This is an optimization exercise on Yosys and OpenROAD, whose aim is small area, a short achievable clock period and few clock cycles, not a production implementation.
Where RTL was checked, it was by simulation tests only, not by an equivalence proof against the original.
Not every run is shown, and edits may drop behaviour that the tests do not exercise.
The RTL of run 6 was laid out without a check of its function.

==> flow/design.v, too long to show whole: its modules and the start of the top module <==
// module Bicubic: 377 lines
// module cubic_kernel: 1021 lines
// module tmul: 445 lines
// module kfa: 4 lines
// module kha: 4 lines
module Bicubic #(parameter fraction_bits = 15)
(
input CLK,
input RST,
input enable,
input [7:0] input_data,
output logic [13:0] iaddr,
output logic ird,
output logic we,
output logic [13:0] waddr,
output logic [7:0] output_data,
input [6:0] V0,
input [6:0] H0,
input [4:0] SW,
input [4:0] SH,
input [5:0] TW,
input [5:0] TH,
output logic DONE
);
  // ...
==> flow/flow/run.sh <==
#!/bin/bash
# The standard layout (standard.sh), except that the ports are buffered with a
# plain buffer cell instead of the default delay cell.  The make output goes
# to standard.log; each ORFS step also keeps its own log under orfs/logs/.
set -euo pipefail
export BUFFER_PORTS_ARGS="-buffer_cell sky130_fd_sc_hd__buf_2"
bash standard.sh > standard.log 2>&1
==> flow/standard.sh <==
#!/bin/bash
# synth_recipe.tcl (not shown) runs the flow's synth.tcl, then flattens the netlist and writes it again
# the make line also repeats each setting of config.mk as NAME=value (left out here)
make -C /OpenROAD-flow-scripts/flow DESIGN_CONFIG=/design/flow/config.mk WORK_HOME=/design/flow/orfs CLKGATE_MAP_FILE= SYNTH_SCRIPT=/design/flow/synth_recipe.tcl "${@:-finish}"
==> flow/config.mk <==
export PLATFORM = sky130hd
export DESIGN_NAME = Bicubic
export DESIGN_NICKNAME = Bicubic
export VERILOG_FILES = /design/flow/design.v
export SDC_FILE = /design/flow/constraint.sdc
export NUM_CORES = 4
export LEC_CHECK = 0
export CAP_MARGIN = 20
export CORE_MARGIN = 2
export CORE_UTILIZATION = 40
export SLEW_MARGIN = 20
export SYNTH_HIERARCHICAL = 1
export SYNTH_MINIMUM_KEEP_SIZE = 0
==> flow/constraint.sdc <==
create_clock -name core_clock -period 55.0 [get_ports {CLK}]
set_input_delay 11.0000 -clock core_clock [delete_from_list [all_inputs] [get_ports {CLK}]]
set_output_delay 11.0000 -clock core_clock [all_outputs]
set_load 0.01 [all_outputs]
==> run_1/chip.png <==
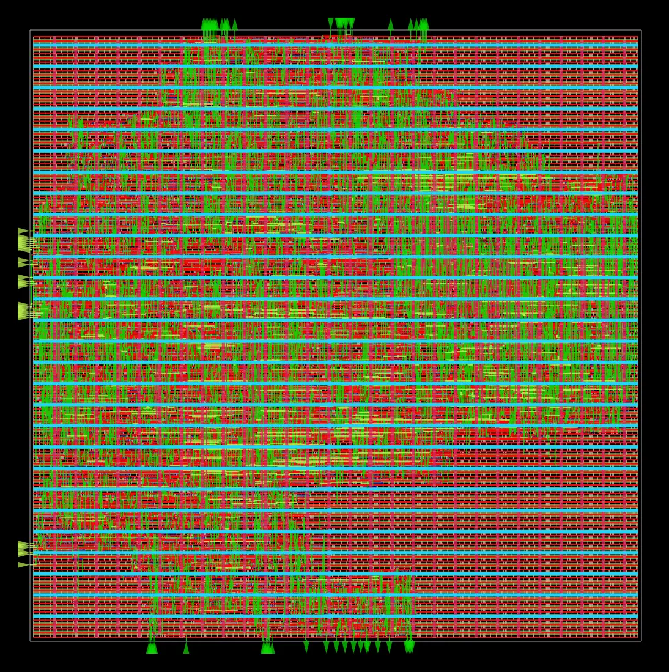
Core Util, Final: 43.98%
# IOs: 86
Finished Layout Cells: 7,048
Site Rows: 142
fin area: 0.06603 sq mm

==> run_1/class_map.png <==
Bar = 100 microns. Fill, decap, tap and diode cells in grey.
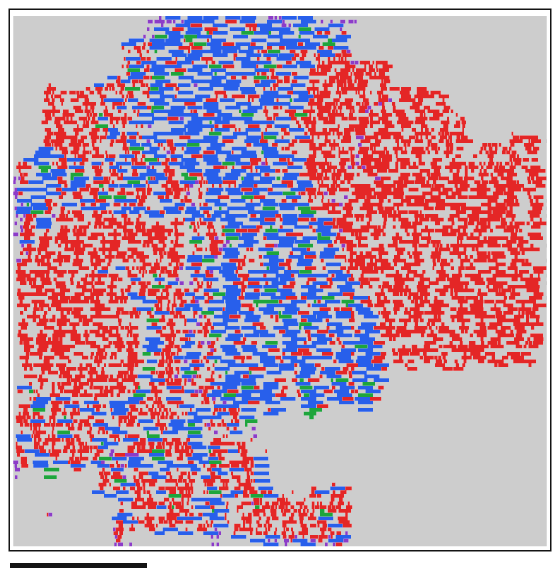
legend:
  remaining buffers and delay cells:
    colour: purple
    cells: 154
    share_of_their_area: 1.5%
  remaining logic cells:
    colour: red
    cells: 3,960
    share_of_their_area: 59%
  sequential cells:
    colour: blue
    cells: 775
    share_of_their_area: 35%
  clock drivers and dummy loads:
    colour: green
    cells: 142
    share_of_their_area: 4.0%

==> run_1/layers.png <==
Only two layers are drawn.
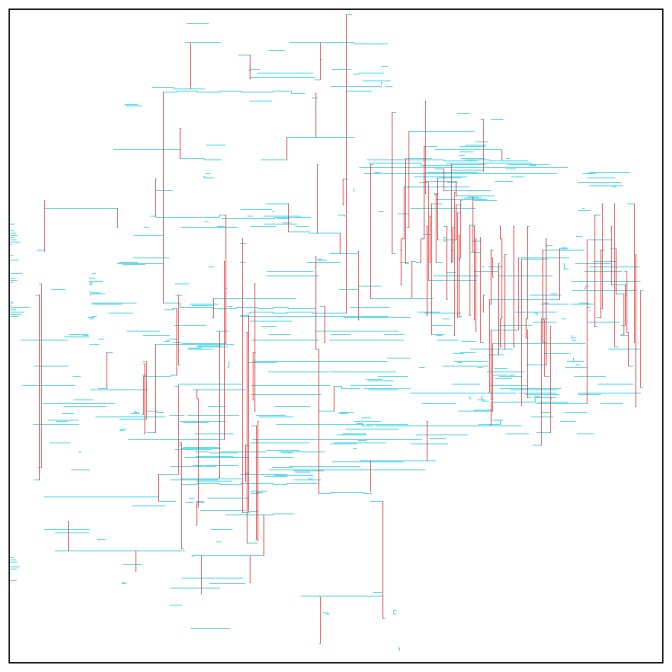
legend:
  M4:
    colour: red
    wire_length: 6,000 microns
  M3:
    colour: cyan
    wire_length: 8,430 microns

==> results.toml, run 1 <==
[detailed_routing]
drc_errors = 0
wl_microns = 163600
vias_per_cell = 5.454
vias = 38440
firstDrtPassIters = 8
wire_per_inst_microns = 23.21
ant_nets = 0
first_iter_violations = 3056

[clocking]
clock_path_buffers = 3
numCtsBuffers = 79
clkLatencyLatePin_ns = 0.66
cts.sinks = 775
cts_tree = "done"
post_cts_buffers = 0
holdBufCountCts = 0
post_cts_resized = 0
path_clk_slew_ns = 0.06
root_buffer = "clkbuf_16"
h-tree-depth = 3

[grt]
grt_pass1_vias = 41090
grt_pass1_wl_microns = 252300
grt_start_max_net_pins = 56
grtUsageTotal_pct = 21.18
grt-ovfl-total = 0
antenna_found_initial = 6

[final_layout]
layout.nets = 6051
syn_to_final_growth_pct = 8.899
nFillCells = 13830
drive_above_1_share_pct = 10.97

[sta]
skew_ns = 0.02636
period_minus_slack_ns = 13.20
finalHoldViolations = 0
rsz0062_at_grt = "no"
slew-limit-headroom_pct = 22.51
drv_slew = 0
holdWs_ns = 0.3274
finalCritPeriodShare_pct = 24.01
setup_tns_ns = 0
worst_pin_slew_ns = 1.157
setup_viol = 0
max_freq_mhz = 75.74

[critical_path]
critical_path.max_fanout = 55
cp.arrival_ns = 13.56
crit_required_ns = 55.35
crit_path_frequent_cell = "fa_1"
slowest_delay_ns = 0.72
worst_setup_path_start_kind = "flop"
path_class = "reg -> reg"
slowest_stage = "buf_4"
r2r_cells = 39
reg2reg_slack_ns = 41.80
crit_path_end_kind = "flop"

[floorplanning]
core-area_sq_mm = 0.1501
fp.dieW_microns = 393.4
die_area_sq_mm = 0.1547
die_h_microns = 393.4
start_util_pct = 40.39

[hold_path]
hold_class = "reg -> reg"
holdPathStages = 0

[run_status]
outcome = "finished clean"

[logic_synthesis]
synthCells = 4940
avgSynthCellArea_sq_um = 12.27
yosysWarnings = 9
syn_area_sq_mm = 0.06064

[run]
cap_violations = 0

[placed_design]
portBuffers = 85
place_hpwl_microns = 120700
gp_congestion = 0.9097
Testbench counts for the RTL of run 1, summed over its fixed seeds: cycles 87,406.
-- run 1: worst max-delay path: cells and delay by family (launching register included) --
kind / cells / cell delay (ns)
adders and majority gates: 11 / 4.89
AOI/OAI and AO/OA: 13 / 3.04
and+or+nand+nor: 10 / 2.83
buffers and inverters: 3 / 0.93
DFF: 1 / 0.60
muxes: 1 / 0.44
xor gates and xnor gates: 1 / 0.12
-- run 1: stage by stage --
| step | worst slack, ns | area [sq um] | util, % | std cells |
|---|---|---|---|---|
| floorplan | 43.09 | 60680 | - | 4952 |
| global placement | 42.07 | 63450 | 42.26 | 6902 |
| detailed placement | 41.92 | 63450 | 42.26 | 6902 |
| CTS | 41.82 | 65980 | 43.95 | 7044 |
| global route | 40.99 | 66030 | 43.98 | 7047 |
| finish | 41.80 | 66030 | 43.98 | 7048 |
-- run 1: layout by cell type, fill, tap and decap left out, drive strengths merged, types with 10 or more instances in the layout --
master and n:
nand2 298, clkbuf 100, clkinv 27, nor2 223, o31ai 12, fa 715
and2 707, xnor2 124, a21o 51, a211oi 27, a21boi 10, nor2b 67
dfrtp 38, ha 319, nand3 51, nor3b 25, nor3 51, a31oi 29
a21oi 199, o21a 18, o21bai 26, o211ai 10, dfxtp 77, or2 16
or3 10, nand2b 22, nand4 27, mux2i 77, xor2 69, mux4 82
mux2 117, conb 13, inv 264, buf 154, o21ai 117, a211o 10
and3 57, edfxtp 660
-- run 1: per-layer routing --
layer  GRT usage [%]  up-vias  part of all wire [%]
li1                -    17130                     -
met1           28.82    19990                    44
met4           7.768        0                   3.7
met5               0        -                     0
met2           34.84     1059                    48
met3           2.574      265                   5.2
-- run 1: final cells by class --
| class | instances | area (sq um) | share of cell area (%) |
|---|---|---|---|
| antenna | 1 | 2.502 | 0.003790 |
| clock inverter | 42 | 392.9 | 0.5950 |
| clock buffer | 100 | 2138 | 3.238 |
| multi-input combinational | 3702 | 36720 | 55.60 |
| timing repair buffer | 154 | 974.7 | 1.476 |
| sequential | 775 | 22320 | 33.80 |
| inverter | 258 | 968.4 | 1.467 |
| tap | 2016 | 2522 | 3.820 |
==> run 1 -> run 2 <==
==> flow/run.sh (new file) <==
#!/bin/bash
# synth_recipe.tcl (not shown) runs the flow's synth.tcl, then flattens the netlist and writes it again
# the make line also repeats each setting of config.mk as NAME=value (left out here)
make -C /OpenROAD-flow-scripts/flow DESIGN_CONFIG=/design/flow/config.mk WORK_HOME=/design/flow/orfs CLKGATE_MAP_FILE= SYNTH_SCRIPT=/design/flow/synth_recipe.tcl finish
removed: flow/flow/run.sh
removed: flow/standard.sh
==> run_2/layers.png <==
Only two layers are drawn.
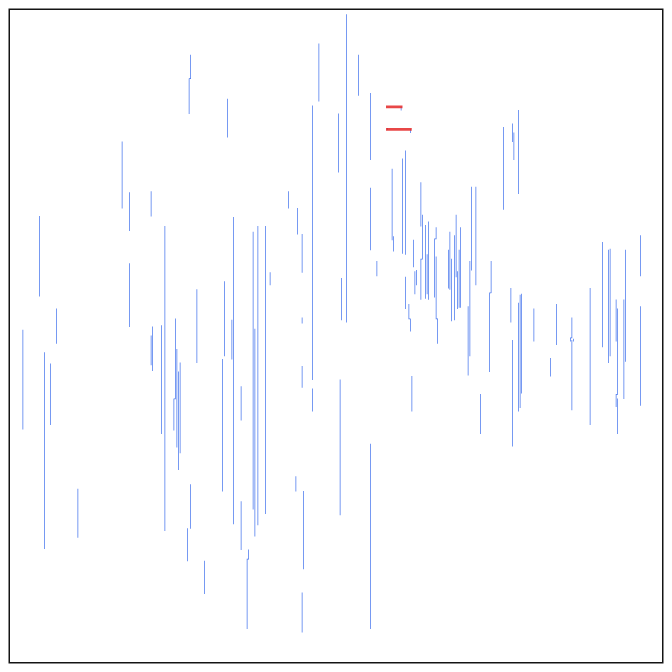
legend:
  M5:
    colour: red
    wire_length: 22.1 microns
  M4:
    colour: blue
    wire_length: 5,390 microns

==> run_2/class_map.png <==
Bar = 100 microns. Fill, decap, tap and diode cells in grey.
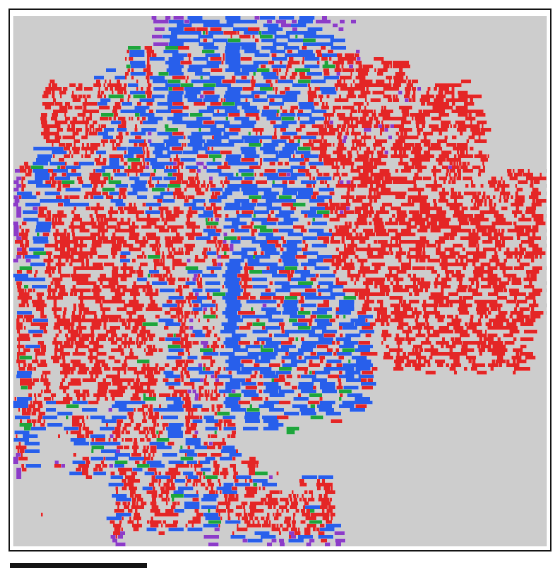
legend:
  remaining logic cells:
    colour: red
    cells: 3,960
    share_of_their_area: 59%
  sequential cells:
    colour: blue
    cells: 775
    share_of_their_area: 35%
  remaining buffers and delay cells:
    colour: purple
    cells: 154
    share_of_their_area: 2.1%
  clock drivers and dummy loads:
    colour: green
    cells: 144
    share_of_their_area: 3.9%
Core Region: 0.1501 sq mm
Seq/total area: 33.61%

==> run_2/chip.png <==
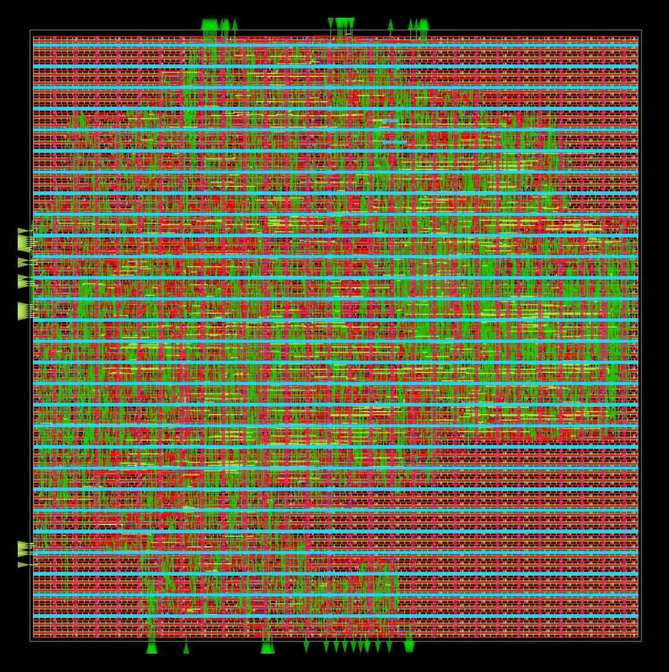
Finished Layout Cells: 7,052
Core Util, Final: 44.23%
fin area: 0.06640 sq mm

==> run 2 against run 1 <==
Via count hardly changed. First-iteration DRC count decreased by 14%. Non-clock buffer count unchanged. Global-route usage decreased by 0.26 points. Sequential share of layout area fell by 0.19 points. Worst setup slack worse by 0.29 ns. Still clean on timing, DRC and antenna. Cell area up 0.56%.
==> results.toml, run 2 <==
[critical_path]
slowest_stage = "edfxtp_1"
r2r_cells = 35
cp.arrival_ns = 13.86
crit_path_end_kind = "flop"
worst_setup_path_start_kind = "flop"
crit_path_frequent_cell = "fa_1"
slowest_delay_ns = 0.84
crit_required_ns = 55.37
reg2reg_slack_ns = 41.51
path_class = "reg -> reg"
critical_path.max_fanout = 34

[detailed_routing]
vias = 38470
wire_per_inst_microns = 22.85
top_layer = "met5"
wl_microns = 161100
wl_met2_microns = 77640
first_iter_violations = 2640
ant_nets = 0
firstDrtPassIters = 5
drc_errors = 0
met3_length_microns = 8612
vias_per_cell = 5.455
wl_met1_microns = 69460

[sta]
rsz0062_at_grt = "no"
finalCritPeriodShare_pct = 24.53
setup_viol = 0
skew_ns = 0.02954
period_minus_slack_ns = 13.49
worst_pin_slew_ns = 1.146
drv_slew = 0
setup_tns_ns = 0
finalHoldViolations = 0
slew-limit-headroom_pct = 23.01
max_freq_mhz = 74.13

[floorplanning]
rows = 142
die_area_sq_mm = 0.1547
ios = 86
fp.dieW_microns = 393.4
die_h_microns = 393.4
start_util_pct = 40.39

[placed_design]
portBuffers = 85
gp_congestion = 0.8786
post_dp_cell_area_sq_mm = 0.06390
place_hpwl_microns = 119700

[final_layout]
multi_input_area_sq_mm = 0.03675
layout_common_cells = "fa_1, and2_1, edfxtp_1"
layout.nets = 6050
nFillCells = 13800
layout_commonest_cell = "fa_1"
drive_above_1_share_pct = 9.160
syn_to_final_growth_pct = 9.506
regArea_sq_mm = 0.02232

[grt]
grt-ovfl-total = 0
grt_start_max_net_pins = 55
antenna_found_initial = 12
grt_pass1_wl_microns = 249600
grt_pass1_vias = 41020
grtUsageTotal_pct = 20.93

[logic_synthesis]
synthCells = 4940
yosysWarnings = 9
syn_area_sq_mm = 0.06064
avgSynthCellArea_sq_um = 12.27

[hold_path]
hold_class = "reg -> reg"
holdPathStages = 0

[clocking]
numCtsBuffers = 78
h-tree-depth = 3
post_cts_buffers = 0
clkLatencyLatePin_ns = 0.67
holdBufCountCts = 0
root_buffer = "clkbuf_16"
path_clk_slew_ns = 0.06
post_cts_resized = 0
clock_path_buffers = 3
cts.sinks = 775
cts_tree = "done"

[run_status]
outcome = "finished clean"

[run]
cap_violations = 0
run 2: cell types whose count changed in the layout (fill, tap and decap cells not counted), moves of 2 or more:
cell / before / now
clkinv_1: 8 / 10
clkinv_4: 2 / 4
buf_4: 66 / 69
clkbuf_16: 81 / 79
clkbuf_1: 15 / 21
clkbuf_8: 4 / 2
clkdlybuf4s50_1: 0 / 85
xnor2_4: 0 / 2
diode_2: 1 / 3
xnor2_2: 6 / 4
inv_6: 5 / 2
bufinv_16: 5 / 3
buf_2: 85 / 0
run 2: area by class of cell:
cell class / count / area share [%]
multi-input cells: 3702 / 55.35
flip-flops and latches: 775 / 33.61
well taps: 2016 / 3.799
clock buffers: 102 / 3.137
repair buffers: 154 / 2.061
inverters: 258 / 1.460
clock inverters: 42 / 0.5728
diodes: 3 / 0.01131
run 2: metal layers:
metal / GRT usage, % / vias up
met4: 7.582 / 4
met2: 34.89 / 1121
met3: 2.429 / 257
met1: 28.17 / 19940
met5: 0 / -
li1: - / 17140
run 2: metrics by stage:
step	cells	hold WS, ns	setup WS, ns	util [%]
6_report	7052	0.3284	41.51	44.23
5_1_grt	7049	0.3344	40.70	44.22
4_1_cts	7049	0.3307	41.48	44.21
3_5_place_dp	6905	0.3151	41.54	42.57
3_3_place_gp	6905	0.3119	41.87	42.56
2_1_floorplan	4952	0.3096	43.09	-
run 2: critical path, delay by kind of cell (launching register included):
| kind | cells | cell delay, ns |
|---|---|---|
| simple gates | 4 | 1.85 |
| fa+ha+maj | 12 | 5.40 |
| compound gates | 13 | 3.57 |
| mux | 2 | 0.59 |
| buf+inv | 4 | 0.86 |
| flops | 1 | 0.84 |
==> run 2 -> run 3 <==
--- a/flow/design.v
+++ b/flow/design.v
@@ -98,12 +98,11 @@
 end
-reg [6:0]  bX0 [0:1];                
-reg        bdx [0:1];                
-reg        bv1 [0:1];                
-reg [14:0] bf  [0:1][0:1];           
-reg [15:0] bt2 [0:1][0:1];
-reg [15:0] bt3 [0:1][0:1];
-reg [1:0]  bfull;
-localparam CS_OFF = 2'd0, CS_COL = 2'd1, CS_WT = 2'd2, CS_FIN = 2'd3;
+reg [14:0] bf  [0:1];                
+reg [15:0] bt2 [0:1];
+reg [15:0] bt3 [0:1];
+reg [1:0]  cf;                       
+reg [1:0]  bw;                       
+reg        fe_lat;                   
+localparam CS_OFF = 2'd0, CS_COL = 2'd1, CS_WT = 2'd2;
 reg [1:0] cs_st;
-reg cs_b, cs_c;
+reg cs_c;
 reg [5:0] cs_i;
@@ -112,7 +111,9 @@
 wire [6:0] cs_X = rH0 + {2'b0, QX[19:15]};
-assign cs_req = (cs_st == CS_COL) && !bfull[cs_b] && cs_valid && cs_xf;
-wire cs_colgo = (cs_st == CS_COL) && !bfull[cs_b] && (!(cs_valid && cs_xf) || tu_gcs);
+wire [6:0] cs_Xn = rH0 + {2'b0, QXn[19:15]};
+wire cs_ok = (cs_st == CS_COL) && fe_lat && cf[cs_c];
+assign cs_req = cs_ok && cs_valid && cs_xf;
+wire cs_colgo = cs_ok && (!(cs_valid && cs_xf) || tu_gcs);
 wire cs_coldone = cs_colgo && !(cs_valid && cs_xf) || (cs_st == CS_WT);
-wire fe_freebank;                    
-wire fe_fb_cur;
+wire fe_take;                        
+wire col_free;                       
 always @(posedge CLK or posedge RST) begin
@@ -120,3 +121,5 @@
         cs_st <= CS_OFF;
-        bfull <= 2'b00;
+        cf <= 2'b00;
+        bw <= 2'b00;
+        fe_lat <= 0;
     end else begin
@@ -124,3 +127,5 @@
             cs_st <= CS_COL;
-            bfull <= 2'b00;
+            cf <= 2'b11;
+            bw <= 2'b00;
+            fe_lat <= 0;
         end else begin
@@ -128,9 +133,14 @@
                 CS_COL: if (cs_colgo && cs_valid && cs_xf) cs_st <= CS_WT;
-                        else if (cs_colgo && cs_c) cs_st <= CS_FIN;
-                CS_WT:  cs_st <= cs_c ? CS_FIN : CS_COL;
-                CS_FIN: cs_st <= cs_valid ? CS_COL : CS_OFF;
+                CS_WT:  cs_st <= CS_COL;
                 default: ;
             endcase
-            if (cs_st == CS_FIN) bfull[cs_b] <= 1'b1;
-            if (fe_freebank) bfull[fe_fb_cur] <= 1'b0;
+            if (fe_take) begin
+                fe_lat <= 1'b1;
+                bw <= 2'b00;
+            end else if (cs_coldone) begin
+                bw[cs_c] <= 1'b1;
+                if (cs_c) fe_lat <= 1'b0;
+            end
+            if (cs_coldone) cf[cs_c] <= 1'b0;
+            if (col_free) cf[tg3_c] <= 1'b1;
         end
@@ -140,3 +150,3 @@
     if (start_run) begin
-        cs_b <= 0; cs_c <= 0; cs_i <= 0;
+        cs_c <= 0; cs_i <= 0;
         QX <= 0; RX <= 0;
@@ -144,11 +154,6 @@
         if (cs_st == CS_COL && cs_colgo) begin
-            if (!cs_c) bX0[cs_b] <= cs_X;
-            else begin
-                bdx[cs_b] <= cs_X != bX0[cs_b];
-                bv1[cs_b] <= cs_valid;
-            end
-            bf[cs_b][cs_c] <= cs_xf ? QX[14:0] : 15'd0;
+            bf[cs_c] <= cs_xf ? QX[14:0] : 15'd0;
             if (!(cs_valid && cs_xf)) begin
-                bt2[cs_b][cs_c] <= 0;
-                bt3[cs_b][cs_c] <= 0;
+                bt2[cs_c] <= 0;
+                bt3[cs_c] <= 0;
             end
@@ -156,4 +161,4 @@
         if (cs_st == CS_WT) begin
-            bt2[cs_b][cs_c] <= tu_tmp;
-            bt3[cs_b][cs_c] <= tu_t3;
+            bt2[cs_c] <= tu_tmp;
+            bt3[cs_c] <= tu_t3;
         end
@@ -164,3 +169,2 @@
         end
-        if (cs_st == CS_FIN) cs_b <= ~cs_b;
     end
@@ -169,3 +173,2 @@
 reg [1:0] fe_st;
-reg fb;
 reg [2:0] slot;
@@ -174,9 +177,9 @@
 reg [2:0] pend;
+reg col1v, samex;
 wire oe_pop;
-assign fe_fb_cur = tg3_bank;
-wire col1v = bv1[fb];
-wire samex = !bdx[fb];
-wire [13:0] grprow = ({7'b0, bX0[fb]} * 14'd100) - 14'd100 + {7'b0, rV0m1};
+assign fe_take = (fe_st == FE_GRP) && (cs_st == CS_COL) && !cs_c && !fe_lat && cs_valid;
+wire [13:0] grprow = ({7'b0, cs_X} * 14'd100) - 14'd100 + {7'b0, rV0m1};
 wire row_start = (fe_st == FE_ROW) && (slot == 0) && (!pend[2] || oe_pop);
-wire slot_act = (fe_st == FE_ROW) && ((slot != 0) || row_start);
+wire slot_act = (fe_st == FE_ROW) && ((slot != 0) || row_start) &&
+                !(slot == 3'd3 && !bw[0]) && !(slot == 3'd4 && !bw[1]);
 wire last_slot = slot_act && ((slot == 3'd4) || (slot == 3'd3 && !col1v));
@@ -185,5 +188,5 @@
 wire lastrow = (rr == rRows);
-reg tg1_sh, tg1_fire, tg1_c, tg1_alt, tg1_last, tg1_free, tg1_bank;
-reg tg2_sh, tg2_fire, tg2_c, tg2_alt, tg2_last, tg2_free, tg2_bank;
-reg tg3_fire, tg3_c, tg3_alt, tg3_last, tg3_free, tg3_bank, tg3_xf;
+reg tg1_sh, tg1_fire, tg1_c, tg1_alt, tg1_last, tg1_free;
+reg tg2_sh, tg2_fire, tg2_c, tg2_alt, tg2_last, tg2_free;
+reg tg3_fire, tg3_c, tg3_alt, tg3_last, tg3_free, tg3_xf;
 always @(posedge CLK or posedge RST) begin
@@ -200,3 +203,3 @@
             case (fe_st)
-                FE_GRP: if (bfull[fb]) fe_st <= FE_ROW;
+                FE_GRP: if (fe_take) fe_st <= FE_ROW;
                 FE_ROW: if (last_slot && lastrow) fe_st <= FE_GRP;
@@ -215,5 +218,6 @@
 always @(posedge CLK) begin
-    if (start_run) fb <= 0;
-    if (fe_st == FE_GRP && bfull[fb]) begin
+    if (fe_take) begin
         rowaddr <= grprow;
+        samex <= cs_Xn == cs_X;
+        col1v <= (cs_i + 1'b1) < rTW;
         rr <= 0;
@@ -227,3 +231,2 @@
             rr <= rr + 1'b1;
-            if (lastrow) fb <= ~fb;
         end
@@ -233,9 +236,8 @@
     tg1_last <= last_slot;
-    tg1_free <= last_slot && lastrow;
-    tg1_bank <= fb;
+    tg1_free <= lastrow;
     tg2_c <= tg1_c; tg2_alt <= tg1_alt; tg2_last <= tg1_last;
-    tg2_free <= tg1_free; tg2_bank <= tg1_bank;
+    tg2_free <= tg1_free;
     tg3_c <= tg2_c; tg3_alt <= tg2_alt; tg3_last <= tg2_last;
-    tg3_free <= tg2_free; tg3_bank <= tg2_bank;
-    tg3_xf <= |bf[tg2_bank][tg2_c][14:10];
+    tg3_free <= tg2_free;
+    tg3_xf <= |bf[tg2_c][14:10];
 end
@@ -248,3 +250,3 @@
 wire fire = tg3_fire;
-assign fe_freebank = fire && tg3_free;
+assign col_free = fire && tg3_free;
 reg [7:0] nH [0:3][0:1];             
@@ -354,5 +356,5 @@
 wire [7:0] kp3 = fire_k ? sr[3] : W[oc][3];
-wire [14:0] kf = fire_k ? bf[tg3_bank][tg3_c] : rf;
-wire [15:0] kt2 = fire_k ? bt2[tg3_bank][tg3_c] : rt2;
-wire [15:0] kt3 = fire_k ? bt3[tg3_bank][tg3_c] : rt3;
+wire [14:0] kf = fire_k ? bf[tg3_c] : rf;
+wire [15:0] kt2 = fire_k ? bt2[tg3_c] : rt2;
+wire [15:0] kt3 = fire_k ? bt3[tg3_c] : rt3;
 wire [7:0] kres;
--- a/flow/config.mk
+++ b/flow/config.mk
@@ -7,2 +7,3 @@
 export LEC_CHECK = 0
+export ABC_CLOCK_PERIOD_IN_PS = 8000
 export CAP_MARGIN = 20
==> run_3/chip.png <==
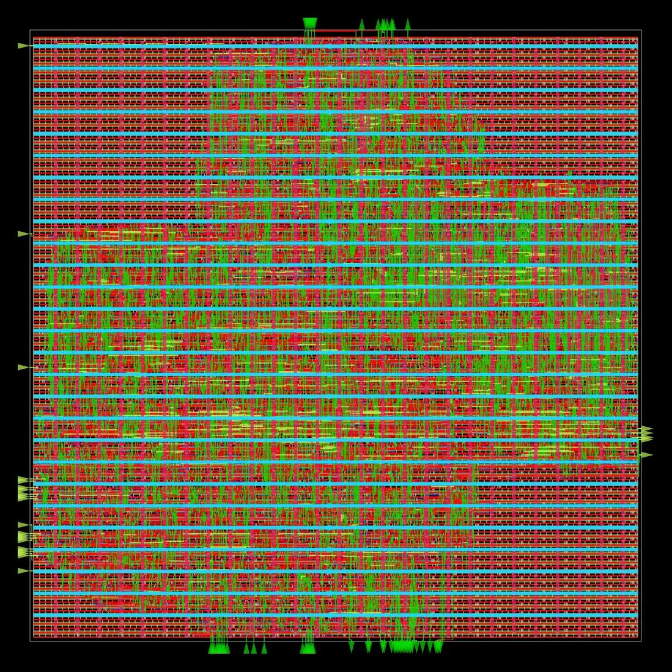
die area: 0.1444 sq mm
Die Wd: 380.0 microns

==> run_3/layers.png <==
Only two layers are drawn.
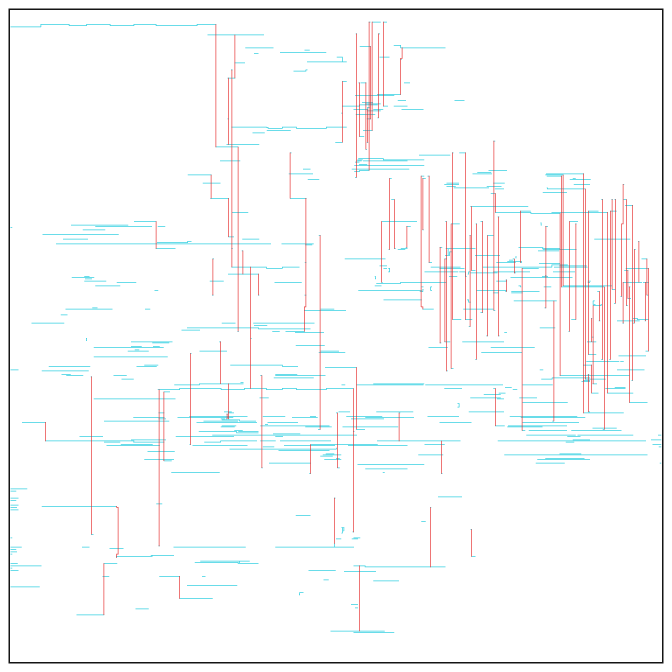
legend:
  M3:
    colour: cyan
    wire_length: 6,680 microns
  M4:
    colour: red
    wire_length: 5,310 microns

==> run_3/congestion_map.png <==
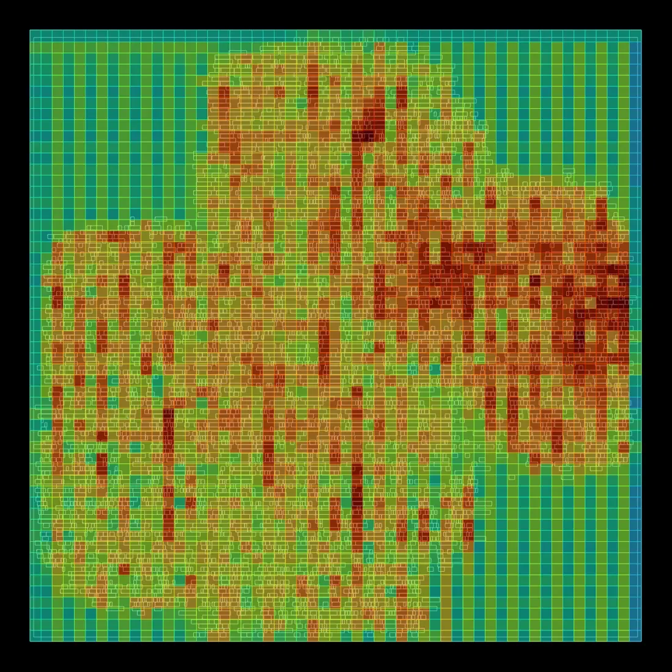
M1 GR Usage: 29.24%
Routed wire per std cell: 22.05 microns
Core Util, Final: 44.63%
M2 GR Usage: 34.76%
GRT Util Overall: 21.18%

==> run 3 against run 2 <==
Via count shrank 4.4%. Largest cell class unchanged. Worst setup slack gained 0.015 ns. Utilization increased by 0.41 points. First-iteration DRC count shrank 3.9%.
==> results.toml, run 3 <==
[logic_synthesis]
synthCells = 4852
yosysWarnings = 9
syn_area_sq_mm = 0.05656
avgSynthCellArea_sq_um = 11.66

[grt]
grt_pass1_vias = 39060
grt-ovfl-total = 0
antenna_found_initial = 7
grt_pass1_wl_microns = 236400
grt_start_max_net_pins = 82

[sta]
rsz0062_at_grt = "no"
slew-limit-headroom_pct = 14.25
setup_viol = 0
setup_tns_ns = 0
skew_ns = 0.03241
drv_slew = 0
finalCritPeriodShare_pct = 24.50
finalHoldViolations = 0
period_minus_slack_ns = 13.47
worst_pin_slew_ns = 1.273
max_freq_mhz = 74.22

[run_status]
outcome = "finished clean"

[final_layout]
syn_to_final_growth_pct = 10.38
design_area_sq_mm = 0.06243
layout.nets = 6026
nFillCells = 13100
drive_above_1_share_pct = 8.171
layout_commonest_cell = "fa_1"
layout_common_cells = "fa_1, and2_1, edfxtp_1"
final_cell_count_no_fill = 6870

[critical_path]
cp.arrival_ns = 13.82
crit_path_frequent_cell = "fa_1"
crit_required_ns = 55.35
slowest_stage = "edfxtp_1"
path_class = "reg -> reg"
r2r_cells = 35
crit_path_end_kind = "flop"
slowest_delay_ns = 0.84
reg2reg_slack_ns = 41.53
critical_path.max_fanout = 29
worst_setup_path_start_kind = "flop"

[floorplanning]
rows = 137
ios = 86
core-area_sq_mm = 0.1399
start_util_pct = 40.44

[clocking]
clock_path_buffers = 3
post_cts_buffers = 0
path_clk_slew_ns = 0.06
h-tree-depth = 3
root_buffer = "clkbuf_16"
cts.sinks = 662
post_cts_resized = 0
clkLatencyLatePin_ns = 0.65
cts_tree = "done"
numCtsBuffers = 72
holdBufCountCts = 0

[run]
cap_violations = 0

[detailed_routing]
ant_nets = 0
vias = 36760
firstDrtPassIters = 5
wl_microns = 151500
first_iter_violations = 2536
vias_per_cell = 5.350
drc_errors = 0

[hold_path]
holdPathStages = 0
hold_class = "reg -> reg"

[placed_design]
place_hpwl_microns = 113400
post_dp_cell_area_sq_mm = 0.06000
gp_congestion = 0.8769
portBuffers = 85
dp.cells = 6736
Testbench counts for the RTL of run 3, summed over its fixed seeds: cycles 87,930.
run 3: final cells by class:
type                            count  area, sq um  area share (%)
Inverter                          262        983.4           1.575
Timing Repair Buffer              206         1759           2.818
Antenna cell                        1        2.502        0.004008
Clock buffer                       92         2003           3.209
Sequential cell                   662        18960           30.38
Clock inverter                     41        417.9          0.6694
Multi-Input combinational cell   3730        35950           57.59
Tap cell                         1876         2347           3.760
run 3: layer usage:
layer	vias to the layer above	wire length, microns	track usage (%)	share of wire [%]
li1	16640	-	-	-
met1	18960	67960	29.24	45
met2	925	71560	34.76	47
met3	230	6676	2.189	4.4
met4	0	5305	7.503	3.5
met5	-	0	0	0
run 3: worst max-delay path: cells and delay by family (launching register included):
kind | cells | cell delay, ns
buffers and inverters | 4 | 1.19
adder cells (fa/ha/maj) | 12 | 5.45
multiplexers | 2 | 0.68
flip-flops | 1 | 0.84
XOR/XNOR | 1 | 0.08
AO/OA/AOI/OAI | 10 | 2.57
AND/OR/NAND/NOR | 6 | 2.26
run 3: stage by stage:
stage | worst slack, ns | hold WS [ns]
2_1_floorplan | 43.05 | 0.3096
3_3_place_gp | 41.91 | 0.3149
3_5_place_dp | 41.70 | 0.3153
4_1_cts | 41.62 | 0.3260
5_1_grt | 40.80 | 0.3293
6_report | 41.53 | 0.3263
==> run 3 -> run 4 <==
--- a/flow/config.mk
+++ b/flow/config.mk
@@ -7,3 +7,2 @@
 export LEC_CHECK = 0
-export ABC_CLOCK_PERIOD_IN_PS = 8000
 export CAP_MARGIN = 20
==> run_4/m2.png <==
Cells faint in the background.
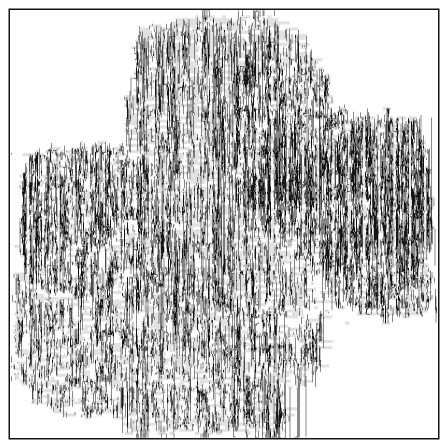
longest straight run: 147 microns
share of all routed wire: 47%
nets with wire on the layer: 5,117
wire length on this layer: 71.6 mm

==> run_4/m3.png <==
Bar = 100 microns. Cells faint in the background.
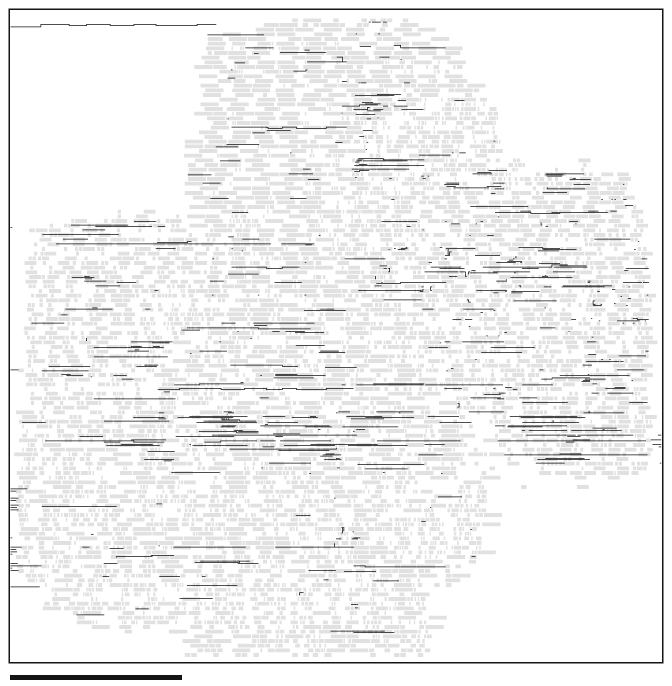
share of all routed wire: 4.4%
longest straight run: 125 microns
main direction: horizontal
wire length on this layer: 6,680 microns
nets with wire on the layer: 337

==> run_4/class_map.png <==
Bar = 100 microns. Fill, decap, tap and diode cells in grey.
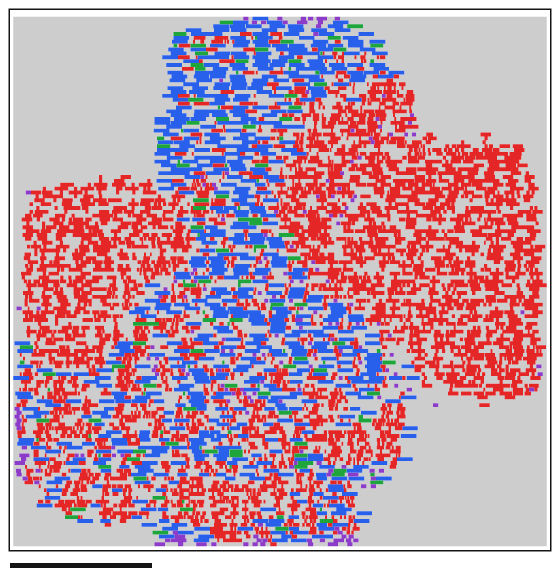
legend:
  clock drivers and dummy loads:
    colour: green
    cells: 133
    share_of_their_area: 4.0%
  remaining logic cells:
    colour: red
    cells: 3,992
    share_of_their_area: 61%
  sequential cells:
    colour: blue
    cells: 662
    share_of_their_area: 32%
  remaining buffers and delay cells:
    colour: purple
    cells: 206
    share_of_their_area: 2.9%

==> run 4 against run 3 <==
Via count stayed put. Critical endpoint unchanged. Register-to-register slack hardly changed. Still clean. Critical path depth stayed put. Utilization stayed put. Sequential share of layout area stayed put. Global-route usage stayed put. Clock skew stayed put. Clock-buffer cell count stayed put.
==> results.toml, run 4 <==
[logic_synthesis]
yosysWarnings = 9
avgSynthCellArea_sq_um = 11.66
syn_area_sq_mm = 0.05656
synthCells = 4852

[sta]
drv_slew = 0
holdWs_ns = 0.3263
rsz0062_at_grt = "no"
skew_ns = 0.03241
slew-limit-headroom_pct = 14.25
period_minus_slack_ns = 13.47
setup_viol = 0
finalCritPeriodShare_pct = 24.50
worst_pin_slew_ns = 1.273
finalHoldViolations = 0
setup_tns_ns = 0

[critical_path]
r2r_cells = 35
crit_path_end_kind = "flop"
slowest_delay_ns = 0.84
crit_path_frequent_cell = "fa_1"
path_class = "reg -> reg"
worst_setup_path_start_kind = "flop"
critical_path.max_fanout = 29
crit_required_ns = 55.35
slowest_stage = "edfxtp_1"
reg2reg_slack_ns = 41.53
cp.arrival_ns = 13.82

[floorplanning]
fp.dieW_microns = 380.0
ios = 86
start_util_pct = 40.44
rows = 137
core-area_sq_mm = 0.1399
die_area_sq_mm = 0.1444

[final_layout]
drive_above_1_share_pct = 8.171
regArea_sq_mm = 0.01896
syn_to_final_growth_pct = 10.38
layout_commonest_cell = "fa_1"
layout.nets = 6026
multi_input_area_sq_mm = 0.03595
nFillCells = 13100
layout_common_cells = "fa_1, and2_1, edfxtp_1"

[grt]
grt_start_max_net_pins = 82
grt-ovfl-total = 0
antenna_found_initial = 7
grt_pass1_wl_microns = 236400
grt_pass1_vias = 39060
grtUsageTotal_pct = 21.18

[clocking]
numCtsBuffers = 72
path_clk_slew_ns = 0.06
cts_tree = "done"
clkLatencyLatePin_ns = 0.65
h-tree-depth = 3
post_cts_buffers = 0
holdBufCountCts = 0
cts.sinks = 662
clock_path_buffers = 3
root_buffer = "clkbuf_16"
post_cts_resized = 0

[run_status]
outcome = "finished clean"

[placed_design]
portBuffers = 85
place_hpwl_microns = 113400
gp_congestion = 0.8769

[detailed_routing]
ant_nets = 0
wire_per_inst_microns = 22.05
wl_microns = 151500
first_iter_violations = 2536
firstDrtPassIters = 5
vias = 36760
vias_per_cell = 5.350

[hold_path]
holdPathStages = 0
hold_class = "reg -> reg"

[run]
cap_violations = 0
-- run 4: through the flow --
stage | worst slack, ns | util, % | instance area, sq um | instances
2_1_floorplan | 43.05 | - | 56600 | 4864
3_3_place_gp | 41.91 | 42.89 | 60000 | 6736
3_5_place_dp | 41.70 | 42.89 | 60000 | 6736
4_1_cts | 41.62 | 44.62 | 62420 | 6869
5_1_grt | 40.80 | 44.63 | 62430 | 6869
6_report | 41.53 | 44.63 | 62430 | 6870
-- run 4: per-layer routing --
| layer | routed length (microns) | track usage, % |
|---|---|---|
| met5 | 0 | 0 |
| met2 | 71560 | 34.76 |
| met1 | 67960 | 29.24 |
| met4 | 5305 | 7.503 |
| met3 | 6676 | 2.189 |
-- run 4: layout make-up --
cell class	count	share of cell area, %
Sequential cell	662	30.38
Multi-Input combinational cell	3730	57.59
Timing Repair Buffer	206	2.818
Clock buffer	92	3.209
Inverter	262	1.575
Antenna cell	1	0.004008
Clock inverter	41	0.6694
Tap cell	1876	3.760
-- run 4: critical path: cells and delay by family, from the launching register on --
family          cells  cell delay, ns
compound gates     10            2.57
xor+xnor            1            0.08
fa+ha+maj          12            5.45
buf+inv             4            1.19
flops               1            0.84
mux                 2            0.68
simple gates        6            2.26
==> run 4 -> run 5 <==
--- a/flow/design.v
+++ b/flow/design.v
@@ -271,5 +271,3 @@
 reg ryf;                             
-wire fxf = tg3_xf;
-wire fire_k = fire && fxf;           
-wire issue = oe_on && rv && !(fire_k && ryf);
+wire issue = oe_on && rv && !fire;
 wire last_issue = issue && (oc == olastc);
@@ -352,9 +350,9 @@
 end
-wire [7:0] kp0 = fire_k ? sr[0] : W[oc][0];
-wire [7:0] kp1 = fire_k ? sr[1] : W[oc][1];
-wire [7:0] kp2 = fire_k ? sr[2] : W[oc][2];
-wire [7:0] kp3 = fire_k ? sr[3] : W[oc][3];
-wire [14:0] kf = fire_k ? bf[tg3_c] : rf;
-wire [15:0] kt2 = fire_k ? bt2[tg3_c] : rt2;
-wire [15:0] kt3 = fire_k ? bt3[tg3_c] : rt3;
+wire [7:0] kp0 = fire ? sr[0] : W[oc][0];
+wire [7:0] kp1 = fire ? sr[1] : W[oc][1];
+wire [7:0] kp2 = fire ? sr[2] : W[oc][2];
+wire [7:0] kp3 = fire ? sr[3] : W[oc][3];
+wire [14:0] kf = fire ? bf[tg3_c] : rf;
+wire [15:0] kt2 = fire ? bt2[tg3_c] : rt2;
+wire [15:0] kt3 = fire ? bt3[tg3_c] : rt3;
 wire [7:0] kres;
@@ -367,3 +365,3 @@
     if (issue) begin
-        output_data <= ryf ? kres : W[oc][1];
+        output_data <= kres;
         waddr <= gfirst ? {8'b0, oi0} :
@@ -373,5 +371,5 @@
     if (fire) begin
-        nH[wptr][tg3_c] <= fxf ? kres : sr[1];
+        nH[wptr][tg3_c] <= kres;
         nA[wptr][tg3_c] <= tg3_alt ? sr[2] : sr[0];
-        nX[wptr][tg3_c] <= fxf;
+        nX[wptr][tg3_c] <= tg3_xf;
     end
==> run_5/chip.png <==
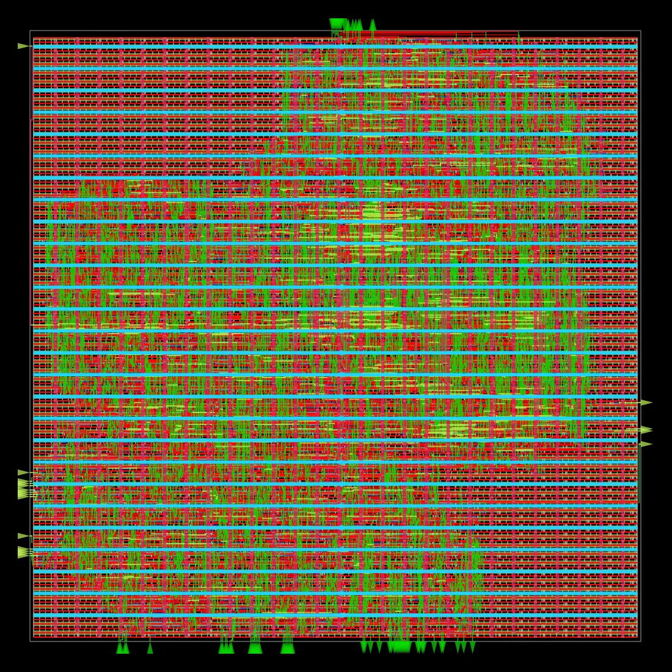
die area: 0.1443 sq mm
Finished Layout Cells: 6,870

==> run_5/m3.png <==
Bar = 100 microns. Cells faint in the background.
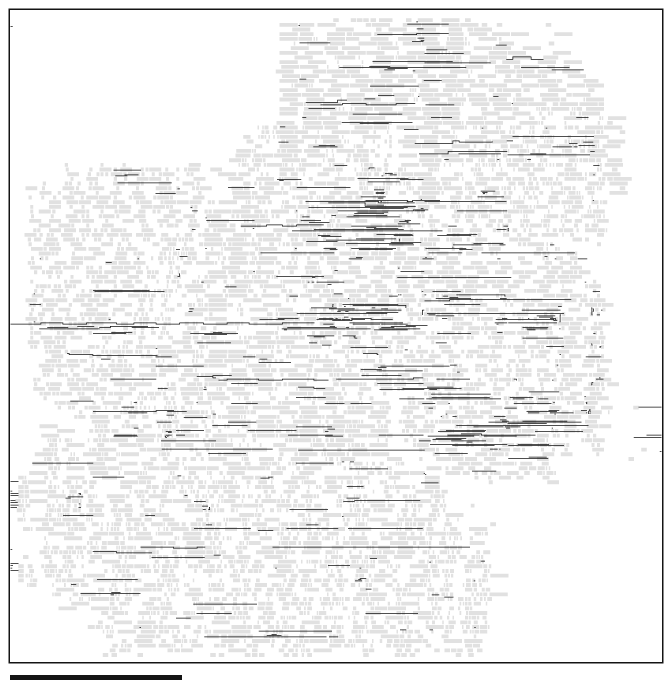
share of all routed wire: 5.0%
longest straight run: 115 microns
nets with wire on the layer: 321
main direction: horizontal
wire length on this layer: 7,460 microns
final WL: 150,800 microns
grt met3 use: 2.650%
vias post-DR: 36,940

==> run_5/class_map.png <==
Bar = 100 microns. Fill, decap, tap and diode cells in grey.
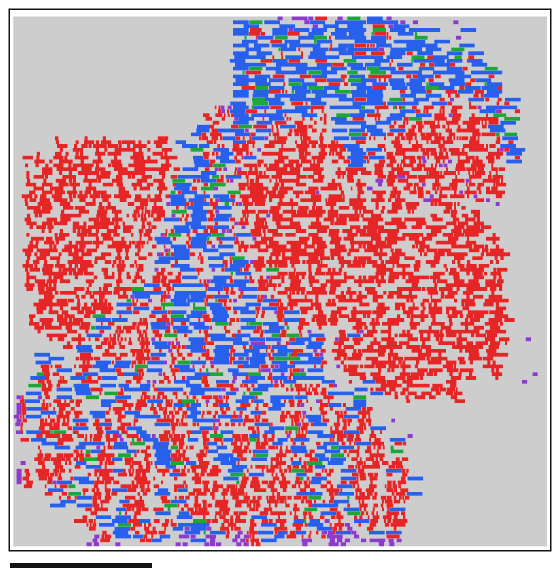
legend:
  remaining buffers and delay cells:
    colour: purple
    cells: 195
    share_of_their_area: 2.9%
  clock drivers and dummy loads:
    colour: green
    cells: 140
    share_of_their_area: 4.1%
  remaining logic cells:
    colour: red
    cells: 3,996
    share_of_their_area: 61%
  sequential cells:
    colour: blue
    cells: 662
    share_of_their_area: 32%
Site Rows: 137
fin area: 0.06245 sq mm
Core Util, Final: 44.65%

==> run 5 against run 4 <==
Clock-buffer cell count is 20 higher. Utilization about the same. Fmax decreased by 1.9%. Sequential cell count stayed put. Final cell count unchanged. Via count is 0.49% higher.
==> results.toml, run 5 <==
[run_status]
outcome = "finished clean"

[sta]
holdWs_ns = 0.3342
rsz0062_at_grt = "no"
worst_pin_slew_ns = 1.183
period_minus_slack_ns = 13.73
finalCritPeriodShare_pct = 24.97
setup_tns_ns = 0
setup_viol = 0
max_freq_mhz = 72.82
skew_ns = 0.04469
finalHoldViolations = 0
slew-limit-headroom_pct = 21.14
setup_ws_ns = 41.27
drv_slew = 0

[detailed_routing]
firstDrtPassIters = 5
vias_per_cell = 5.376
first_iter_violations = 2783
met3_length_microns = 7460
drc_errors = 0
wire_per_inst_microns = 21.95
wl_met1_microns = 68030
top_layer = "met4"
ant_nets = 0
wl_met2_microns = 71750

[placed_design]
gp_congestion = 0.8918
portBuffers = 85
post-place-ws_ns = 41.36
place_hpwl_microns = 111600
dp.cells = 6726

[clocking]
post_cts_buffers = 0
path_clk_slew_ns = 0.06
numCtsBuffers = 75
root_buffer = "clkbuf_16"
cts_tree = "done"
cts.sinks = 662
clkLatencyLatePin_ns = 0.67
holdBufCountCts = 0
clock_path_buffers = 3
post_cts_resized = 0
h-tree-depth = 3

[run]
cap_violations = 0

[floorplanning]
ios = 86
core-area_sq_mm = 0.1399
start_util_pct = 40.41
fp.dieW_microns = 379.9
die_h_microns = 379.9

[grt]
antenna_found_initial = 5
grt_pass1_wl_microns = 233800
grtUsageTotal_pct = 21.03
grt_start_max_net_pins = 73
grt-ovfl-total = 0
grt_pass1_vias = 38800

[logic_synthesis]
yosysWarnings = 9
synthCells = 4857
syn_area_sq_mm = 0.05653
avgSynthCellArea_sq_um = 11.64

[critical_path]
crit_path_end_kind = "flop"
slowest_delay_ns = 0.78
critical_path.max_fanout = 36
reg2reg_slack_ns = 41.27
cp.arrival_ns = 14.06
worst_setup_path_start_kind = "flop"
path_class = "reg -> reg"
crit_path_frequent_cell = "fa_1"
crit_required_ns = 55.33
slowest_stage = "nor4_2"
r2r_cells = 34

[final_layout]
syn_to_final_growth_pct = 10.48
drive_above_1_share_pct = 7.671
layout_commonest_cell = "and2_1"
layout.nets = 6022
layout_common_cells = "and2_1, fa_1, edfxtp_1"

[hold_path]
holdPathStages = 0
hold_class = "reg -> reg"
Testbench counts for the RTL of run 5, summed over its fixed seeds: cycles 89,565.
==> run 5: routing by layer <==
metal	vias up	track usage [%]
met2	958	34.53
met1	19060	29.41
met4	0	5.666
met5	-	0
met3	191	2.650
li1	16730	-
==> run 5: layout make-up <==
type | instances | area [sq um]
fillers | 13000 | 77420
multi-input cells | 3726 | 35910
flip-flops and latches | 662 | 18970
well taps | 1876 | 2347
clock buffers | 112 | 2107
repair buffers | 195 | 1728
inverters | 270 | 1016
clock inverters | 28 | 372.9
diodes | 1 | 2.502
==> run 5: critical path: cells and delay by family, from the launching register on <==
family                   cells  cell delay [ns]
flip-flops                   1             0.76
multiplexers                 1             0.14
AND/OR/NAND/NOR              6             2.21
AO/OA/AOI/OAI               11             3.70
buffers and inverters        4             0.88
adder cells (fa/ha/maj)     12             5.55
==> run 5: through the flow <==
stage / area (sq um) / util (%)
2_1_floorplan: 56570 / -
3_3_place_gp: 59850 / 42.79
3_5_place_dp: 59900 / 42.82
4_1_cts: 62380 / 44.60
5_1_grt: 62450 / 44.65
6_report: 62450 / 44.65
==> run 5 -> run 6 <==
--- a/flow/design.v
+++ b/flow/design.v
@@ -384,6 +384,163 @@
 wire [8:0] c = {1'b0, p1} - {1'b0, pm1};
-wire [10:0] kbw = {2'b0, pm1, 1'b0} - ({1'b0, p0, 2'b0} + {3'b0, p0}) + {1'b0, p1, 2'b0} - {3'b0, p2};
+wire kbw_pp0 = pm1[0];
+wire kbw_pp1 = pm1[1];
+wire kbw_pp2 = pm1[2];
+wire kbw_pp3 = pm1[3];
+wire kbw_pp4 = pm1[4];
+wire kbw_pp5 = pm1[5];
+wire kbw_pp6 = pm1[6];
+wire kbw_pp7 = pm1[7];
+wire kbw_pp8 = ~(p0[0]);
+wire kbw_pp9 = ~(p0[1]);
+wire kbw_pp10 = ~(p0[2]);
+wire kbw_pp11 = ~(p0[3]);
+wire kbw_pp12 = ~(p0[4]);
+wire kbw_pp13 = ~(p0[5]);
+wire kbw_pp14 = ~(p0[6]);
+wire kbw_pp15 = ~(p0[7]);
+wire kbw_pp16 = ~(p0[0]);
+wire kbw_pp17 = ~(p0[1]);
+wire kbw_pp18 = ~(p0[2]);
+wire kbw_pp19 = ~(p0[3]);
+wire kbw_pp20 = ~(p0[4]);
+wire kbw_pp21 = ~(p0[5]);
+wire kbw_pp22 = ~(p0[6]);
+wire kbw_pp23 = ~(p0[7]);
+wire kbw_pp24 = p1[0];
+wire kbw_pp25 = p1[1];
+wire kbw_pp26 = p1[2];
+wire kbw_pp27 = p1[3];
+wire kbw_pp28 = p1[4];
+wire kbw_pp29 = p1[5];
+wire kbw_pp30 = p1[6];
+wire kbw_pp31 = p1[7];
+wire kbw_pp32 = ~(p2[0]);
+wire kbw_pp33 = ~(p2[1]);
+wire kbw_pp34 = ~(p2[2]);
+wire kbw_pp35 = ~(p2[3]);
+wire kbw_pp36 = ~(p2[4]);
+wire kbw_pp37 = ~(p2[5]);
+wire kbw_pp38 = ~(p2[6]);
+wire kbw_pp39 = ~(p2[7]);
+wire kbw_s1, kbw_k2, kbw_s3, kbw_k4, kbw_s5, kbw_k6, kbw_s7, kbw_k8, kbw_s9, kbw_k10, kbw_s11, kbw_k12, kbw_s13, kbw_k14, kbw_s15, kbw_k16, kbw_s17, kbw_k18, kbw_s19, kbw_k20, kbw_s21, kbw_k22, kbw_s23, kbw_k24, kbw_s25, kbw_k26, kbw_s27, kbw_k28, kbw_s29, kbw_k30, kbw_s31, kbw_k32, kbw_s33, kbw_k34, kbw_s35, kbw_k36, kbw_s37, kbw_k38, kbw_s39, kbw_k40, kbw_s41, kbw_k42, kbw_s43, kbw_k44, kbw_s45, kbw_k46, kbw_s47, kbw_k48;
+kfa ukbw_s1(.a(kbw_pp1), .b(kbw_pp8), .c(kbw_pp18), .s(kbw_s1), .co(kbw_k2));
+kfa ukbw_s3(.a(kbw_pp2), .b(kbw_pp9), .c(kbw_pp19), .s(kbw_s3), .co(kbw_k4));
+kfa ukbw_s5(.a(kbw_pp3), .b(kbw_pp10), .c(kbw_pp20), .s(kbw_s5), .co(kbw_k6));
+kfa ukbw_s7(.a(kbw_pp4), .b(kbw_pp11), .c(kbw_pp21), .s(kbw_s7), .co(kbw_k8));
+kfa ukbw_s9(.a(kbw_pp5), .b(kbw_pp12), .c(kbw_pp22), .s(kbw_s9), .co(kbw_k10));
+kfa ukbw_s11(.a(kbw_pp6), .b(kbw_pp13), .c(kbw_pp23), .s(kbw_s11), .co(kbw_k12));
+kha ukbw_s13(.a(kbw_pp0), .b(kbw_pp17), .s(kbw_s13), .co(kbw_k14));
+kfa ukbw_s15(.a(kbw_s1), .b(kbw_pp24), .c(kbw_pp34), .s(kbw_s15), .co(kbw_k16));
+kfa ukbw_s17(.a(kbw_k2), .b(kbw_s3), .c(kbw_pp25), .s(kbw_s17), .co(kbw_k18));
+kfa ukbw_s19(.a(kbw_k4), .b(kbw_s5), .c(kbw_pp26), .s(kbw_s19), .co(kbw_k20));
+kfa ukbw_s21(.a(kbw_k6), .b(kbw_s7), .c(kbw_pp27), .s(kbw_s21), .co(kbw_k22));
+kfa ukbw_s23(.a(kbw_k8), .b(kbw_s9), .c(kbw_pp28), .s(kbw_s23), .co(kbw_k24));
+kfa ukbw_s25(.a(kbw_k10), .b(kbw_s11), .c(kbw_pp29), .s(kbw_s25), .co(kbw_k26));
+kfa ukbw_s27(.a(kbw_k12), .b(kbw_pp7), .c(kbw_pp14), .s(kbw_s27), .co(kbw_k28));
+kha ukbw_s29(.a(kbw_pp15), .b(kbw_pp31), .s(kbw_s29), .co(kbw_k30));
+kha ukbw_s31(.a(kbw_s13), .b(kbw_pp33), .s(kbw_s31), .co(kbw_k32));
+kfa ukbw_s33(.a(kbw_k14), .b(kbw_s15), .c(1'b1), .s(kbw_s33), .co(kbw_k34));
+kfa ukbw_s35(.a(kbw_k16), .b(kbw_s17), .c(kbw_pp35), .s(kbw_s35), .co(kbw_k36));
+kfa ukbw_s37(.a(kbw_k18), .b(kbw_s19), .c(kbw_pp36), .s(kbw_s37), .co(kbw_k38));
+kfa ukbw_s39(.a(kbw_k20), .b(kbw_s21), .c(kbw_pp37), .s(kbw_s39), .co(kbw_k40));
+kfa ukbw_s41(.a(kbw_k22), .b(kbw_s23), .c(kbw_pp38), .s(kbw_s41), .co(kbw_k42));
+kfa ukbw_s43(.a(kbw_k24), .b(kbw_s25), .c(kbw_pp39), .s(kbw_s43), .co(kbw_k44));
+kfa ukbw_s45(.a(kbw_k26), .b(kbw_s27), .c(kbw_pp30), .s(kbw_s45), .co(kbw_k46));
+kfa ukbw_s47(.a(kbw_k28), .b(kbw_s29), .c(1'b1), .s(kbw_s47), .co(kbw_k48));
+wire [10:0] kbw_ra = {kbw_k48, kbw_k46, kbw_k44, kbw_k42, kbw_k40, kbw_k38, kbw_k36, kbw_k34, kbw_k32, kbw_s31, kbw_pp16};
+wire [10:0] kbw_rb = {kbw_k30, kbw_s47, kbw_s45, kbw_s43, kbw_s41, kbw_s39, kbw_s37, kbw_s35, kbw_s33, 1'b1, kbw_pp32};
+wire [10:0] kbw = kbw_ra + kbw_rb;
+wire ka_pp0 = p2[0];
+wire ka_pp1 = p2[1];
+wire ka_pp2 = p2[2];
+wire ka_pp3 = p2[3];
+wire ka_pp4 = p2[4];
+wire ka_pp5 = p2[5];
+wire ka_pp6 = p2[6];
+wire ka_pp7 = p2[7];
+wire ka_pp8 = ~(pm1[0]);
+wire ka_pp9 = ~(pm1[1]);
+wire ka_pp10 = ~(pm1[2]);
+wire ka_pp11 = ~(pm1[3]);
+wire ka_pp12 = ~(pm1[4]);
+wire ka_pp13 = ~(pm1[5]);
+wire ka_pp14 = ~(pm1[6]);
+wire ka_pp15 = ~(pm1[7]);
+wire ka_pp16 = p0[0];
+wire ka_pp17 = p0[1];
+wire ka_pp18 = p0[2];
+wire ka_pp19 = p0[3];
+wire ka_pp20 = p0[4];
+wire ka_pp21 = p0[5];
+wire ka_pp22 = p0[6];
+wire ka_pp23 = p0[7];
+wire ka_pp24 = p0[0];
+wire ka_pp25 = p0[1];
+wire ka_pp26 = p0[2];
+wire ka_pp27 = p0[3];
+wire ka_pp28 = p0[4];
+wire ka_pp29 = p0[5];
+wire ka_pp30 = p0[6];
+wire ka_pp31 = p0[7];
+wire ka_pp32 = ~(p1[0]);
+wire ka_pp33 = ~(p1[1]);
+wire ka_pp34 = ~(p1[2]);
+wire ka_pp35 = ~(p1[3]);
+wire ka_pp36 = ~(p1[4]);
+wire ka_pp37 = ~(p1[5]);
+wire ka_pp38 = ~(p1[6]);
+wire ka_pp39 = ~(p1[7]);
+wire ka_pp40 = ~(p1[0]);
+wire ka_pp41 = ~(p1[1]);
+wire ka_pp42 = ~(p1[2]);
+wire ka_pp43 = ~(p1[3]);
+wire ka_pp44 = ~(p1[4]);
+wire ka_pp45 = ~(p1[5]);
+wire ka_pp46 = ~(p1[6]);
+wire ka_pp47 = ~(p1[7]);
+wire ka_s1, ka_k2, ka_s3, ka_k4, ka_s5, ka_k6, ka_s7, ka_k8, ka_s9, ka_k10, ka_s11, ka_k12, ka_s13, ka_k14, ka_s15, ka_k16, ka_s17, ka_k18, ka_s19, ka_k20, ka_s21, ka_k22, ka_s23, ka_k24, ka_s25, ka_k26, ka_s27, ka_k28, ka_s29, ka_k30, ka_s31, ka_k32, ka_s33, ka_k34, ka_s35, ka_k36, ka_s37, ka_k38, ka_s39, ka_k40, ka_s41, ka_k42, ka_s43, ka_k44, ka_s45, ka_k46, ka_s47, ka_k48, ka_s49, ka_k50, ka_s51, ka_k52, ka_s53, ka_k54, ka_s55, ka_k56, ka_s57, ka_k58, ka_s59, ka_k60, ka_s61, ka_k62, ka_s63, ka_k64, ka_s65, ka_k66, ka_s67, ka_k68, ka_s69, ka_k70, ka_s71, ka_k72, ka_s73, ka_k74, ka_s75, ka_k76, ka_s77, ka_k78;
+kha uka_s1(.a(ka_pp2), .b(ka_pp10), .s(ka_s1), .co(ka_k2));
+kha uka_s3(.a(ka_pp3), .b(ka_pp11), .s(ka_s3), .co(ka_k4));
+kha uka_s5(.a(ka_pp4), .b(ka_pp12), .s(ka_s5), .co(ka_k6));
+kha uka_s7(.a(ka_pp5), .b(ka_pp13), .s(ka_s7), .co(ka_k8));
+kha uka_s9(.a(ka_pp6), .b(ka_pp14), .s(ka_s9), .co(ka_k10));
+kha uka_s11(.a(ka_pp7), .b(ka_pp15), .s(ka_s11), .co(ka_k12));
+kfa uka_s13(.a(ka_pp1), .b(ka_pp9), .c(ka_pp16), .s(ka_s13), .co(ka_k14));
+kfa uka_s15(.a(ka_s1), .b(ka_pp17), .c(ka_pp26), .s(ka_s15), .co(ka_k16));
+kha uka_s17(.a(ka_pp33), .b(ka_pp42), .s(ka_s17), .co(ka_k18));
+kfa uka_s19(.a(ka_k2), .b(ka_s3), .c(ka_pp18), .s(ka_s19), .co(ka_k20));
+kfa uka_s21(.a(ka_pp27), .b(ka_pp34), .c(ka_pp43), .s(ka_s21), .co(ka_k22));
+kfa uka_s23(.a(ka_k4), .b(ka_s5), .c(ka_pp19), .s(ka_s23), .co(ka_k24));
+kfa uka_s25(.a(ka_pp28), .b(ka_pp35), .c(ka_pp44), .s(ka_s25), .co(ka_k26));
+kfa uka_s27(.a(ka_k6), .b(ka_s7), .c(ka_pp20), .s(ka_s27), .co(ka_k28));
+kfa uka_s29(.a(ka_pp29), .b(ka_pp36), .c(ka_pp45), .s(ka_s29), .co(ka_k30));
+kfa uka_s31(.a(ka_k8), .b(ka_s9), .c(ka_pp21), .s(ka_s31), .co(ka_k32));
+kfa uka_s33(.a(ka_pp30), .b(ka_pp37), .c(ka_pp46), .s(ka_s33), .co(ka_k34));
+kfa uka_s35(.a(ka_k10), .b(ka_s11), .c(ka_pp22), .s(ka_s35), .co(ka_k36));
+kfa uka_s37(.a(ka_pp31), .b(ka_pp38), .c(ka_pp47), .s(ka_s37), .co(ka_k38));
+kha uka_s39(.a(ka_k12), .b(ka_pp23), .s(ka_s39), .co(ka_k40));
+kha uka_s41(.a(ka_pp0), .b(ka_pp8), .s(ka_s41), .co(ka_k42));
+kfa uka_s43(.a(ka_s13), .b(ka_pp25), .c(ka_pp32), .s(ka_s43), .co(ka_k44));
+kfa uka_s45(.a(ka_k14), .b(ka_s15), .c(ka_s17), .s(ka_s45), .co(ka_k46));
+kfa uka_s47(.a(ka_k16), .b(ka_k18), .c(ka_s19), .s(ka_s47), .co(ka_k48));
+kfa uka_s49(.a(ka_k20), .b(ka_k22), .c(ka_s23), .s(ka_s49), .co(ka_k50));
+kfa uka_s51(.a(ka_k24), .b(ka_k26), .c(ka_s27), .s(ka_s51), .co(ka_k52));
+kfa uka_s53(.a(ka_k28), .b(ka_k30), .c(ka_s31), .s(ka_s53), .co(ka_k54));
+kfa uka_s55(.a(ka_k32), .b(ka_k34), .c(ka_s35), .s(ka_s55), .co(ka_k56));
+kfa uka_s57(.a(ka_k36), .b(ka_k38), .c(ka_s39), .s(ka_s57), .co(ka_k58));
+kha uka_s59(.a(ka_s41), .b(ka_pp24), .s(ka_s59), .co(ka_k60));
+kfa uka_s61(.a(ka_k42), .b(ka_s43), .c(ka_pp41), .s(ka_s61), .co(ka_k62));
+kfa uka_s63(.a(ka_k44), .b(ka_s45), .c(1'b1), .s(ka_s63), .co(ka_k64));
+kfa uka_s65(.a(ka_k46), .b(ka_s47), .c(ka_s21), .s(ka_s65), .co(ka_k66));
+kfa uka_s67(.a(ka_k48), .b(ka_s49), .c(ka_s25), .s(ka_s67), .co(ka_k68));
+kfa uka_s69(.a(ka_k50), .b(ka_s51), .c(ka_s29), .s(ka_s69), .co(ka_k70));
+kfa uka_s71(.a(ka_k52), .b(ka_s53), .c(ka_s33), .s(ka_s71), .co(ka_k72));
+kfa uka_s73(.a(ka_k54), .b(ka_s55), .c(ka_s37), .s(ka_s73), .co(ka_k74));
+kfa uka_s75(.a(ka_k56), .b(ka_s57), .c(ka_pp39), .s(ka_s75), .co(ka_k76));
+kha uka_s77(.a(ka_k58), .b(ka_k40), .s(ka_s77), .co(ka_k78));
+wire [10:0] ka_ra = {ka_k78, ka_k76, ka_k74, ka_k72, ka_k70, ka_k68, ka_k66, ka_k64, ka_k62, ka_k60, ka_s59};
+wire [10:0] ka_rb = {1'b1, ka_s77, ka_s75, ka_s73, ka_s71, ka_s69, ka_s67, ka_s65, ka_s63, ka_s61, ka_pp40};
+wire [10:0] ka = ka_ra + ka_rb;
 wire [10:0] kb = kbw;
 wire kz = (kbw == 11'h400);          
-wire [10:0] ka = {3'b0, p2} - {3'b0, pm1} + {2'b0, p0, 1'b0} + {3'b0, p0} - {2'b0, p1, 1'b0} - {3'b0, p1};
 wire ob = kb[0] & t2[0];
==> flow/flow/run.sh (new file) <==
#!/bin/bash
# The standard layout (standard.sh), except that the ports are buffered with a
# plain buffer cell instead of the default delay cell.  The make output goes
# to standard.log; each ORFS step also keeps its own log under orfs/logs/.
set -euo pipefail
export BUFFER_PORTS_ARGS="-buffer_cell sky130_fd_sc_hd__buf_2"
bash standard.sh > standard.log 2>&1
==> flow/standard.sh (new file) <==
#!/bin/bash
# synth_recipe.tcl (not shown) runs the flow's synth.tcl, then flattens the netlist and writes it again
# the make line also repeats each setting of config.mk as NAME=value (left out here)
make -C /OpenROAD-flow-scripts/flow DESIGN_CONFIG=/design/flow/config.mk WORK_HOME=/design/flow/orfs CLKGATE_MAP_FILE= SYNTH_SCRIPT=/design/flow/synth_recipe.tcl "${@:-finish}"
removed: flow/run.sh
==> run_6/class_map.png <==
Bar = 100 microns. Fill, decap, tap and diode cells in grey.
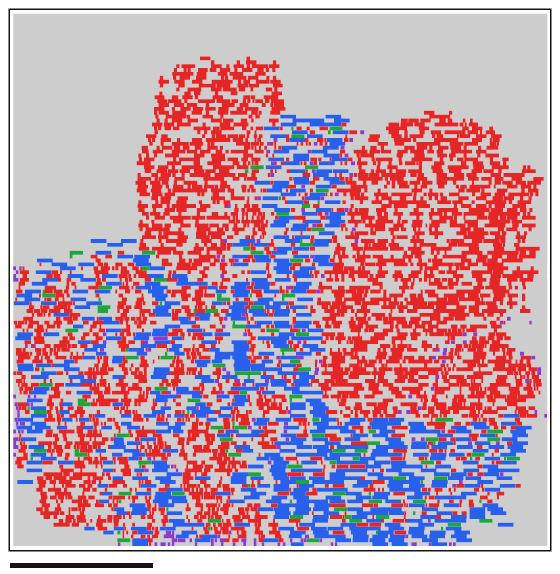
legend:
  clock drivers and dummy loads:
    colour: green
    cells: 133
    share_of_their_area: 3.9%
  remaining logic cells:
    colour: red
    cells: 3,882
    share_of_their_area: 62%
  remaining buffers and delay cells:
    colour: purple
    cells: 190
    share_of_their_area: 2.1%
  sequential cells:
    colour: blue
    cells: 662
    share_of_their_area: 32%

==> run_6/layers.png <==
Only two layers are drawn.
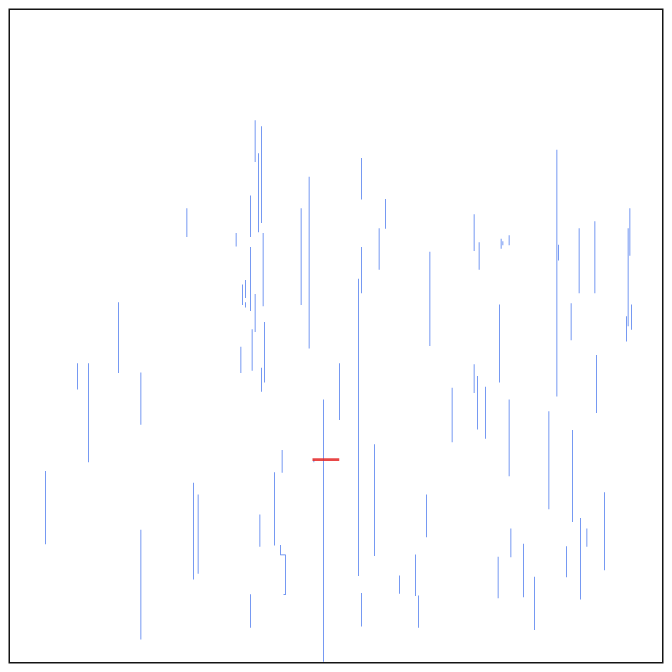
legend:
  M5:
    colour: red
    wire_length: 13.8 microns
  M4:
    colour: blue
    wire_length: 2,650 microns

==> run_6/chip.png <==
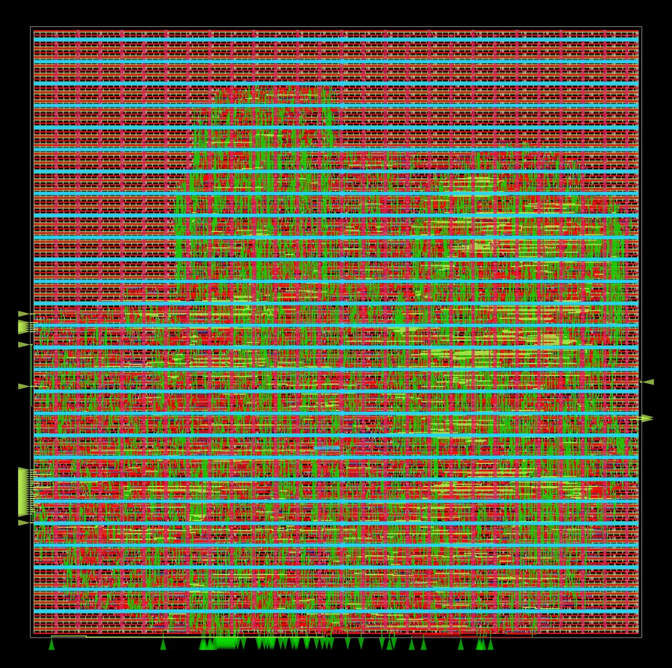
die area: 0.1428 sq mm
Core Util, Final: 43.92%
final WL: 141,800 microns
Die Wd: 377.9 microns
DIE HEIGHT: 377.9 microns

==> run 6 against run 5 <==
Highest routed layer is now met5. Clock skew down 0.0076 ns. Worst setup slack better by 0.74 ns. Clock-buffer cell count down 5. Still clean on timing, DRC and antenna.
==> results.toml, run 6 <==
[run_status]
outcome = "finished clean"

[final_layout]
layout.nets = 5903
syn_to_final_growth_pct = 9.293
drive_above_1_share_pct = 9.410
layout_commonest_cell = "fa_1"
multi_input_area_sq_mm = 0.03548
regArea_sq_mm = 0.01897
layout_common_cells = "fa_1, and2_1, edfxtp_1"
nFillCells = 12960
final_cell_count_no_fill = 6744

[grt]
grt_pass1_wl_microns = 221600
grt_pass1_vias = 37520
grtUsageTotal_pct = 20.14
grt_start_max_net_pins = 85
antenna_found_initial = 6
grt-ovfl-total = 0

[placed_design]
portBuffers = 85
dp.cells = 6609
gp_congestion = 0.9002
place_hpwl_microns = 106000

[hold_path]
hold_class = "reg -> reg"
holdPathStages = 0

[logic_synthesis]
yosysWarnings = 9
synthCells = 4739
syn_area_sq_mm = 0.05593
avgSynthCellArea_sq_um = 11.80

[clocking]
h-tree-depth = 3
cts.sinks = 662
numCtsBuffers = 72
path_clk_slew_ns = 0.06
post_cts_resized = 0
cts_tree = "done"
clock_path_buffers = 3
root_buffer = "clkbuf_16"
clkLatencyLatePin_ns = 0.66
post_cts_buffers = 0
holdBufCountCts = 0

[sta]
slew-limit-headroom_pct = 20.62
rsz0062_at_grt = "no"
skew_ns = 0.03713
finalHoldViolations = 0
setup_tns_ns = 0
holdWs_ns = 0.3256
drv_slew = 0
finalCritPeriodShare_pct = 23.62
max_freq_mhz = 76.98
worst_pin_slew_ns = 1.185
period_minus_slack_ns = 12.99
setup_viol = 0

[critical_path]
critical_path.max_fanout = 64
slowest_stage = "o21ai_0"
critPathTopFamily = "adder cells"
crit_path_frequent_cell = "fa_1"
path_class = "reg -> reg"
slowest_delay_ns = 0.82
crit_path_end_kind = "flop"
crit_required_ns = 55.42
reg2reg_slack_ns = 42.01
worst_setup_path_start_kind = "flop"
r2r_cells = 31
critPathBufInv = 3
cp.depth = 31
cp.arrival_ns = 13.41

[detailed_routing]
first_iter_violations = 2362
wire_per_inst_microns = 21.02
ant_nets = 0
firstDrtPassIters = 5
vias = 35700
drc_errors = 0
vias_per_cell = 5.294

[floorplanning]
rows = 137
core-area_sq_mm = 0.1392
ios = 86
start_util_pct = 40.18

[run]
cap_violations = 0
==> run 6: metal layers <==
metal / vias to the layer above / track usage [%] / part of all wire [%] / wire length (microns)
met5: - / 0 / 0.0092 / 13
met4: 2 / 4.277 / 1.9 / 2652
met1: 18280 / 28.39 / 46 / 65250
met2: 944 / 32.15 / 46 / 65350
met3: 183 / 4.097 / 6.0 / 8523
li1: 16290 / - / - / -
==> run 6: worst register-to-register path: cells and delay by family, from the launching register on <==
kind / cells / cell delay [ns]
AOI/OAI and AO/OA: 8 / 2.48
and+or+nand+nor: 7 / 2.79
adders and majority gates: 12 / 5.51
buffers and inverters: 3 / 0.78
muxes: 1 / 0.57
DFF: 1 / 0.61
==> run 6: metrics by stage <==
step	utilization (%)	setup slack [ns]	instance area (sq um)
2_1_floorplan	-	43.05	55990
3_3_place_gp	42.25	42.36	58810
3_5_place_dp	42.25	42.01	58810
4_1_cts	43.88	41.95	61080
5_1_grt	43.92	41.38	61120
6_report	43.92	42.01	61130
==> run 6: area by class of cell <==
class	count	share of cell area [%]
Sequential cell	662	31.03
Inverter	219	1.345
Multi-Input combinational cell	3663	58.05
Timing Repair Buffer	190	2.018
Tap cell	1876	3.840
Antenna cell	1	0.004094
Clock buffer	107	3.379
Clock inverter	26	0.3336
==> run 6 -> run 7 <==
--- a/flow/design.v
+++ b/flow/design.v
@@ -543,4 +543,26 @@
 wire [10:0] ka = ka_ra + ka_rb;
+wire kzr0 = kbw_ra[0] ^ kbw_rb[0];
+wire kzc0 = (kbw_ra[0] & kbw_rb[0]) | ((kbw_ra[0] ^ kbw_rb[0]));
+wire kzr1 = kbw_ra[1] ^ kbw_rb[1];
+wire kzc1 = (kbw_ra[1] & kbw_rb[1]) | ((kbw_ra[1] ^ kbw_rb[1]));
+wire kzr2 = kbw_ra[2] ^ kbw_rb[2];
+wire kzc2 = (kbw_ra[2] & kbw_rb[2]) | ((kbw_ra[2] ^ kbw_rb[2]));
+wire kzr3 = kbw_ra[3] ^ kbw_rb[3];
+wire kzc3 = (kbw_ra[3] & kbw_rb[3]) | ((kbw_ra[3] ^ kbw_rb[3]));
+wire kzr4 = kbw_ra[4] ^ kbw_rb[4];
+wire kzc4 = (kbw_ra[4] & kbw_rb[4]) | ((kbw_ra[4] ^ kbw_rb[4]));
+wire kzr5 = kbw_ra[5] ^ kbw_rb[5];
+wire kzc5 = (kbw_ra[5] & kbw_rb[5]) | ((kbw_ra[5] ^ kbw_rb[5]));
+wire kzr6 = kbw_ra[6] ^ kbw_rb[6];
+wire kzc6 = (kbw_ra[6] & kbw_rb[6]) | ((kbw_ra[6] ^ kbw_rb[6]));
+wire kzr7 = kbw_ra[7] ^ kbw_rb[7];
+wire kzc7 = (kbw_ra[7] & kbw_rb[7]) | ((kbw_ra[7] ^ kbw_rb[7]));
+wire kzr8 = kbw_ra[8] ^ kbw_rb[8];
+wire kzc8 = (kbw_ra[8] & kbw_rb[8]) | ((kbw_ra[8] ^ kbw_rb[8]));
+wire kzr9 = kbw_ra[9] ^ kbw_rb[9];
+wire kzc9 = (kbw_ra[9] & kbw_rb[9]) | ((kbw_ra[9] ^ kbw_rb[9]));
+wire kzr10 = kbw_ra[10] ^ kbw_rb[10] ^ 1'b1;
+wire kzc10 = (kbw_ra[10] & kbw_rb[10]) | ((kbw_ra[10] ^ kbw_rb[10]) & 1'b0);
+wire kz = ~kzr0 & (kzr1 ~^ kzc0) & (kzr2 ~^ kzc1) & (kzr3 ~^ kzc2) & (kzr4 ~^ kzc3) & (kzr5 ~^ kzc4) & (kzr6 ~^ kzc5) & (kzr7 ~^ kzc6) & (kzr8 ~^ kzc7) & (kzr9 ~^ kzc8) & (kzr10 ~^ kzc9);    
 wire [10:0] kb = kbw;
-wire kz = (kbw == 11'h400);          
 wire ob = kb[0] & t2[0];
==> run_7/congestion_map.png <==
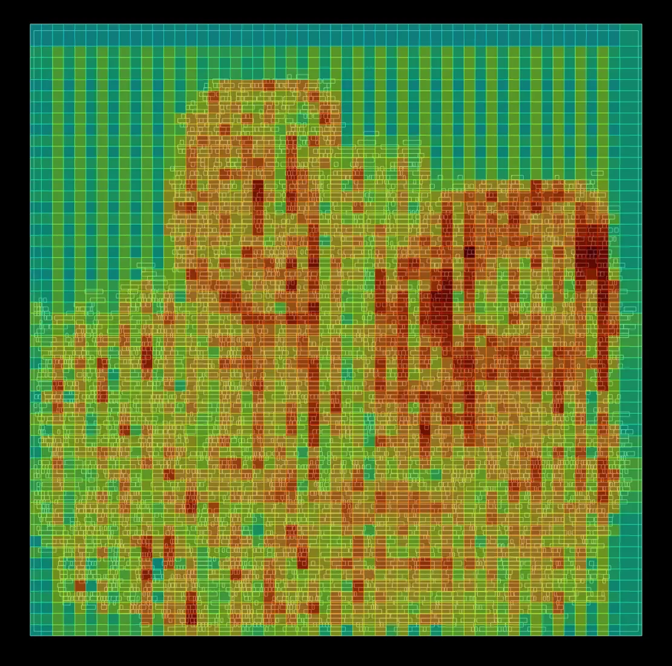
peak-usage layer in the global routing report: met2
Core Util, Final: 44.19%

==> run_7/layers.png <==
Only two layers are drawn.
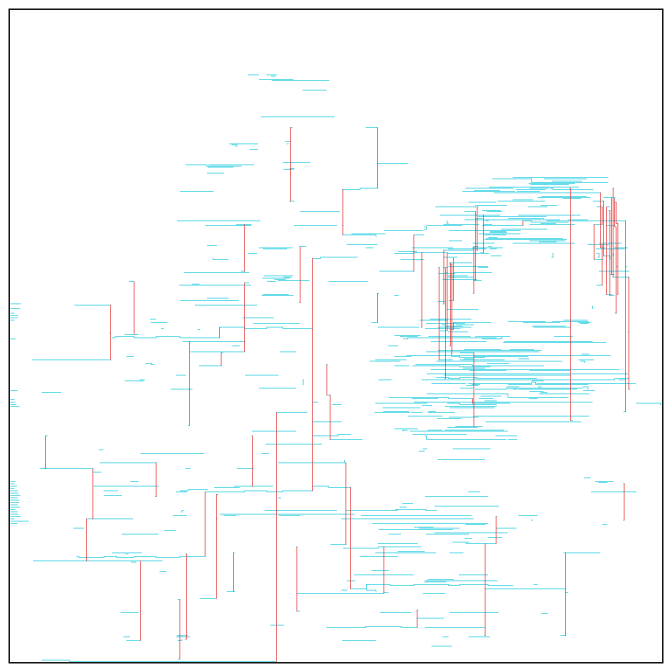
legend:
  M3:
    colour: cyan
    wire_length: 9,040 microns
  M4:
    colour: red
    wire_length: 2,660 microns
final WL: 144,300 microns
vias post-DR: 36,330
GRT Util Overall: 20.47%
Routed wire per std cell: 21.14 microns

==> run_7/m3.png <==
Bar = 100 microns. Cells faint in the background.
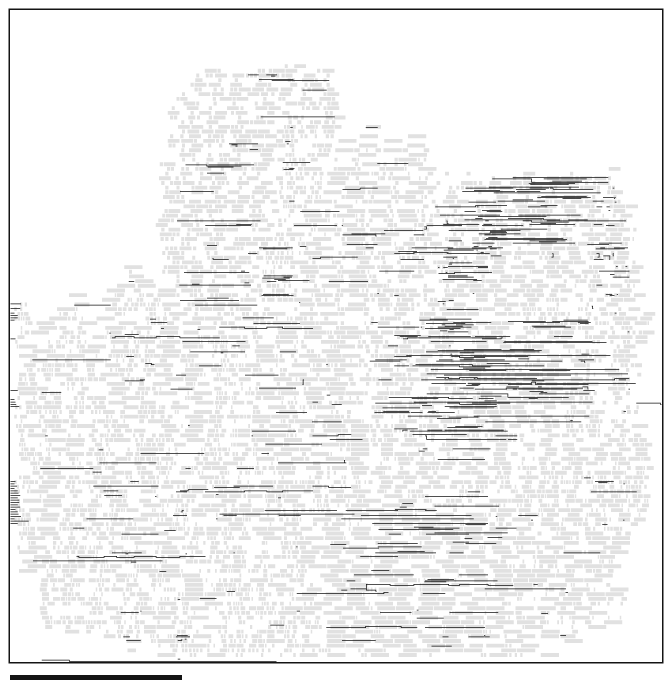
nets with wire on the layer: 320
longest straight run: 121 microns
main direction: horizontal
share of all routed wire: 6.3%
wire length on this layer: 9,040 microns

==> run 7 against run 6 <==
Still clean. Register-to-register slack better by 0.18 ns. First-iteration DRC count is 5.2% higher. Hold slack better by 0.00067 ns. Cell area is 1.0% higher. Sequential cell count stayed put.
==> results.toml, run 7 <==
[detailed_routing]
drc_errors = 0
firstDrtPassIters = 8
first_iter_violations = 2484
met3_length_microns = 9039
wl_met1_microns = 65730
vias_per_cell = 5.323
ant_nets = 0
top_layer = "met4"
wl_met2_microns = 66890

[critical_path]
cp.arrival_ns = 13.24
cp.depth = 33
path_class = "reg -> reg"
crit_path_frequent_cell = "fa_1"
crit_required_ns = 55.44
crit_path_end_kind = "flop"
critPathBufInv = 3
critical_path.max_fanout = 63
r2r_cells = 33
critPathTopFamily = "adder cells"
slowest_stage = "o21ai_0"
slowest_delay_ns = 0.86
reg2reg_slack_ns = 42.19
worst_setup_path_start_kind = "flop"

[sta]
finalCritPeriodShare_pct = 23.28
finalHoldViolations = 0
rsz0062_at_grt = "no"
max_freq_mhz = 78.09
period_minus_slack_ns = 12.81
skew_ns = 0.03332
setup_tns_ns = 0
worst_pin_slew_ns = 1.136
slew-limit-headroom_pct = 23.87
setup_viol = 0
drv_slew = 0

[grt]
grt_start_max_net_pins = 76
grt_pass1_wl_microns = 226200
grt-ovfl-total = 0
antenna_found_initial = 3
grt_pass1_vias = 38280

[clocking]
clock_path_buffers = 3
holdBufCountCts = 0
numCtsBuffers = 73
cts_tree = "done"
clkLatencyLatePin_ns = 0.65
root_buffer = "clkbuf_16"
cts.sinks = 662
h-tree-depth = 3
post_cts_resized = 0
path_clk_slew_ns = 0.06
post_cts_buffers = 0

[logic_synthesis]
yosysWarnings = 9
synthCells = 4816
avgSynthCellArea_sq_um = 11.71
syn_area_sq_mm = 0.05639

[hold_path]
holdPathStages = 0
hold_class = "reg -> reg"

[placed_design]
place_hpwl_microns = 106700
dp.cells = 6686
portBuffers = 85
gp_congestion = 0.9177
post_dp_cell_area_sq_mm = 0.05937

[floorplanning]
die_area_sq_mm = 0.1440
start_util_pct = 40.36
die_h_microns = 379.5
rows = 137
ios = 86
core-area_sq_mm = 0.1397
fp.dieW_microns = 379.5

[final_layout]
design_area_sq_mm = 0.06174
layout.nets = 5993
drive_above_1_share_pct = 9.297
layout_commonest_cell = "and2_1"
syn_to_final_growth_pct = 9.493
final_cell_count_no_fill = 6826
layout_common_cells = "and2_1, fa_1, edfxtp_1"

[run_status]
outcome = "finished clean"

[run]
cap_violations = 0
Testbench counts for the RTL of run 7, summed over its fixed seeds: cycles 89,565.
-- run 7: worst register-to-register path: cells and delay by family (launching register included) --
kind	cells	cell delay, ns
mux	1	0.19
compound gates	12	3.38
fa+ha+maj	12	5.65
xor+xnor	2	1.17
flops	1	0.44
buf+inv	3	1.07
simple gates	3	0.69
-- run 7: per-layer routing --
layer  GRT usage (%)  up-vias
li1                -    16560
met1           28.79    18640
met2           32.99      968
met3           3.815      162
met4           4.350        0
met5               0        -
-- run 7: final cells by class --
| cell class | count | area (sq um) |
|---|---|---|
| Inverter | 237 | 892.1 |
| Antenna cell | 2 | 5.005 |
| Fill cell | 12920 | 77960 |
| Clock inverter | 40 | 332.8 |
| Sequential cell | 662 | 18970 |
| Multi-Input combinational cell | 3726 | 35990 |
| Clock buffer | 94 | 1957 |
| Tap cell | 1876 | 2347 |
| Timing Repair Buffer | 189 | 1251 |
-- run 7: per-stage QoR --
step	hold WS (ns)	setup WS (ns)
6_report	0.3263	42.19
5_1_grt	0.3357	41.63
4_1_cts	0.3257	42.14
3_5_place_dp	0.3121	42.17
3_3_place_gp	0.3127	42.41
2_1_floorplan	0.3096	43.05
==> run 7 -> run 8 <==
==> flow/run.sh (new file) <==
#!/bin/bash
# synth_recipe.tcl (not shown) runs the flow's synth.tcl, then flattens the netlist and writes it again
# the make line also repeats each setting of config.mk as NAME=value (left out here)
make -C /OpenROAD-flow-scripts/flow DESIGN_CONFIG=/design/flow/config.mk WORK_HOME=/design/flow/orfs CLKGATE_MAP_FILE= SYNTH_SCRIPT=/design/flow/synth_recipe.tcl finish
removed: flow/flow/run.sh
removed: flow/standard.sh
==> run_8/class_map.png <==
Bar = 100 microns. Fill, decap, tap and diode cells in grey.
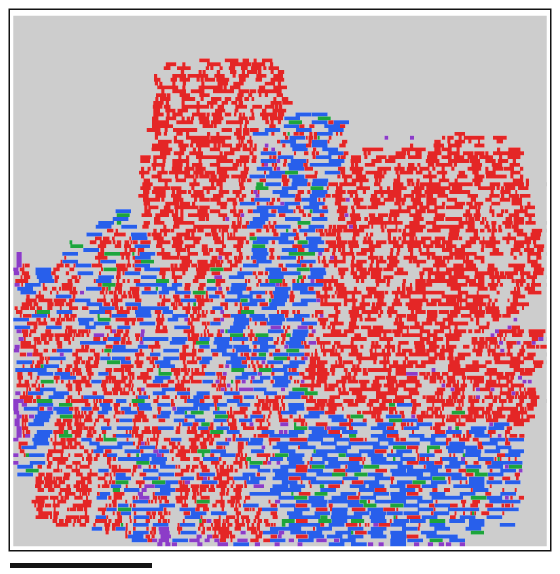
legend:
  clock drivers and dummy loads:
    colour: green
    cells: 136
    share_of_their_area: 4.0%
  remaining buffers and delay cells:
    colour: purple
    cells: 185
    share_of_their_area: 2.8%
  sequential cells:
    colour: blue
    cells: 662
    share_of_their_area: 32%
  remaining logic cells:
    colour: red
    cells: 3,963
    share_of_their_area: 62%
Core Region: 0.1397 sq mm
fin area: 0.06229 sq mm

==> run_8/chip.png <==
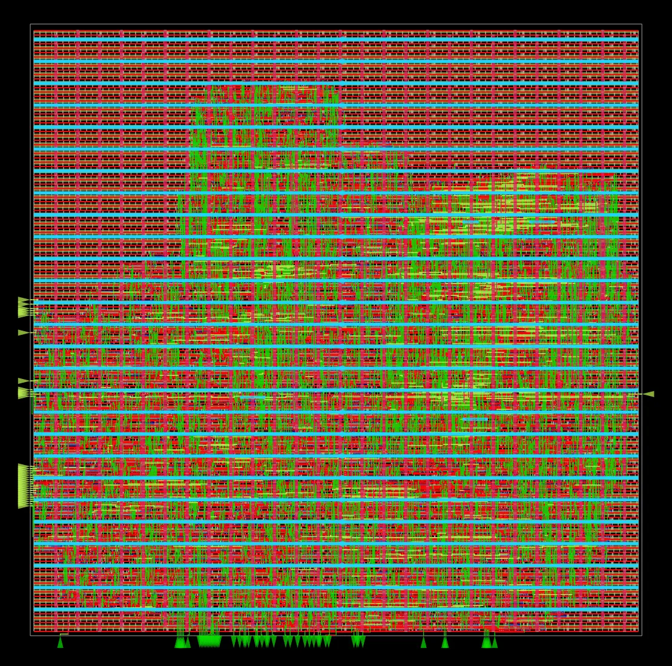
final WL: 143,000 microns
die area: 0.1440 sq mm

==> run_8/layers.png <==
Only two layers are drawn.
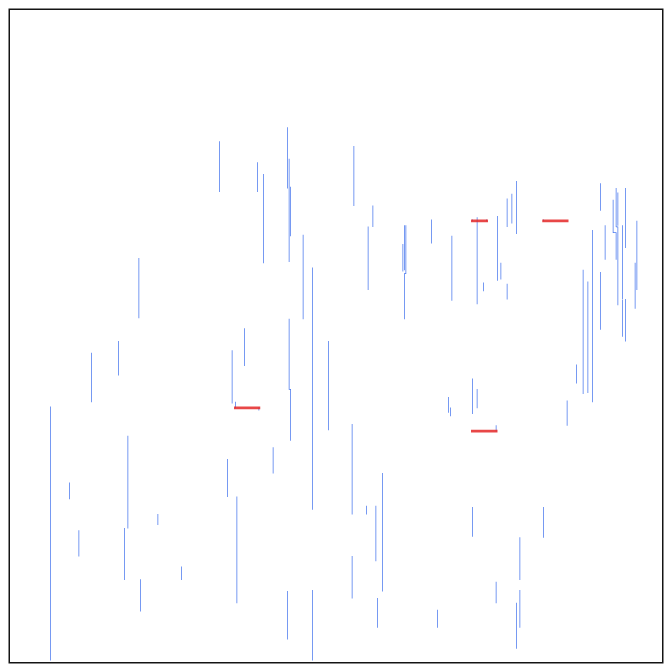
legend:
  M5:
    colour: red
    wire_length: 49.7 microns
  M4:
    colour: blue
    wire_length: 2,560 microns
vias post-DR: 36,090
Routed wire per std cell: 20.95 microns

==> run 8 against run 7 <==
Non-clock buffer count shrank 4. Worst setup slack gained 0.069 ns. Utilization grew 0.39 points. Fmax grew 0.54%. Final cell count is essentially flat. Synthesized cell count is the same. Cell area grew 0.89%. Clock skew grew 0.00077 ns. Via count shrank 0.66%. Die area is the same. Register-to-register slack gained 0.33 ns. Critical endpoint is now waddr[12]. Highest routed layer is now met5.
==> results.toml, run 8 <==
[clocking]
path_clk_slew_ns = 0.06
clkLatencyLatePin_ns = 0.65
clock_path_buffers = 3
post_cts_resized = 0
holdBufCountCts = 0
post_cts_buffers = 0
cts.sinks = 662
h-tree-depth = 3
cts_tree = "done"
numCtsBuffers = 73
root_buffer = "clkbuf_16"

[grt]
grt_pass1_wl_microns = 224700
grt-ovfl-total = 0
grt_pass1_vias = 38200
grt_start_max_net_pins = 74
grtUsageTotal_pct = 20.23
antenna_found_initial = 9

[detailed_routing]
ant_nets = 0
first_iter_violations = 2490
firstDrtPassIters = 5
vias_per_cell = 5.289
drc_errors = 0

[critical_path]
cp.depth = 1
critical_path.max_fanout = 6
r2r_cells = 33
path_cells = "clkdlybuf4s50_1"
slowest_stage = "clkdlybuf4s50_1"
slowest_delay_ns = 0.60
critPathBufInv = 1
cp.arrival_ns = 1.74
path_class = "reg -> out"
reg2reg_slack_ns = 42.52
worst_setup_path_start_kind = "flop"
critPathTopFamily = "buffers and inverters"
crit_path_end_kind = "primary output"
crit_required_ns = 44.00

[run_status]
outcome = "finished clean"

[final_layout]
final_cell_count_no_fill = 6824
syn_to_final_growth_pct = 10.46
nFillCells = 12880
layout.nets = 5989
final_util_pct = 44.58
layout_commonest_cell = "and2_1"
drive_above_1_share_pct = 7.946
layout_common_cells = "and2_1, fa_1, edfxtp_1"

[sta]
worst_pin_slew_ns = 1.154
period_minus_slack_ns = 12.74
drv_slew = 0
finalHoldViolations = 0
finalCritPeriodShare_pct = 23.16
skew_ns = 0.03408
max_freq_mhz = 78.52
setup_tns_ns = 0
slew-limit-headroom_pct = 23.01
setup_ws_ns = 42.26
setup_viol = 0
rsz0062_at_grt = "no"

[floorplanning]
die_h_microns = 379.5
fp.dieW_microns = 379.5
rows = 137
start_util_pct = 40.36
ios = 86

[placed_design]
gp_congestion = 0.8783
portBuffers = 85
dp.cells = 6680
place_hpwl_microns = 106000
post-place-ws_ns = 42.33

[logic_synthesis]
avgSynthCellArea_sq_um = 11.71
synthCells = 4816
syn_area_sq_mm = 0.05639
yosysWarnings = 9

[hold_path]
hold_class = "reg -> reg"
holdPathStages = 0

[run]
cap_violations = 0
==> run 8: area by class of cell <==
type / instances / area (sq um) / share of cell area (%)
clock buffers: 97 / 2038 / 3.272
inverters: 237 / 892.1 / 1.432
clock inverters: 39 / 382.9 / 0.6147
flip-flops and latches: 662 / 18970 / 30.45
multi-input cells: 3726 / 35990 / 57.79
well taps: 1876 / 2347 / 3.769
repair buffers: 185 / 1659 / 2.664
diodes: 2 / 5.005 / 0.008035
==> run 8: layer usage <==
| layer | GRT usage, % | share of wire (%) |
|---|---|---|
| met1 | 28.33 | 46 |
| met2 | 33.19 | 47 |
| met3 | 3.309 | 5.5 |
| met4 | 4.043 | 1.8 |
| met5 | 0 | 0.034 |
==> run 8: worst register-to-register path, delay by kind of cell (launching register included) <==
| kind | cells | cell delay (ns) |
|---|---|---|
| AO/OA/AOI/OAI | 10 | 3.11 |
| XOR/XNOR | 2 | 1.14 |
| adder cells (fa/ha/maj) | 12 | 5.63 |
| buffers and inverters | 3 | 0.81 |
| flip-flops | 1 | 0.36 |
| multiplexers | 1 | 0.17 |
| AND/OR/NAND/NOR | 5 | 1.00 |
==> run 8: stage by stage <==
| stage | hold WS, ns | instance area [sq um] |
|---|---|---|
| CTS | 0.3246 | 62170 |
| global placement | 0.3137 | 59730 |
| finish | 0.3248 | 62290 |
| global route | 0.3334 | 62280 |
| floorplan | 0.3096 | 56440 |
| detailed placement | 0.3121 | 59750 |
==> run 8 -> run 9 <==
--- a/flow/design.v
+++ b/flow/design.v
@@ -262,3 +262,4 @@
 reg rstep, rlast, rj0;
-reg d1;
+reg d1, d2;
+reg k_iss, k_fire;                   
 wire g_yf = |QY[14:10];
@@ -289,3 +290,3 @@
         nvalid <= 0; wptr <= 0; rptr <= 0;
-        d1 <= 0; DONE <= 0;
+        d1 <= 0; d2 <= 0; DONE <= 0;
     end else begin
@@ -304,3 +305,3 @@
             end
-            if (fire && tg3_last) begin
+            if (k_fire && k_last) begin
                 nvalid[wptr] <= 1'b1;
@@ -310,3 +311,4 @@
         d1 <= all_end;
-        if (d1) DONE <= 1'b1;
+        d2 <= d1;
+        if (d2) DONE <= 1'b1;
     end
@@ -357,19 +359,36 @@
 wire [15:0] kt3 = fire ? bt3[tg3_c] : rt3;
+wire [12:0] kha, khb;
+wire kc17;
+cubic_kernel u_kernel(.pm1(kp0), .p0(kp1), .p1(kp2), .p2(kp3), .f(kf), .t2(kt2), .t3(kt3),
+                      .ha(kha), .hb(khb), .c17(kc17));
+reg [12:0] kha_r, khb_r;
+reg kc17_r;
+reg k_c, k_last, k_xf, k_oc, k_gf, k_olc;
+reg [7:0] k_alt;
 wire [7:0] kres;
-cubic_kernel u_kernel(.pm1(kp0), .p0(kp1), .p1(kp2), .p2(kp3), .f(kf), .t2(kt2), .t3(kt3), .q(kres));
+kernel_round u_round(.ha(kha_r), .hb(khb_r), .c17(kc17_r), .q(kres));
 always @(posedge CLK or posedge RST) begin
-    if (RST) we <= 0;
-    else we <= issue;
+    if (RST) begin
+        k_iss <= 0; k_fire <= 0; we <= 0;
+    end else begin
+        k_iss <= issue;
+        k_fire <= fire;
+        we <= k_iss;
+    end
 end
 always @(posedge CLK) begin
-    if (issue) begin
+    kha_r <= kha; khb_r <= khb; kc17_r <= kc17;
+    k_c <= tg3_c; k_last <= tg3_last; k_xf <= tg3_xf;
+    k_alt <= tg3_alt ? sr[2] : sr[0];
+    k_oc <= oc; k_gf <= gfirst; k_olc <= olastc;
+    if (k_iss) begin
         output_data <= kres;
-        waddr <= gfirst ? {8'b0, oi0} :
-                 oc ? waddr + 1'b1 :
-                 waddr + {8'b0, rTW} - {13'b0, olastc};
+        waddr <= k_gf ? {8'b0, oi0} :
+                 k_oc ? waddr + 1'b1 :
+                 waddr + {8'b0, rTW} - {13'b0, k_olc};
     end
-    if (fire) begin
-        nH[wptr][tg3_c] <= kres;
-        nA[wptr][tg3_c] <= tg3_alt ? sr[2] : sr[0];
-        nX[wptr][tg3_c] <= tg3_xf;
+    if (k_fire) begin
+        nH[wptr][k_c] <= kres;
+        nA[wptr][k_c] <= k_alt;
+        nX[wptr][k_c] <= k_xf;
     end
@@ -381,3 +400,4 @@
 input [15:0] t2, t3,
-output [7:0] q
+output [12:0] ha, hb,
+output c17
 );
@@ -1574,4 +1594,14 @@
 wire [29:0] rb = {1'b0, 1'b0, k920, s973, s971, s969, s967, s965, s963, s961, s959, s957, s955, s953, s951, s949, s947, s945, s943, s941, s939, s937, s935, s933, s931, s929, s927, s925, s923, pp514};
-wire [29:0] S2 = ra + rb;
-assign q = S2[29] ? 8'd0 : (|S2[28:25]) ? 8'd255 : S2[24:17];
+wire [17:0] lo = {1'b0, ra[16:0]} + {1'b0, rb[16:0]};
+assign c17 = lo[17];
+assign ha = ra[29:17];
+assign hb = rb[29:17];
+endmodule
+module kernel_round (
+input [12:0] ha, hb,
+input c17,
+output [7:0] q
+);
+wire [12:0] S = ha + hb + {12'b0, c17};
+assign q = S[12] ? 8'd0 : (|S[11:8]) ? 8'd255 : S[7:0];
 endmodule
==> flow/flow/run.sh (new file) <==
#!/bin/bash
# The standard layout (standard.sh), except that the ports are buffered with a
# plain buffer cell instead of the default delay cell.  The make output goes
# to standard.log; each ORFS step also keeps its own log under orfs/logs/.
set -euo pipefail
export BUFFER_PORTS_ARGS="-buffer_cell sky130_fd_sc_hd__buf_2"
bash standard.sh > standard.log 2>&1
==> flow/standard.sh (new file) <==
#!/bin/bash
# synth_recipe.tcl (not shown) runs the flow's synth.tcl, then flattens the netlist and writes it again
# the make line also repeats each setting of config.mk as NAME=value (left out here)
make -C /OpenROAD-flow-scripts/flow DESIGN_CONFIG=/design/flow/config.mk WORK_HOME=/design/flow/orfs CLKGATE_MAP_FILE= SYNTH_SCRIPT=/design/flow/synth_recipe.tcl "${@:-finish}"
--- a/flow/config.mk
+++ b/flow/config.mk
@@ -10,2 +10,4 @@
 export CORE_UTILIZATION = 40
+export CTS_CLUSTER_DIAMETER = 80
+export CTS_CLUSTER_SIZE = 30
 export SLEW_MARGIN = 20
removed: flow/run.sh
==> run_9/chip.png <==
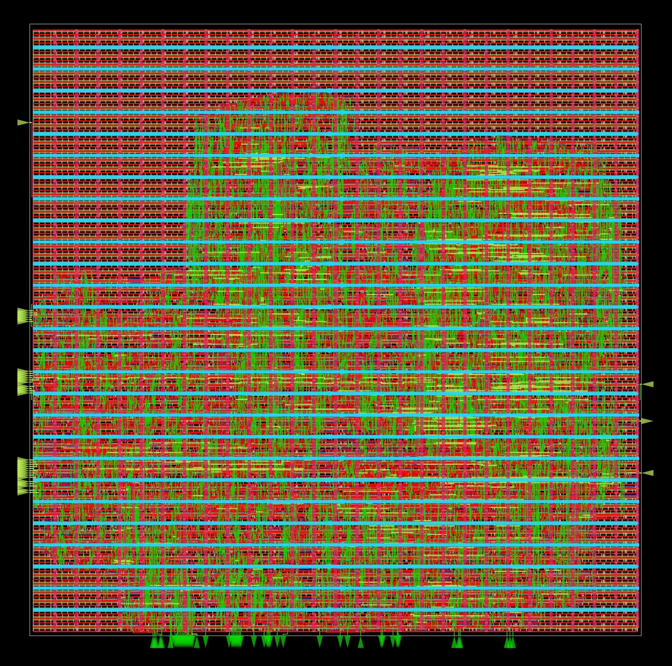
Site Rows: 139
Finished Layout Cells: 6,900
fin area: 0.06219 sq mm

==> run_9/congestion_map.png <==
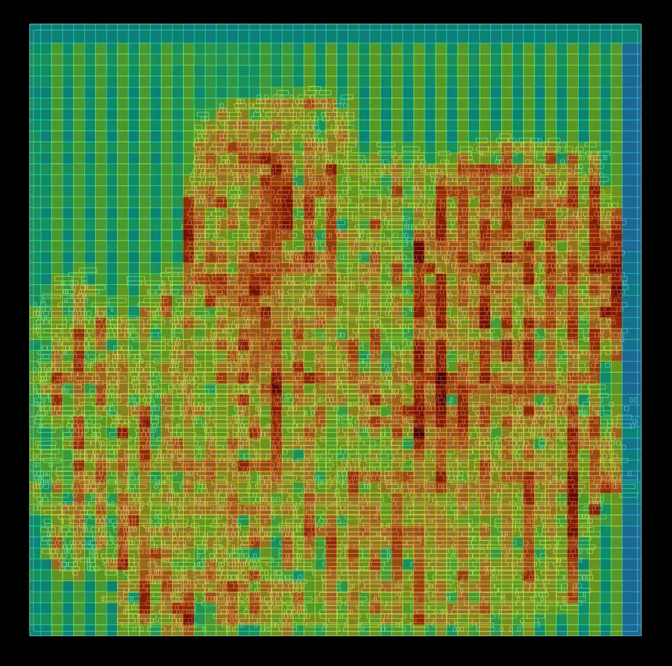
Routed wire per std cell: 20.91 microns
Core Util, Final: 43.29%

==> run_9/m2.png <==
Cells faint in the background.
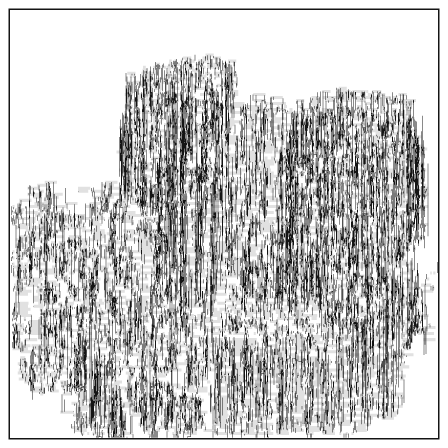
longest straight run: 119 microns
nets with wire on the layer: 5,150
share of all routed wire: 47%
M2 GR Usage: 32.18%
final WL: 144,300 microns
vias post-DR: 36,720

==> run 9 against run 8 <==
Register-to-register slack improved by 2.4 ns. Die area increased by 2.7%. Critical path depth unchanged. Highest routed layer is now met4.
==> results.toml, run 9 <==
[placed_design]
post_dp_cell_area_sq_mm = 0.06077
place_hpwl_microns = 107000
gp_congestion = 0.8705
portBuffers = 85
post-place-ws_ns = 42.90

[sta]
max_freq_mhz = 80.98
skew_ns = 0.06537
setup_ws_ns = 42.65
finalHoldViolations = 0
setup_viol = 0
slew-limit-headroom_pct = 24.06
rsz0062_at_grt = "no"
finalCritPeriodShare_pct = 22.45
setup_tns_ns = 0
drv_slew = 0
period_minus_slack_ns = 12.35
worst_pin_slew_ns = 1.139

[floorplanning]
core-area_sq_mm = 0.1437
die_h_microns = 384.6
start_util_pct = 40.33
die_area_sq_mm = 0.1479
ios = 86
fp.dieW_microns = 384.6

[clocking]
holdBufCountCts = 0
cts_tree = "done"
root_buffer = "clkbuf_16"
clkLatencyLatePin_ns = 0.65
clock_path_buffers = 3
h-tree-depth = 2
post_cts_buffers = 0
post_cts_resized = 0
path_clk_slew_ns = 0.12
cts.sinks = 706
numCtsBuffers = 38

[critical_path]
crit_required_ns = 44.00
worst_setup_path_start_kind = "flop"
critical_path.max_fanout = 7
slowest_stage = "edfxtp_1"
crit_path_end_kind = "primary output"
cp.arrival_ns = 1.35
critPathTopFamily = "flip-flops"
path_cells = "buf_2"
slowest_delay_ns = 0.52
cp.depth = 1
reg2reg_slack_ns = 44.88
path_class = "reg -> out"
r2r_cells = 28
critPathBufInv = 1

[detailed_routing]
first_iter_violations = 2491
ant_nets = 0
firstDrtPassIters = 18
drc_errors = 0
vias_per_cell = 5.322

[run]
cap_violations = 0

[grt]
grtUsageTotal_pct = 19.78
grt-ovfl-total = 0
grt_pass1_vias = 39200
grt_start_max_net_pins = 89
antenna_found_initial = 4
grt_pass1_wl_microns = 227600

[final_layout]
layout_commonest_cell = "fa_1"
drive_above_1_share_pct = 8.530
layout.nets = 6070
layout_common_cells = "fa_1, and2_1, edfxtp_1"
syn_to_final_growth_pct = 7.338

[logic_synthesis]
synthCells = 4946
syn_area_sq_mm = 0.05794
yosysWarnings = 9
avgSynthCellArea_sq_um = 11.71

[run_status]
outcome = "finished clean"

[hold_path]
hold_class = "reg -> reg"
holdPathStages = 0
Testbench counts for the RTL of run 9, summed over its fixed seeds: cycles 90,277.
## run 9: cell types whose count changed in the layout (fill, tap and decap cells not counted), sizes merged, moves of 34 or more
cell / previous run / this run
and2: 736 / 585
clkbuf: 98 / 50
nor2b: 68 / 146
and3: 25 / 59
dfxtp: 71 / 112
buf: 99 / 201
clkdlybuf4s50: 85 / 0
## run 9: layer usage
layer  GRT usage, %  vias to the layer above  share of wire [%]
li1               -                    16800                  -
met1          27.68                    18880                 46
met2          32.18                      864                 47
met3          3.119                      171                5.4
met4          4.832                        0                2.4
met5              0                        -                  0
## run 9: area by class of cell
cell class | instances | area, sq um
fillers | 13480 | 81470
multi-input cells | 3785 | 36360
repair buffers | 201 | 1296
clock buffers | 50 | 1049
inverters | 232 | 870.8
well taps | 1903 | 2381
diodes | 3 | 7.507
clock inverters | 20 | 364.1
flip-flops and latches | 706 | 19860
## run 9: stage by stage
stage	cells	hold WS, ns
detailed placement	6827	0.3121
CTS	6897	0.3388
floorplan	4964	0.3096
global placement	6827	0.3121
finish	6900	0.3377
global route	6898	0.3444
## run 9: worst reg2reg max path: cells and delay by family (launching register included)
| kind | cells | cell delay [ns] |
|---|---|---|
| AO/OA/AOI/OAI | 5 | 1.14 |
| XOR/XNOR | 1 | 0.17 |
| adder cells (fa/ha/maj) | 12 | 5.56 |
| buffers and inverters | 5 | 1.20 |
| flip-flops | 1 | 0.33 |
| multiplexers | 1 | 0.19 |
| AND/OR/NAND/NOR | 4 | 1.38 |
==> run 9 -> run 10 <==
--- a/flow/config.mk
+++ b/flow/config.mk
@@ -10,4 +10,2 @@
 export CORE_UTILIZATION = 40
-export CTS_CLUSTER_DIAMETER = 80
-export CTS_CLUSTER_SIZE = 30
 export SLEW_MARGIN = 20
==> run_10/class_map.png <==
Bar = 100 microns. Fill, decap, tap and diode cells in grey.
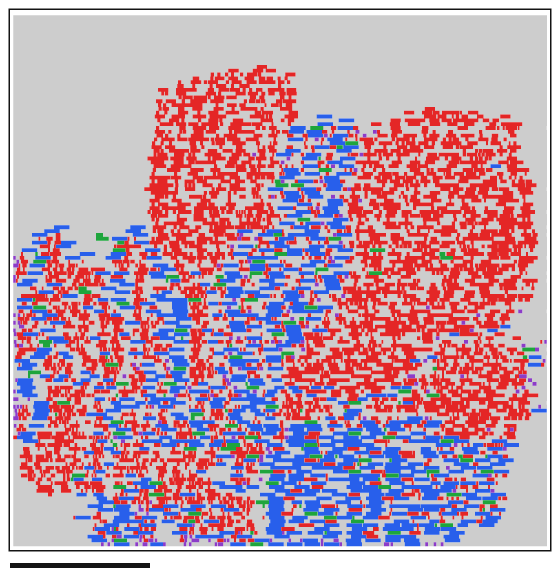
legend:
  remaining buffers and delay cells:
    colour: purple
    cells: 201
    share_of_their_area: 2.1%
  sequential cells:
    colour: blue
    cells: 706
    share_of_their_area: 33%
  clock drivers and dummy loads:
    colour: green
    cells: 140
    share_of_their_area: 4.0%
  remaining logic cells:
    colour: red
    cells: 4,017
    share_of_their_area: 61%
Core Region: 0.1437 sq mm
Core Util, Final: 44.01%
Seq/total area: 31.42%
fin area: 0.06323 sq mm

==> run_10/chip.png <==
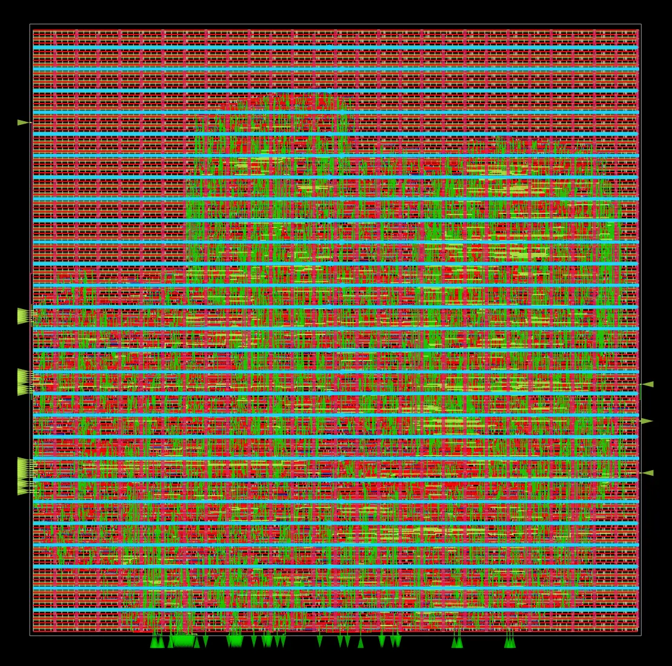
Die Wd: 384.6 microns
Finished Layout Cells: 6,971
die area: 0.1479 sq mm
DIE HEIGHT: 384.6 microns

==> run_10/layers.png <==
Only two layers are drawn.
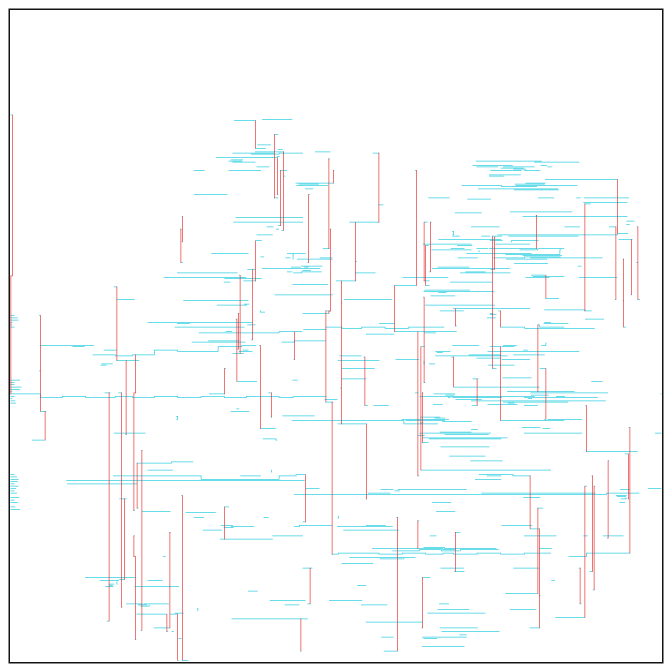
legend:
  M3:
    colour: cyan
    wire_length: 7,460 microns
  M4:
    colour: red
    wire_length: 3,830 microns
Routed wire per std cell: 20.88 microns
vias post-DR: 37,090
final WL: 145,500 microns
GRT Util Overall: 20.03%

==> run 10 against run 9 <==
Clock skew decreased by 0.033 ns. Largest cell class unchanged. Sequential share of layout area shrank 0.53 points. Critical path depth unchanged. Routed wire length grew 0.89%. Global-route usage rose by 0.25 points. Worst setup slack gained 0.0088 ns. Non-clock buffer count unchanged. Highest routed layer unchanged. Synthesized cell count did not move. Cell area grew 1.7%. Still clean.
==> results.toml, run 10 <==
[logic_synthesis]
yosysWarnings = 9
synthCells = 4946
avgSynthCellArea_sq_um = 11.71
syn_area_sq_mm = 0.05794

[critical_path]
crit_path_end_kind = "primary output"
critPathTopFamily = "flip-flops"
crit_required_ns = 44.00
reg2reg_slack_ns = 44.97
cp.arrival_ns = 1.34
cp.depth = 1
path_class = "reg -> out"
slowest_stage = "edfxtp_1"
worst_setup_path_start_kind = "flop"
slowest_delay_ns = 0.50
r2r_cells = 28
path_cells = "buf_2"
critical_path.max_fanout = 7
critPathBufInv = 1

[final_layout]
layout.nets = 6109
syn_to_final_growth_pct = 9.133
layout_commonest_cell = "fa_1"
drive_above_1_share_pct = 9.380
layout_common_cells = "fa_1, and2_1, edfxtp_1"

[detailed_routing]
ant_nets = 0
first_iter_violations = 2437
firstDrtPassIters = 16
drc_errors = 0
vias_per_cell = 5.320

[run_status]
outcome = "finished clean"

[grt]
grt_pass1_vias = 39660
grt_pass1_wl_microns = 229500
grt-ovfl-total = 0
antenna_found_initial = 5
grt_start_max_net_pins = 89

[placed_design]
place_hpwl_microns = 107000
gp_congestion = 0.8705
portBuffers = 85
dp.cells = 6827
post_dp_cell_area_sq_mm = 0.06077

[hold_path]
hold_class = "reg -> reg"
holdPathStages = 0

[sta]
skew_ns = 0.03265
holdWs_ns = 0.3270
drv_slew = 0
worst_pin_slew_ns = 1.159
setup_viol = 0
setup_tns_ns = 0
slew-limit-headroom_pct = 22.77
max_freq_mhz = 81.03
period_minus_slack_ns = 12.34
finalCritPeriodShare_pct = 22.44
finalHoldViolations = 0
rsz0062_at_grt = "no"

[clocking]
clkLatencyLatePin_ns = 0.67
cts.sinks = 706
holdBufCountCts = 0
cts_tree = "done"
post_cts_resized = 0
numCtsBuffers = 77
path_clk_slew_ns = 0.06
clock_path_buffers = 3
root_buffer = "clkbuf_16"
h-tree-depth = 3
post_cts_buffers = 0

[floorplanning]
rows = 139
start_util_pct = 40.33
ios = 86

[run]
cap_violations = 0
## run 10: metrics by stage
stage / setup WS, ns
after global placement: 42.94
final: 42.66
after global routing: 42.59
after CTS: 42.60
after detailed placement: 42.90
after floorplan: 42.97
## run 10: metal layers
layer  vias up  part of all wire [%]  global-route usage (%)
met5         -                     0                       0
met4         0                   2.6                   5.722
li1      16930                     -                       -
met2       875                    47                   32.30
met1     19080                    46                   27.77
met3       202                   5.1                   3.423
## run 10: cell type report
type | count | area, sq um
tap | 1903 | 2381
clock inverter | 35 | 314.1
clock buffer | 105 | 2136
multi-input combinational | 3785 | 36360
antenna | 4 | 10.01
fill | 13390 | 80430
timing repair buffer | 201 | 1296
sequential | 706 | 19860
inverter | 232 | 870.8

==> gallery <==
Signal wires on met3.
Bar = 100 microns. Cells faint in the background.
panel A
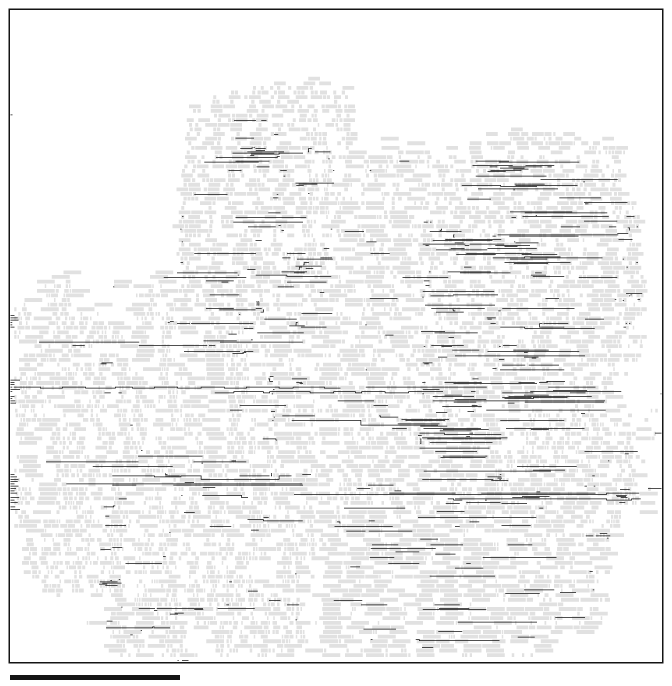
panel B
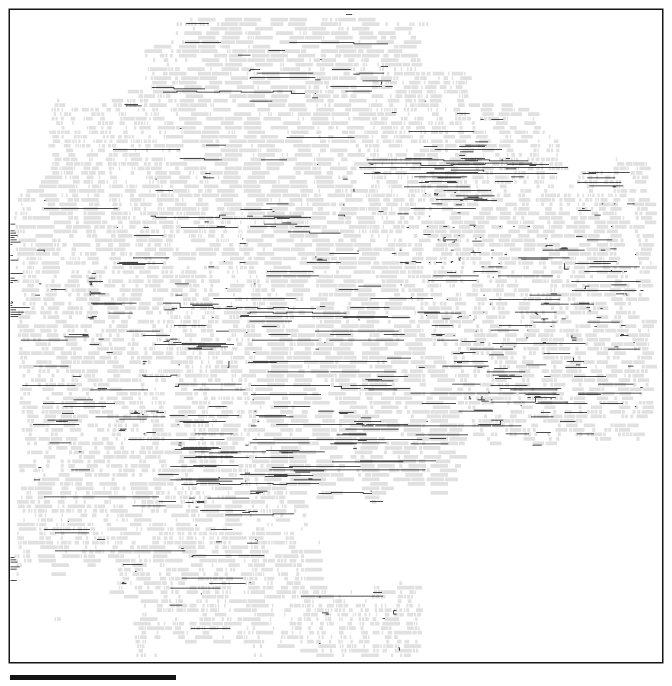
- panel A = run 9
- panel B = run 1

Key to panel B:
longest straight run: 126 microns
main direction: horizontal
share of all routed wire: 5.1%

afterwards: timing with drivers on the ports:
In the flow no input, the clock included, has a driving cell. The finished layouts below were timed again as built, in two steps. Step 1 assumes that a clkbuf_16 drives the clock port and a buf_2 every other input. Step 2, shift: input delay + t, output delay - t, t = (earliest + latest rising clock arrival at the registers) / 2. This alone moves slack from input paths to output paths. Three values: ideal ports, drivers, drivers and shift; two values: the first two.
run	t (ns)	setup WS [ns]	hold WS [ns]
run 1	0.710	41.797 / 41.797 / 41.797	0.327 / 0.327 / 0.327
run 2	0.718	41.511 / 41.511 / 41.511	0.328 / 0.328 / 0.328
run 3	0.701	41.526 / 41.526 / 41.526	0.326 / 0.326 / 0.326
run 4	0.701	41.526 / 41.526 / 41.526	0.326 / 0.326 / 0.326
run 5	0.722	41.267 / 41.267 / 41.267	0.334 / 0.334 / 0.334
run 6	0.708	42.010 / 42.010 / 42.010	0.326 / 0.326 / 0.326
run 7	0.702	42.195 / 42.195 / 42.195	0.326 / 0.326 / 0.326
run 8	0.708	42.264 / 42.192 / 42.495	0.325 / 0.325 / 0.325
run 9	0.689	42.651 / 42.575 / 42.945	0.338 / 0.338 / 0.338
run 10	0.727	42.660 / 42.588 / 42.902	0.327 / 0.327 / 0.327
After both steps setup and hold are still met in every run listed.
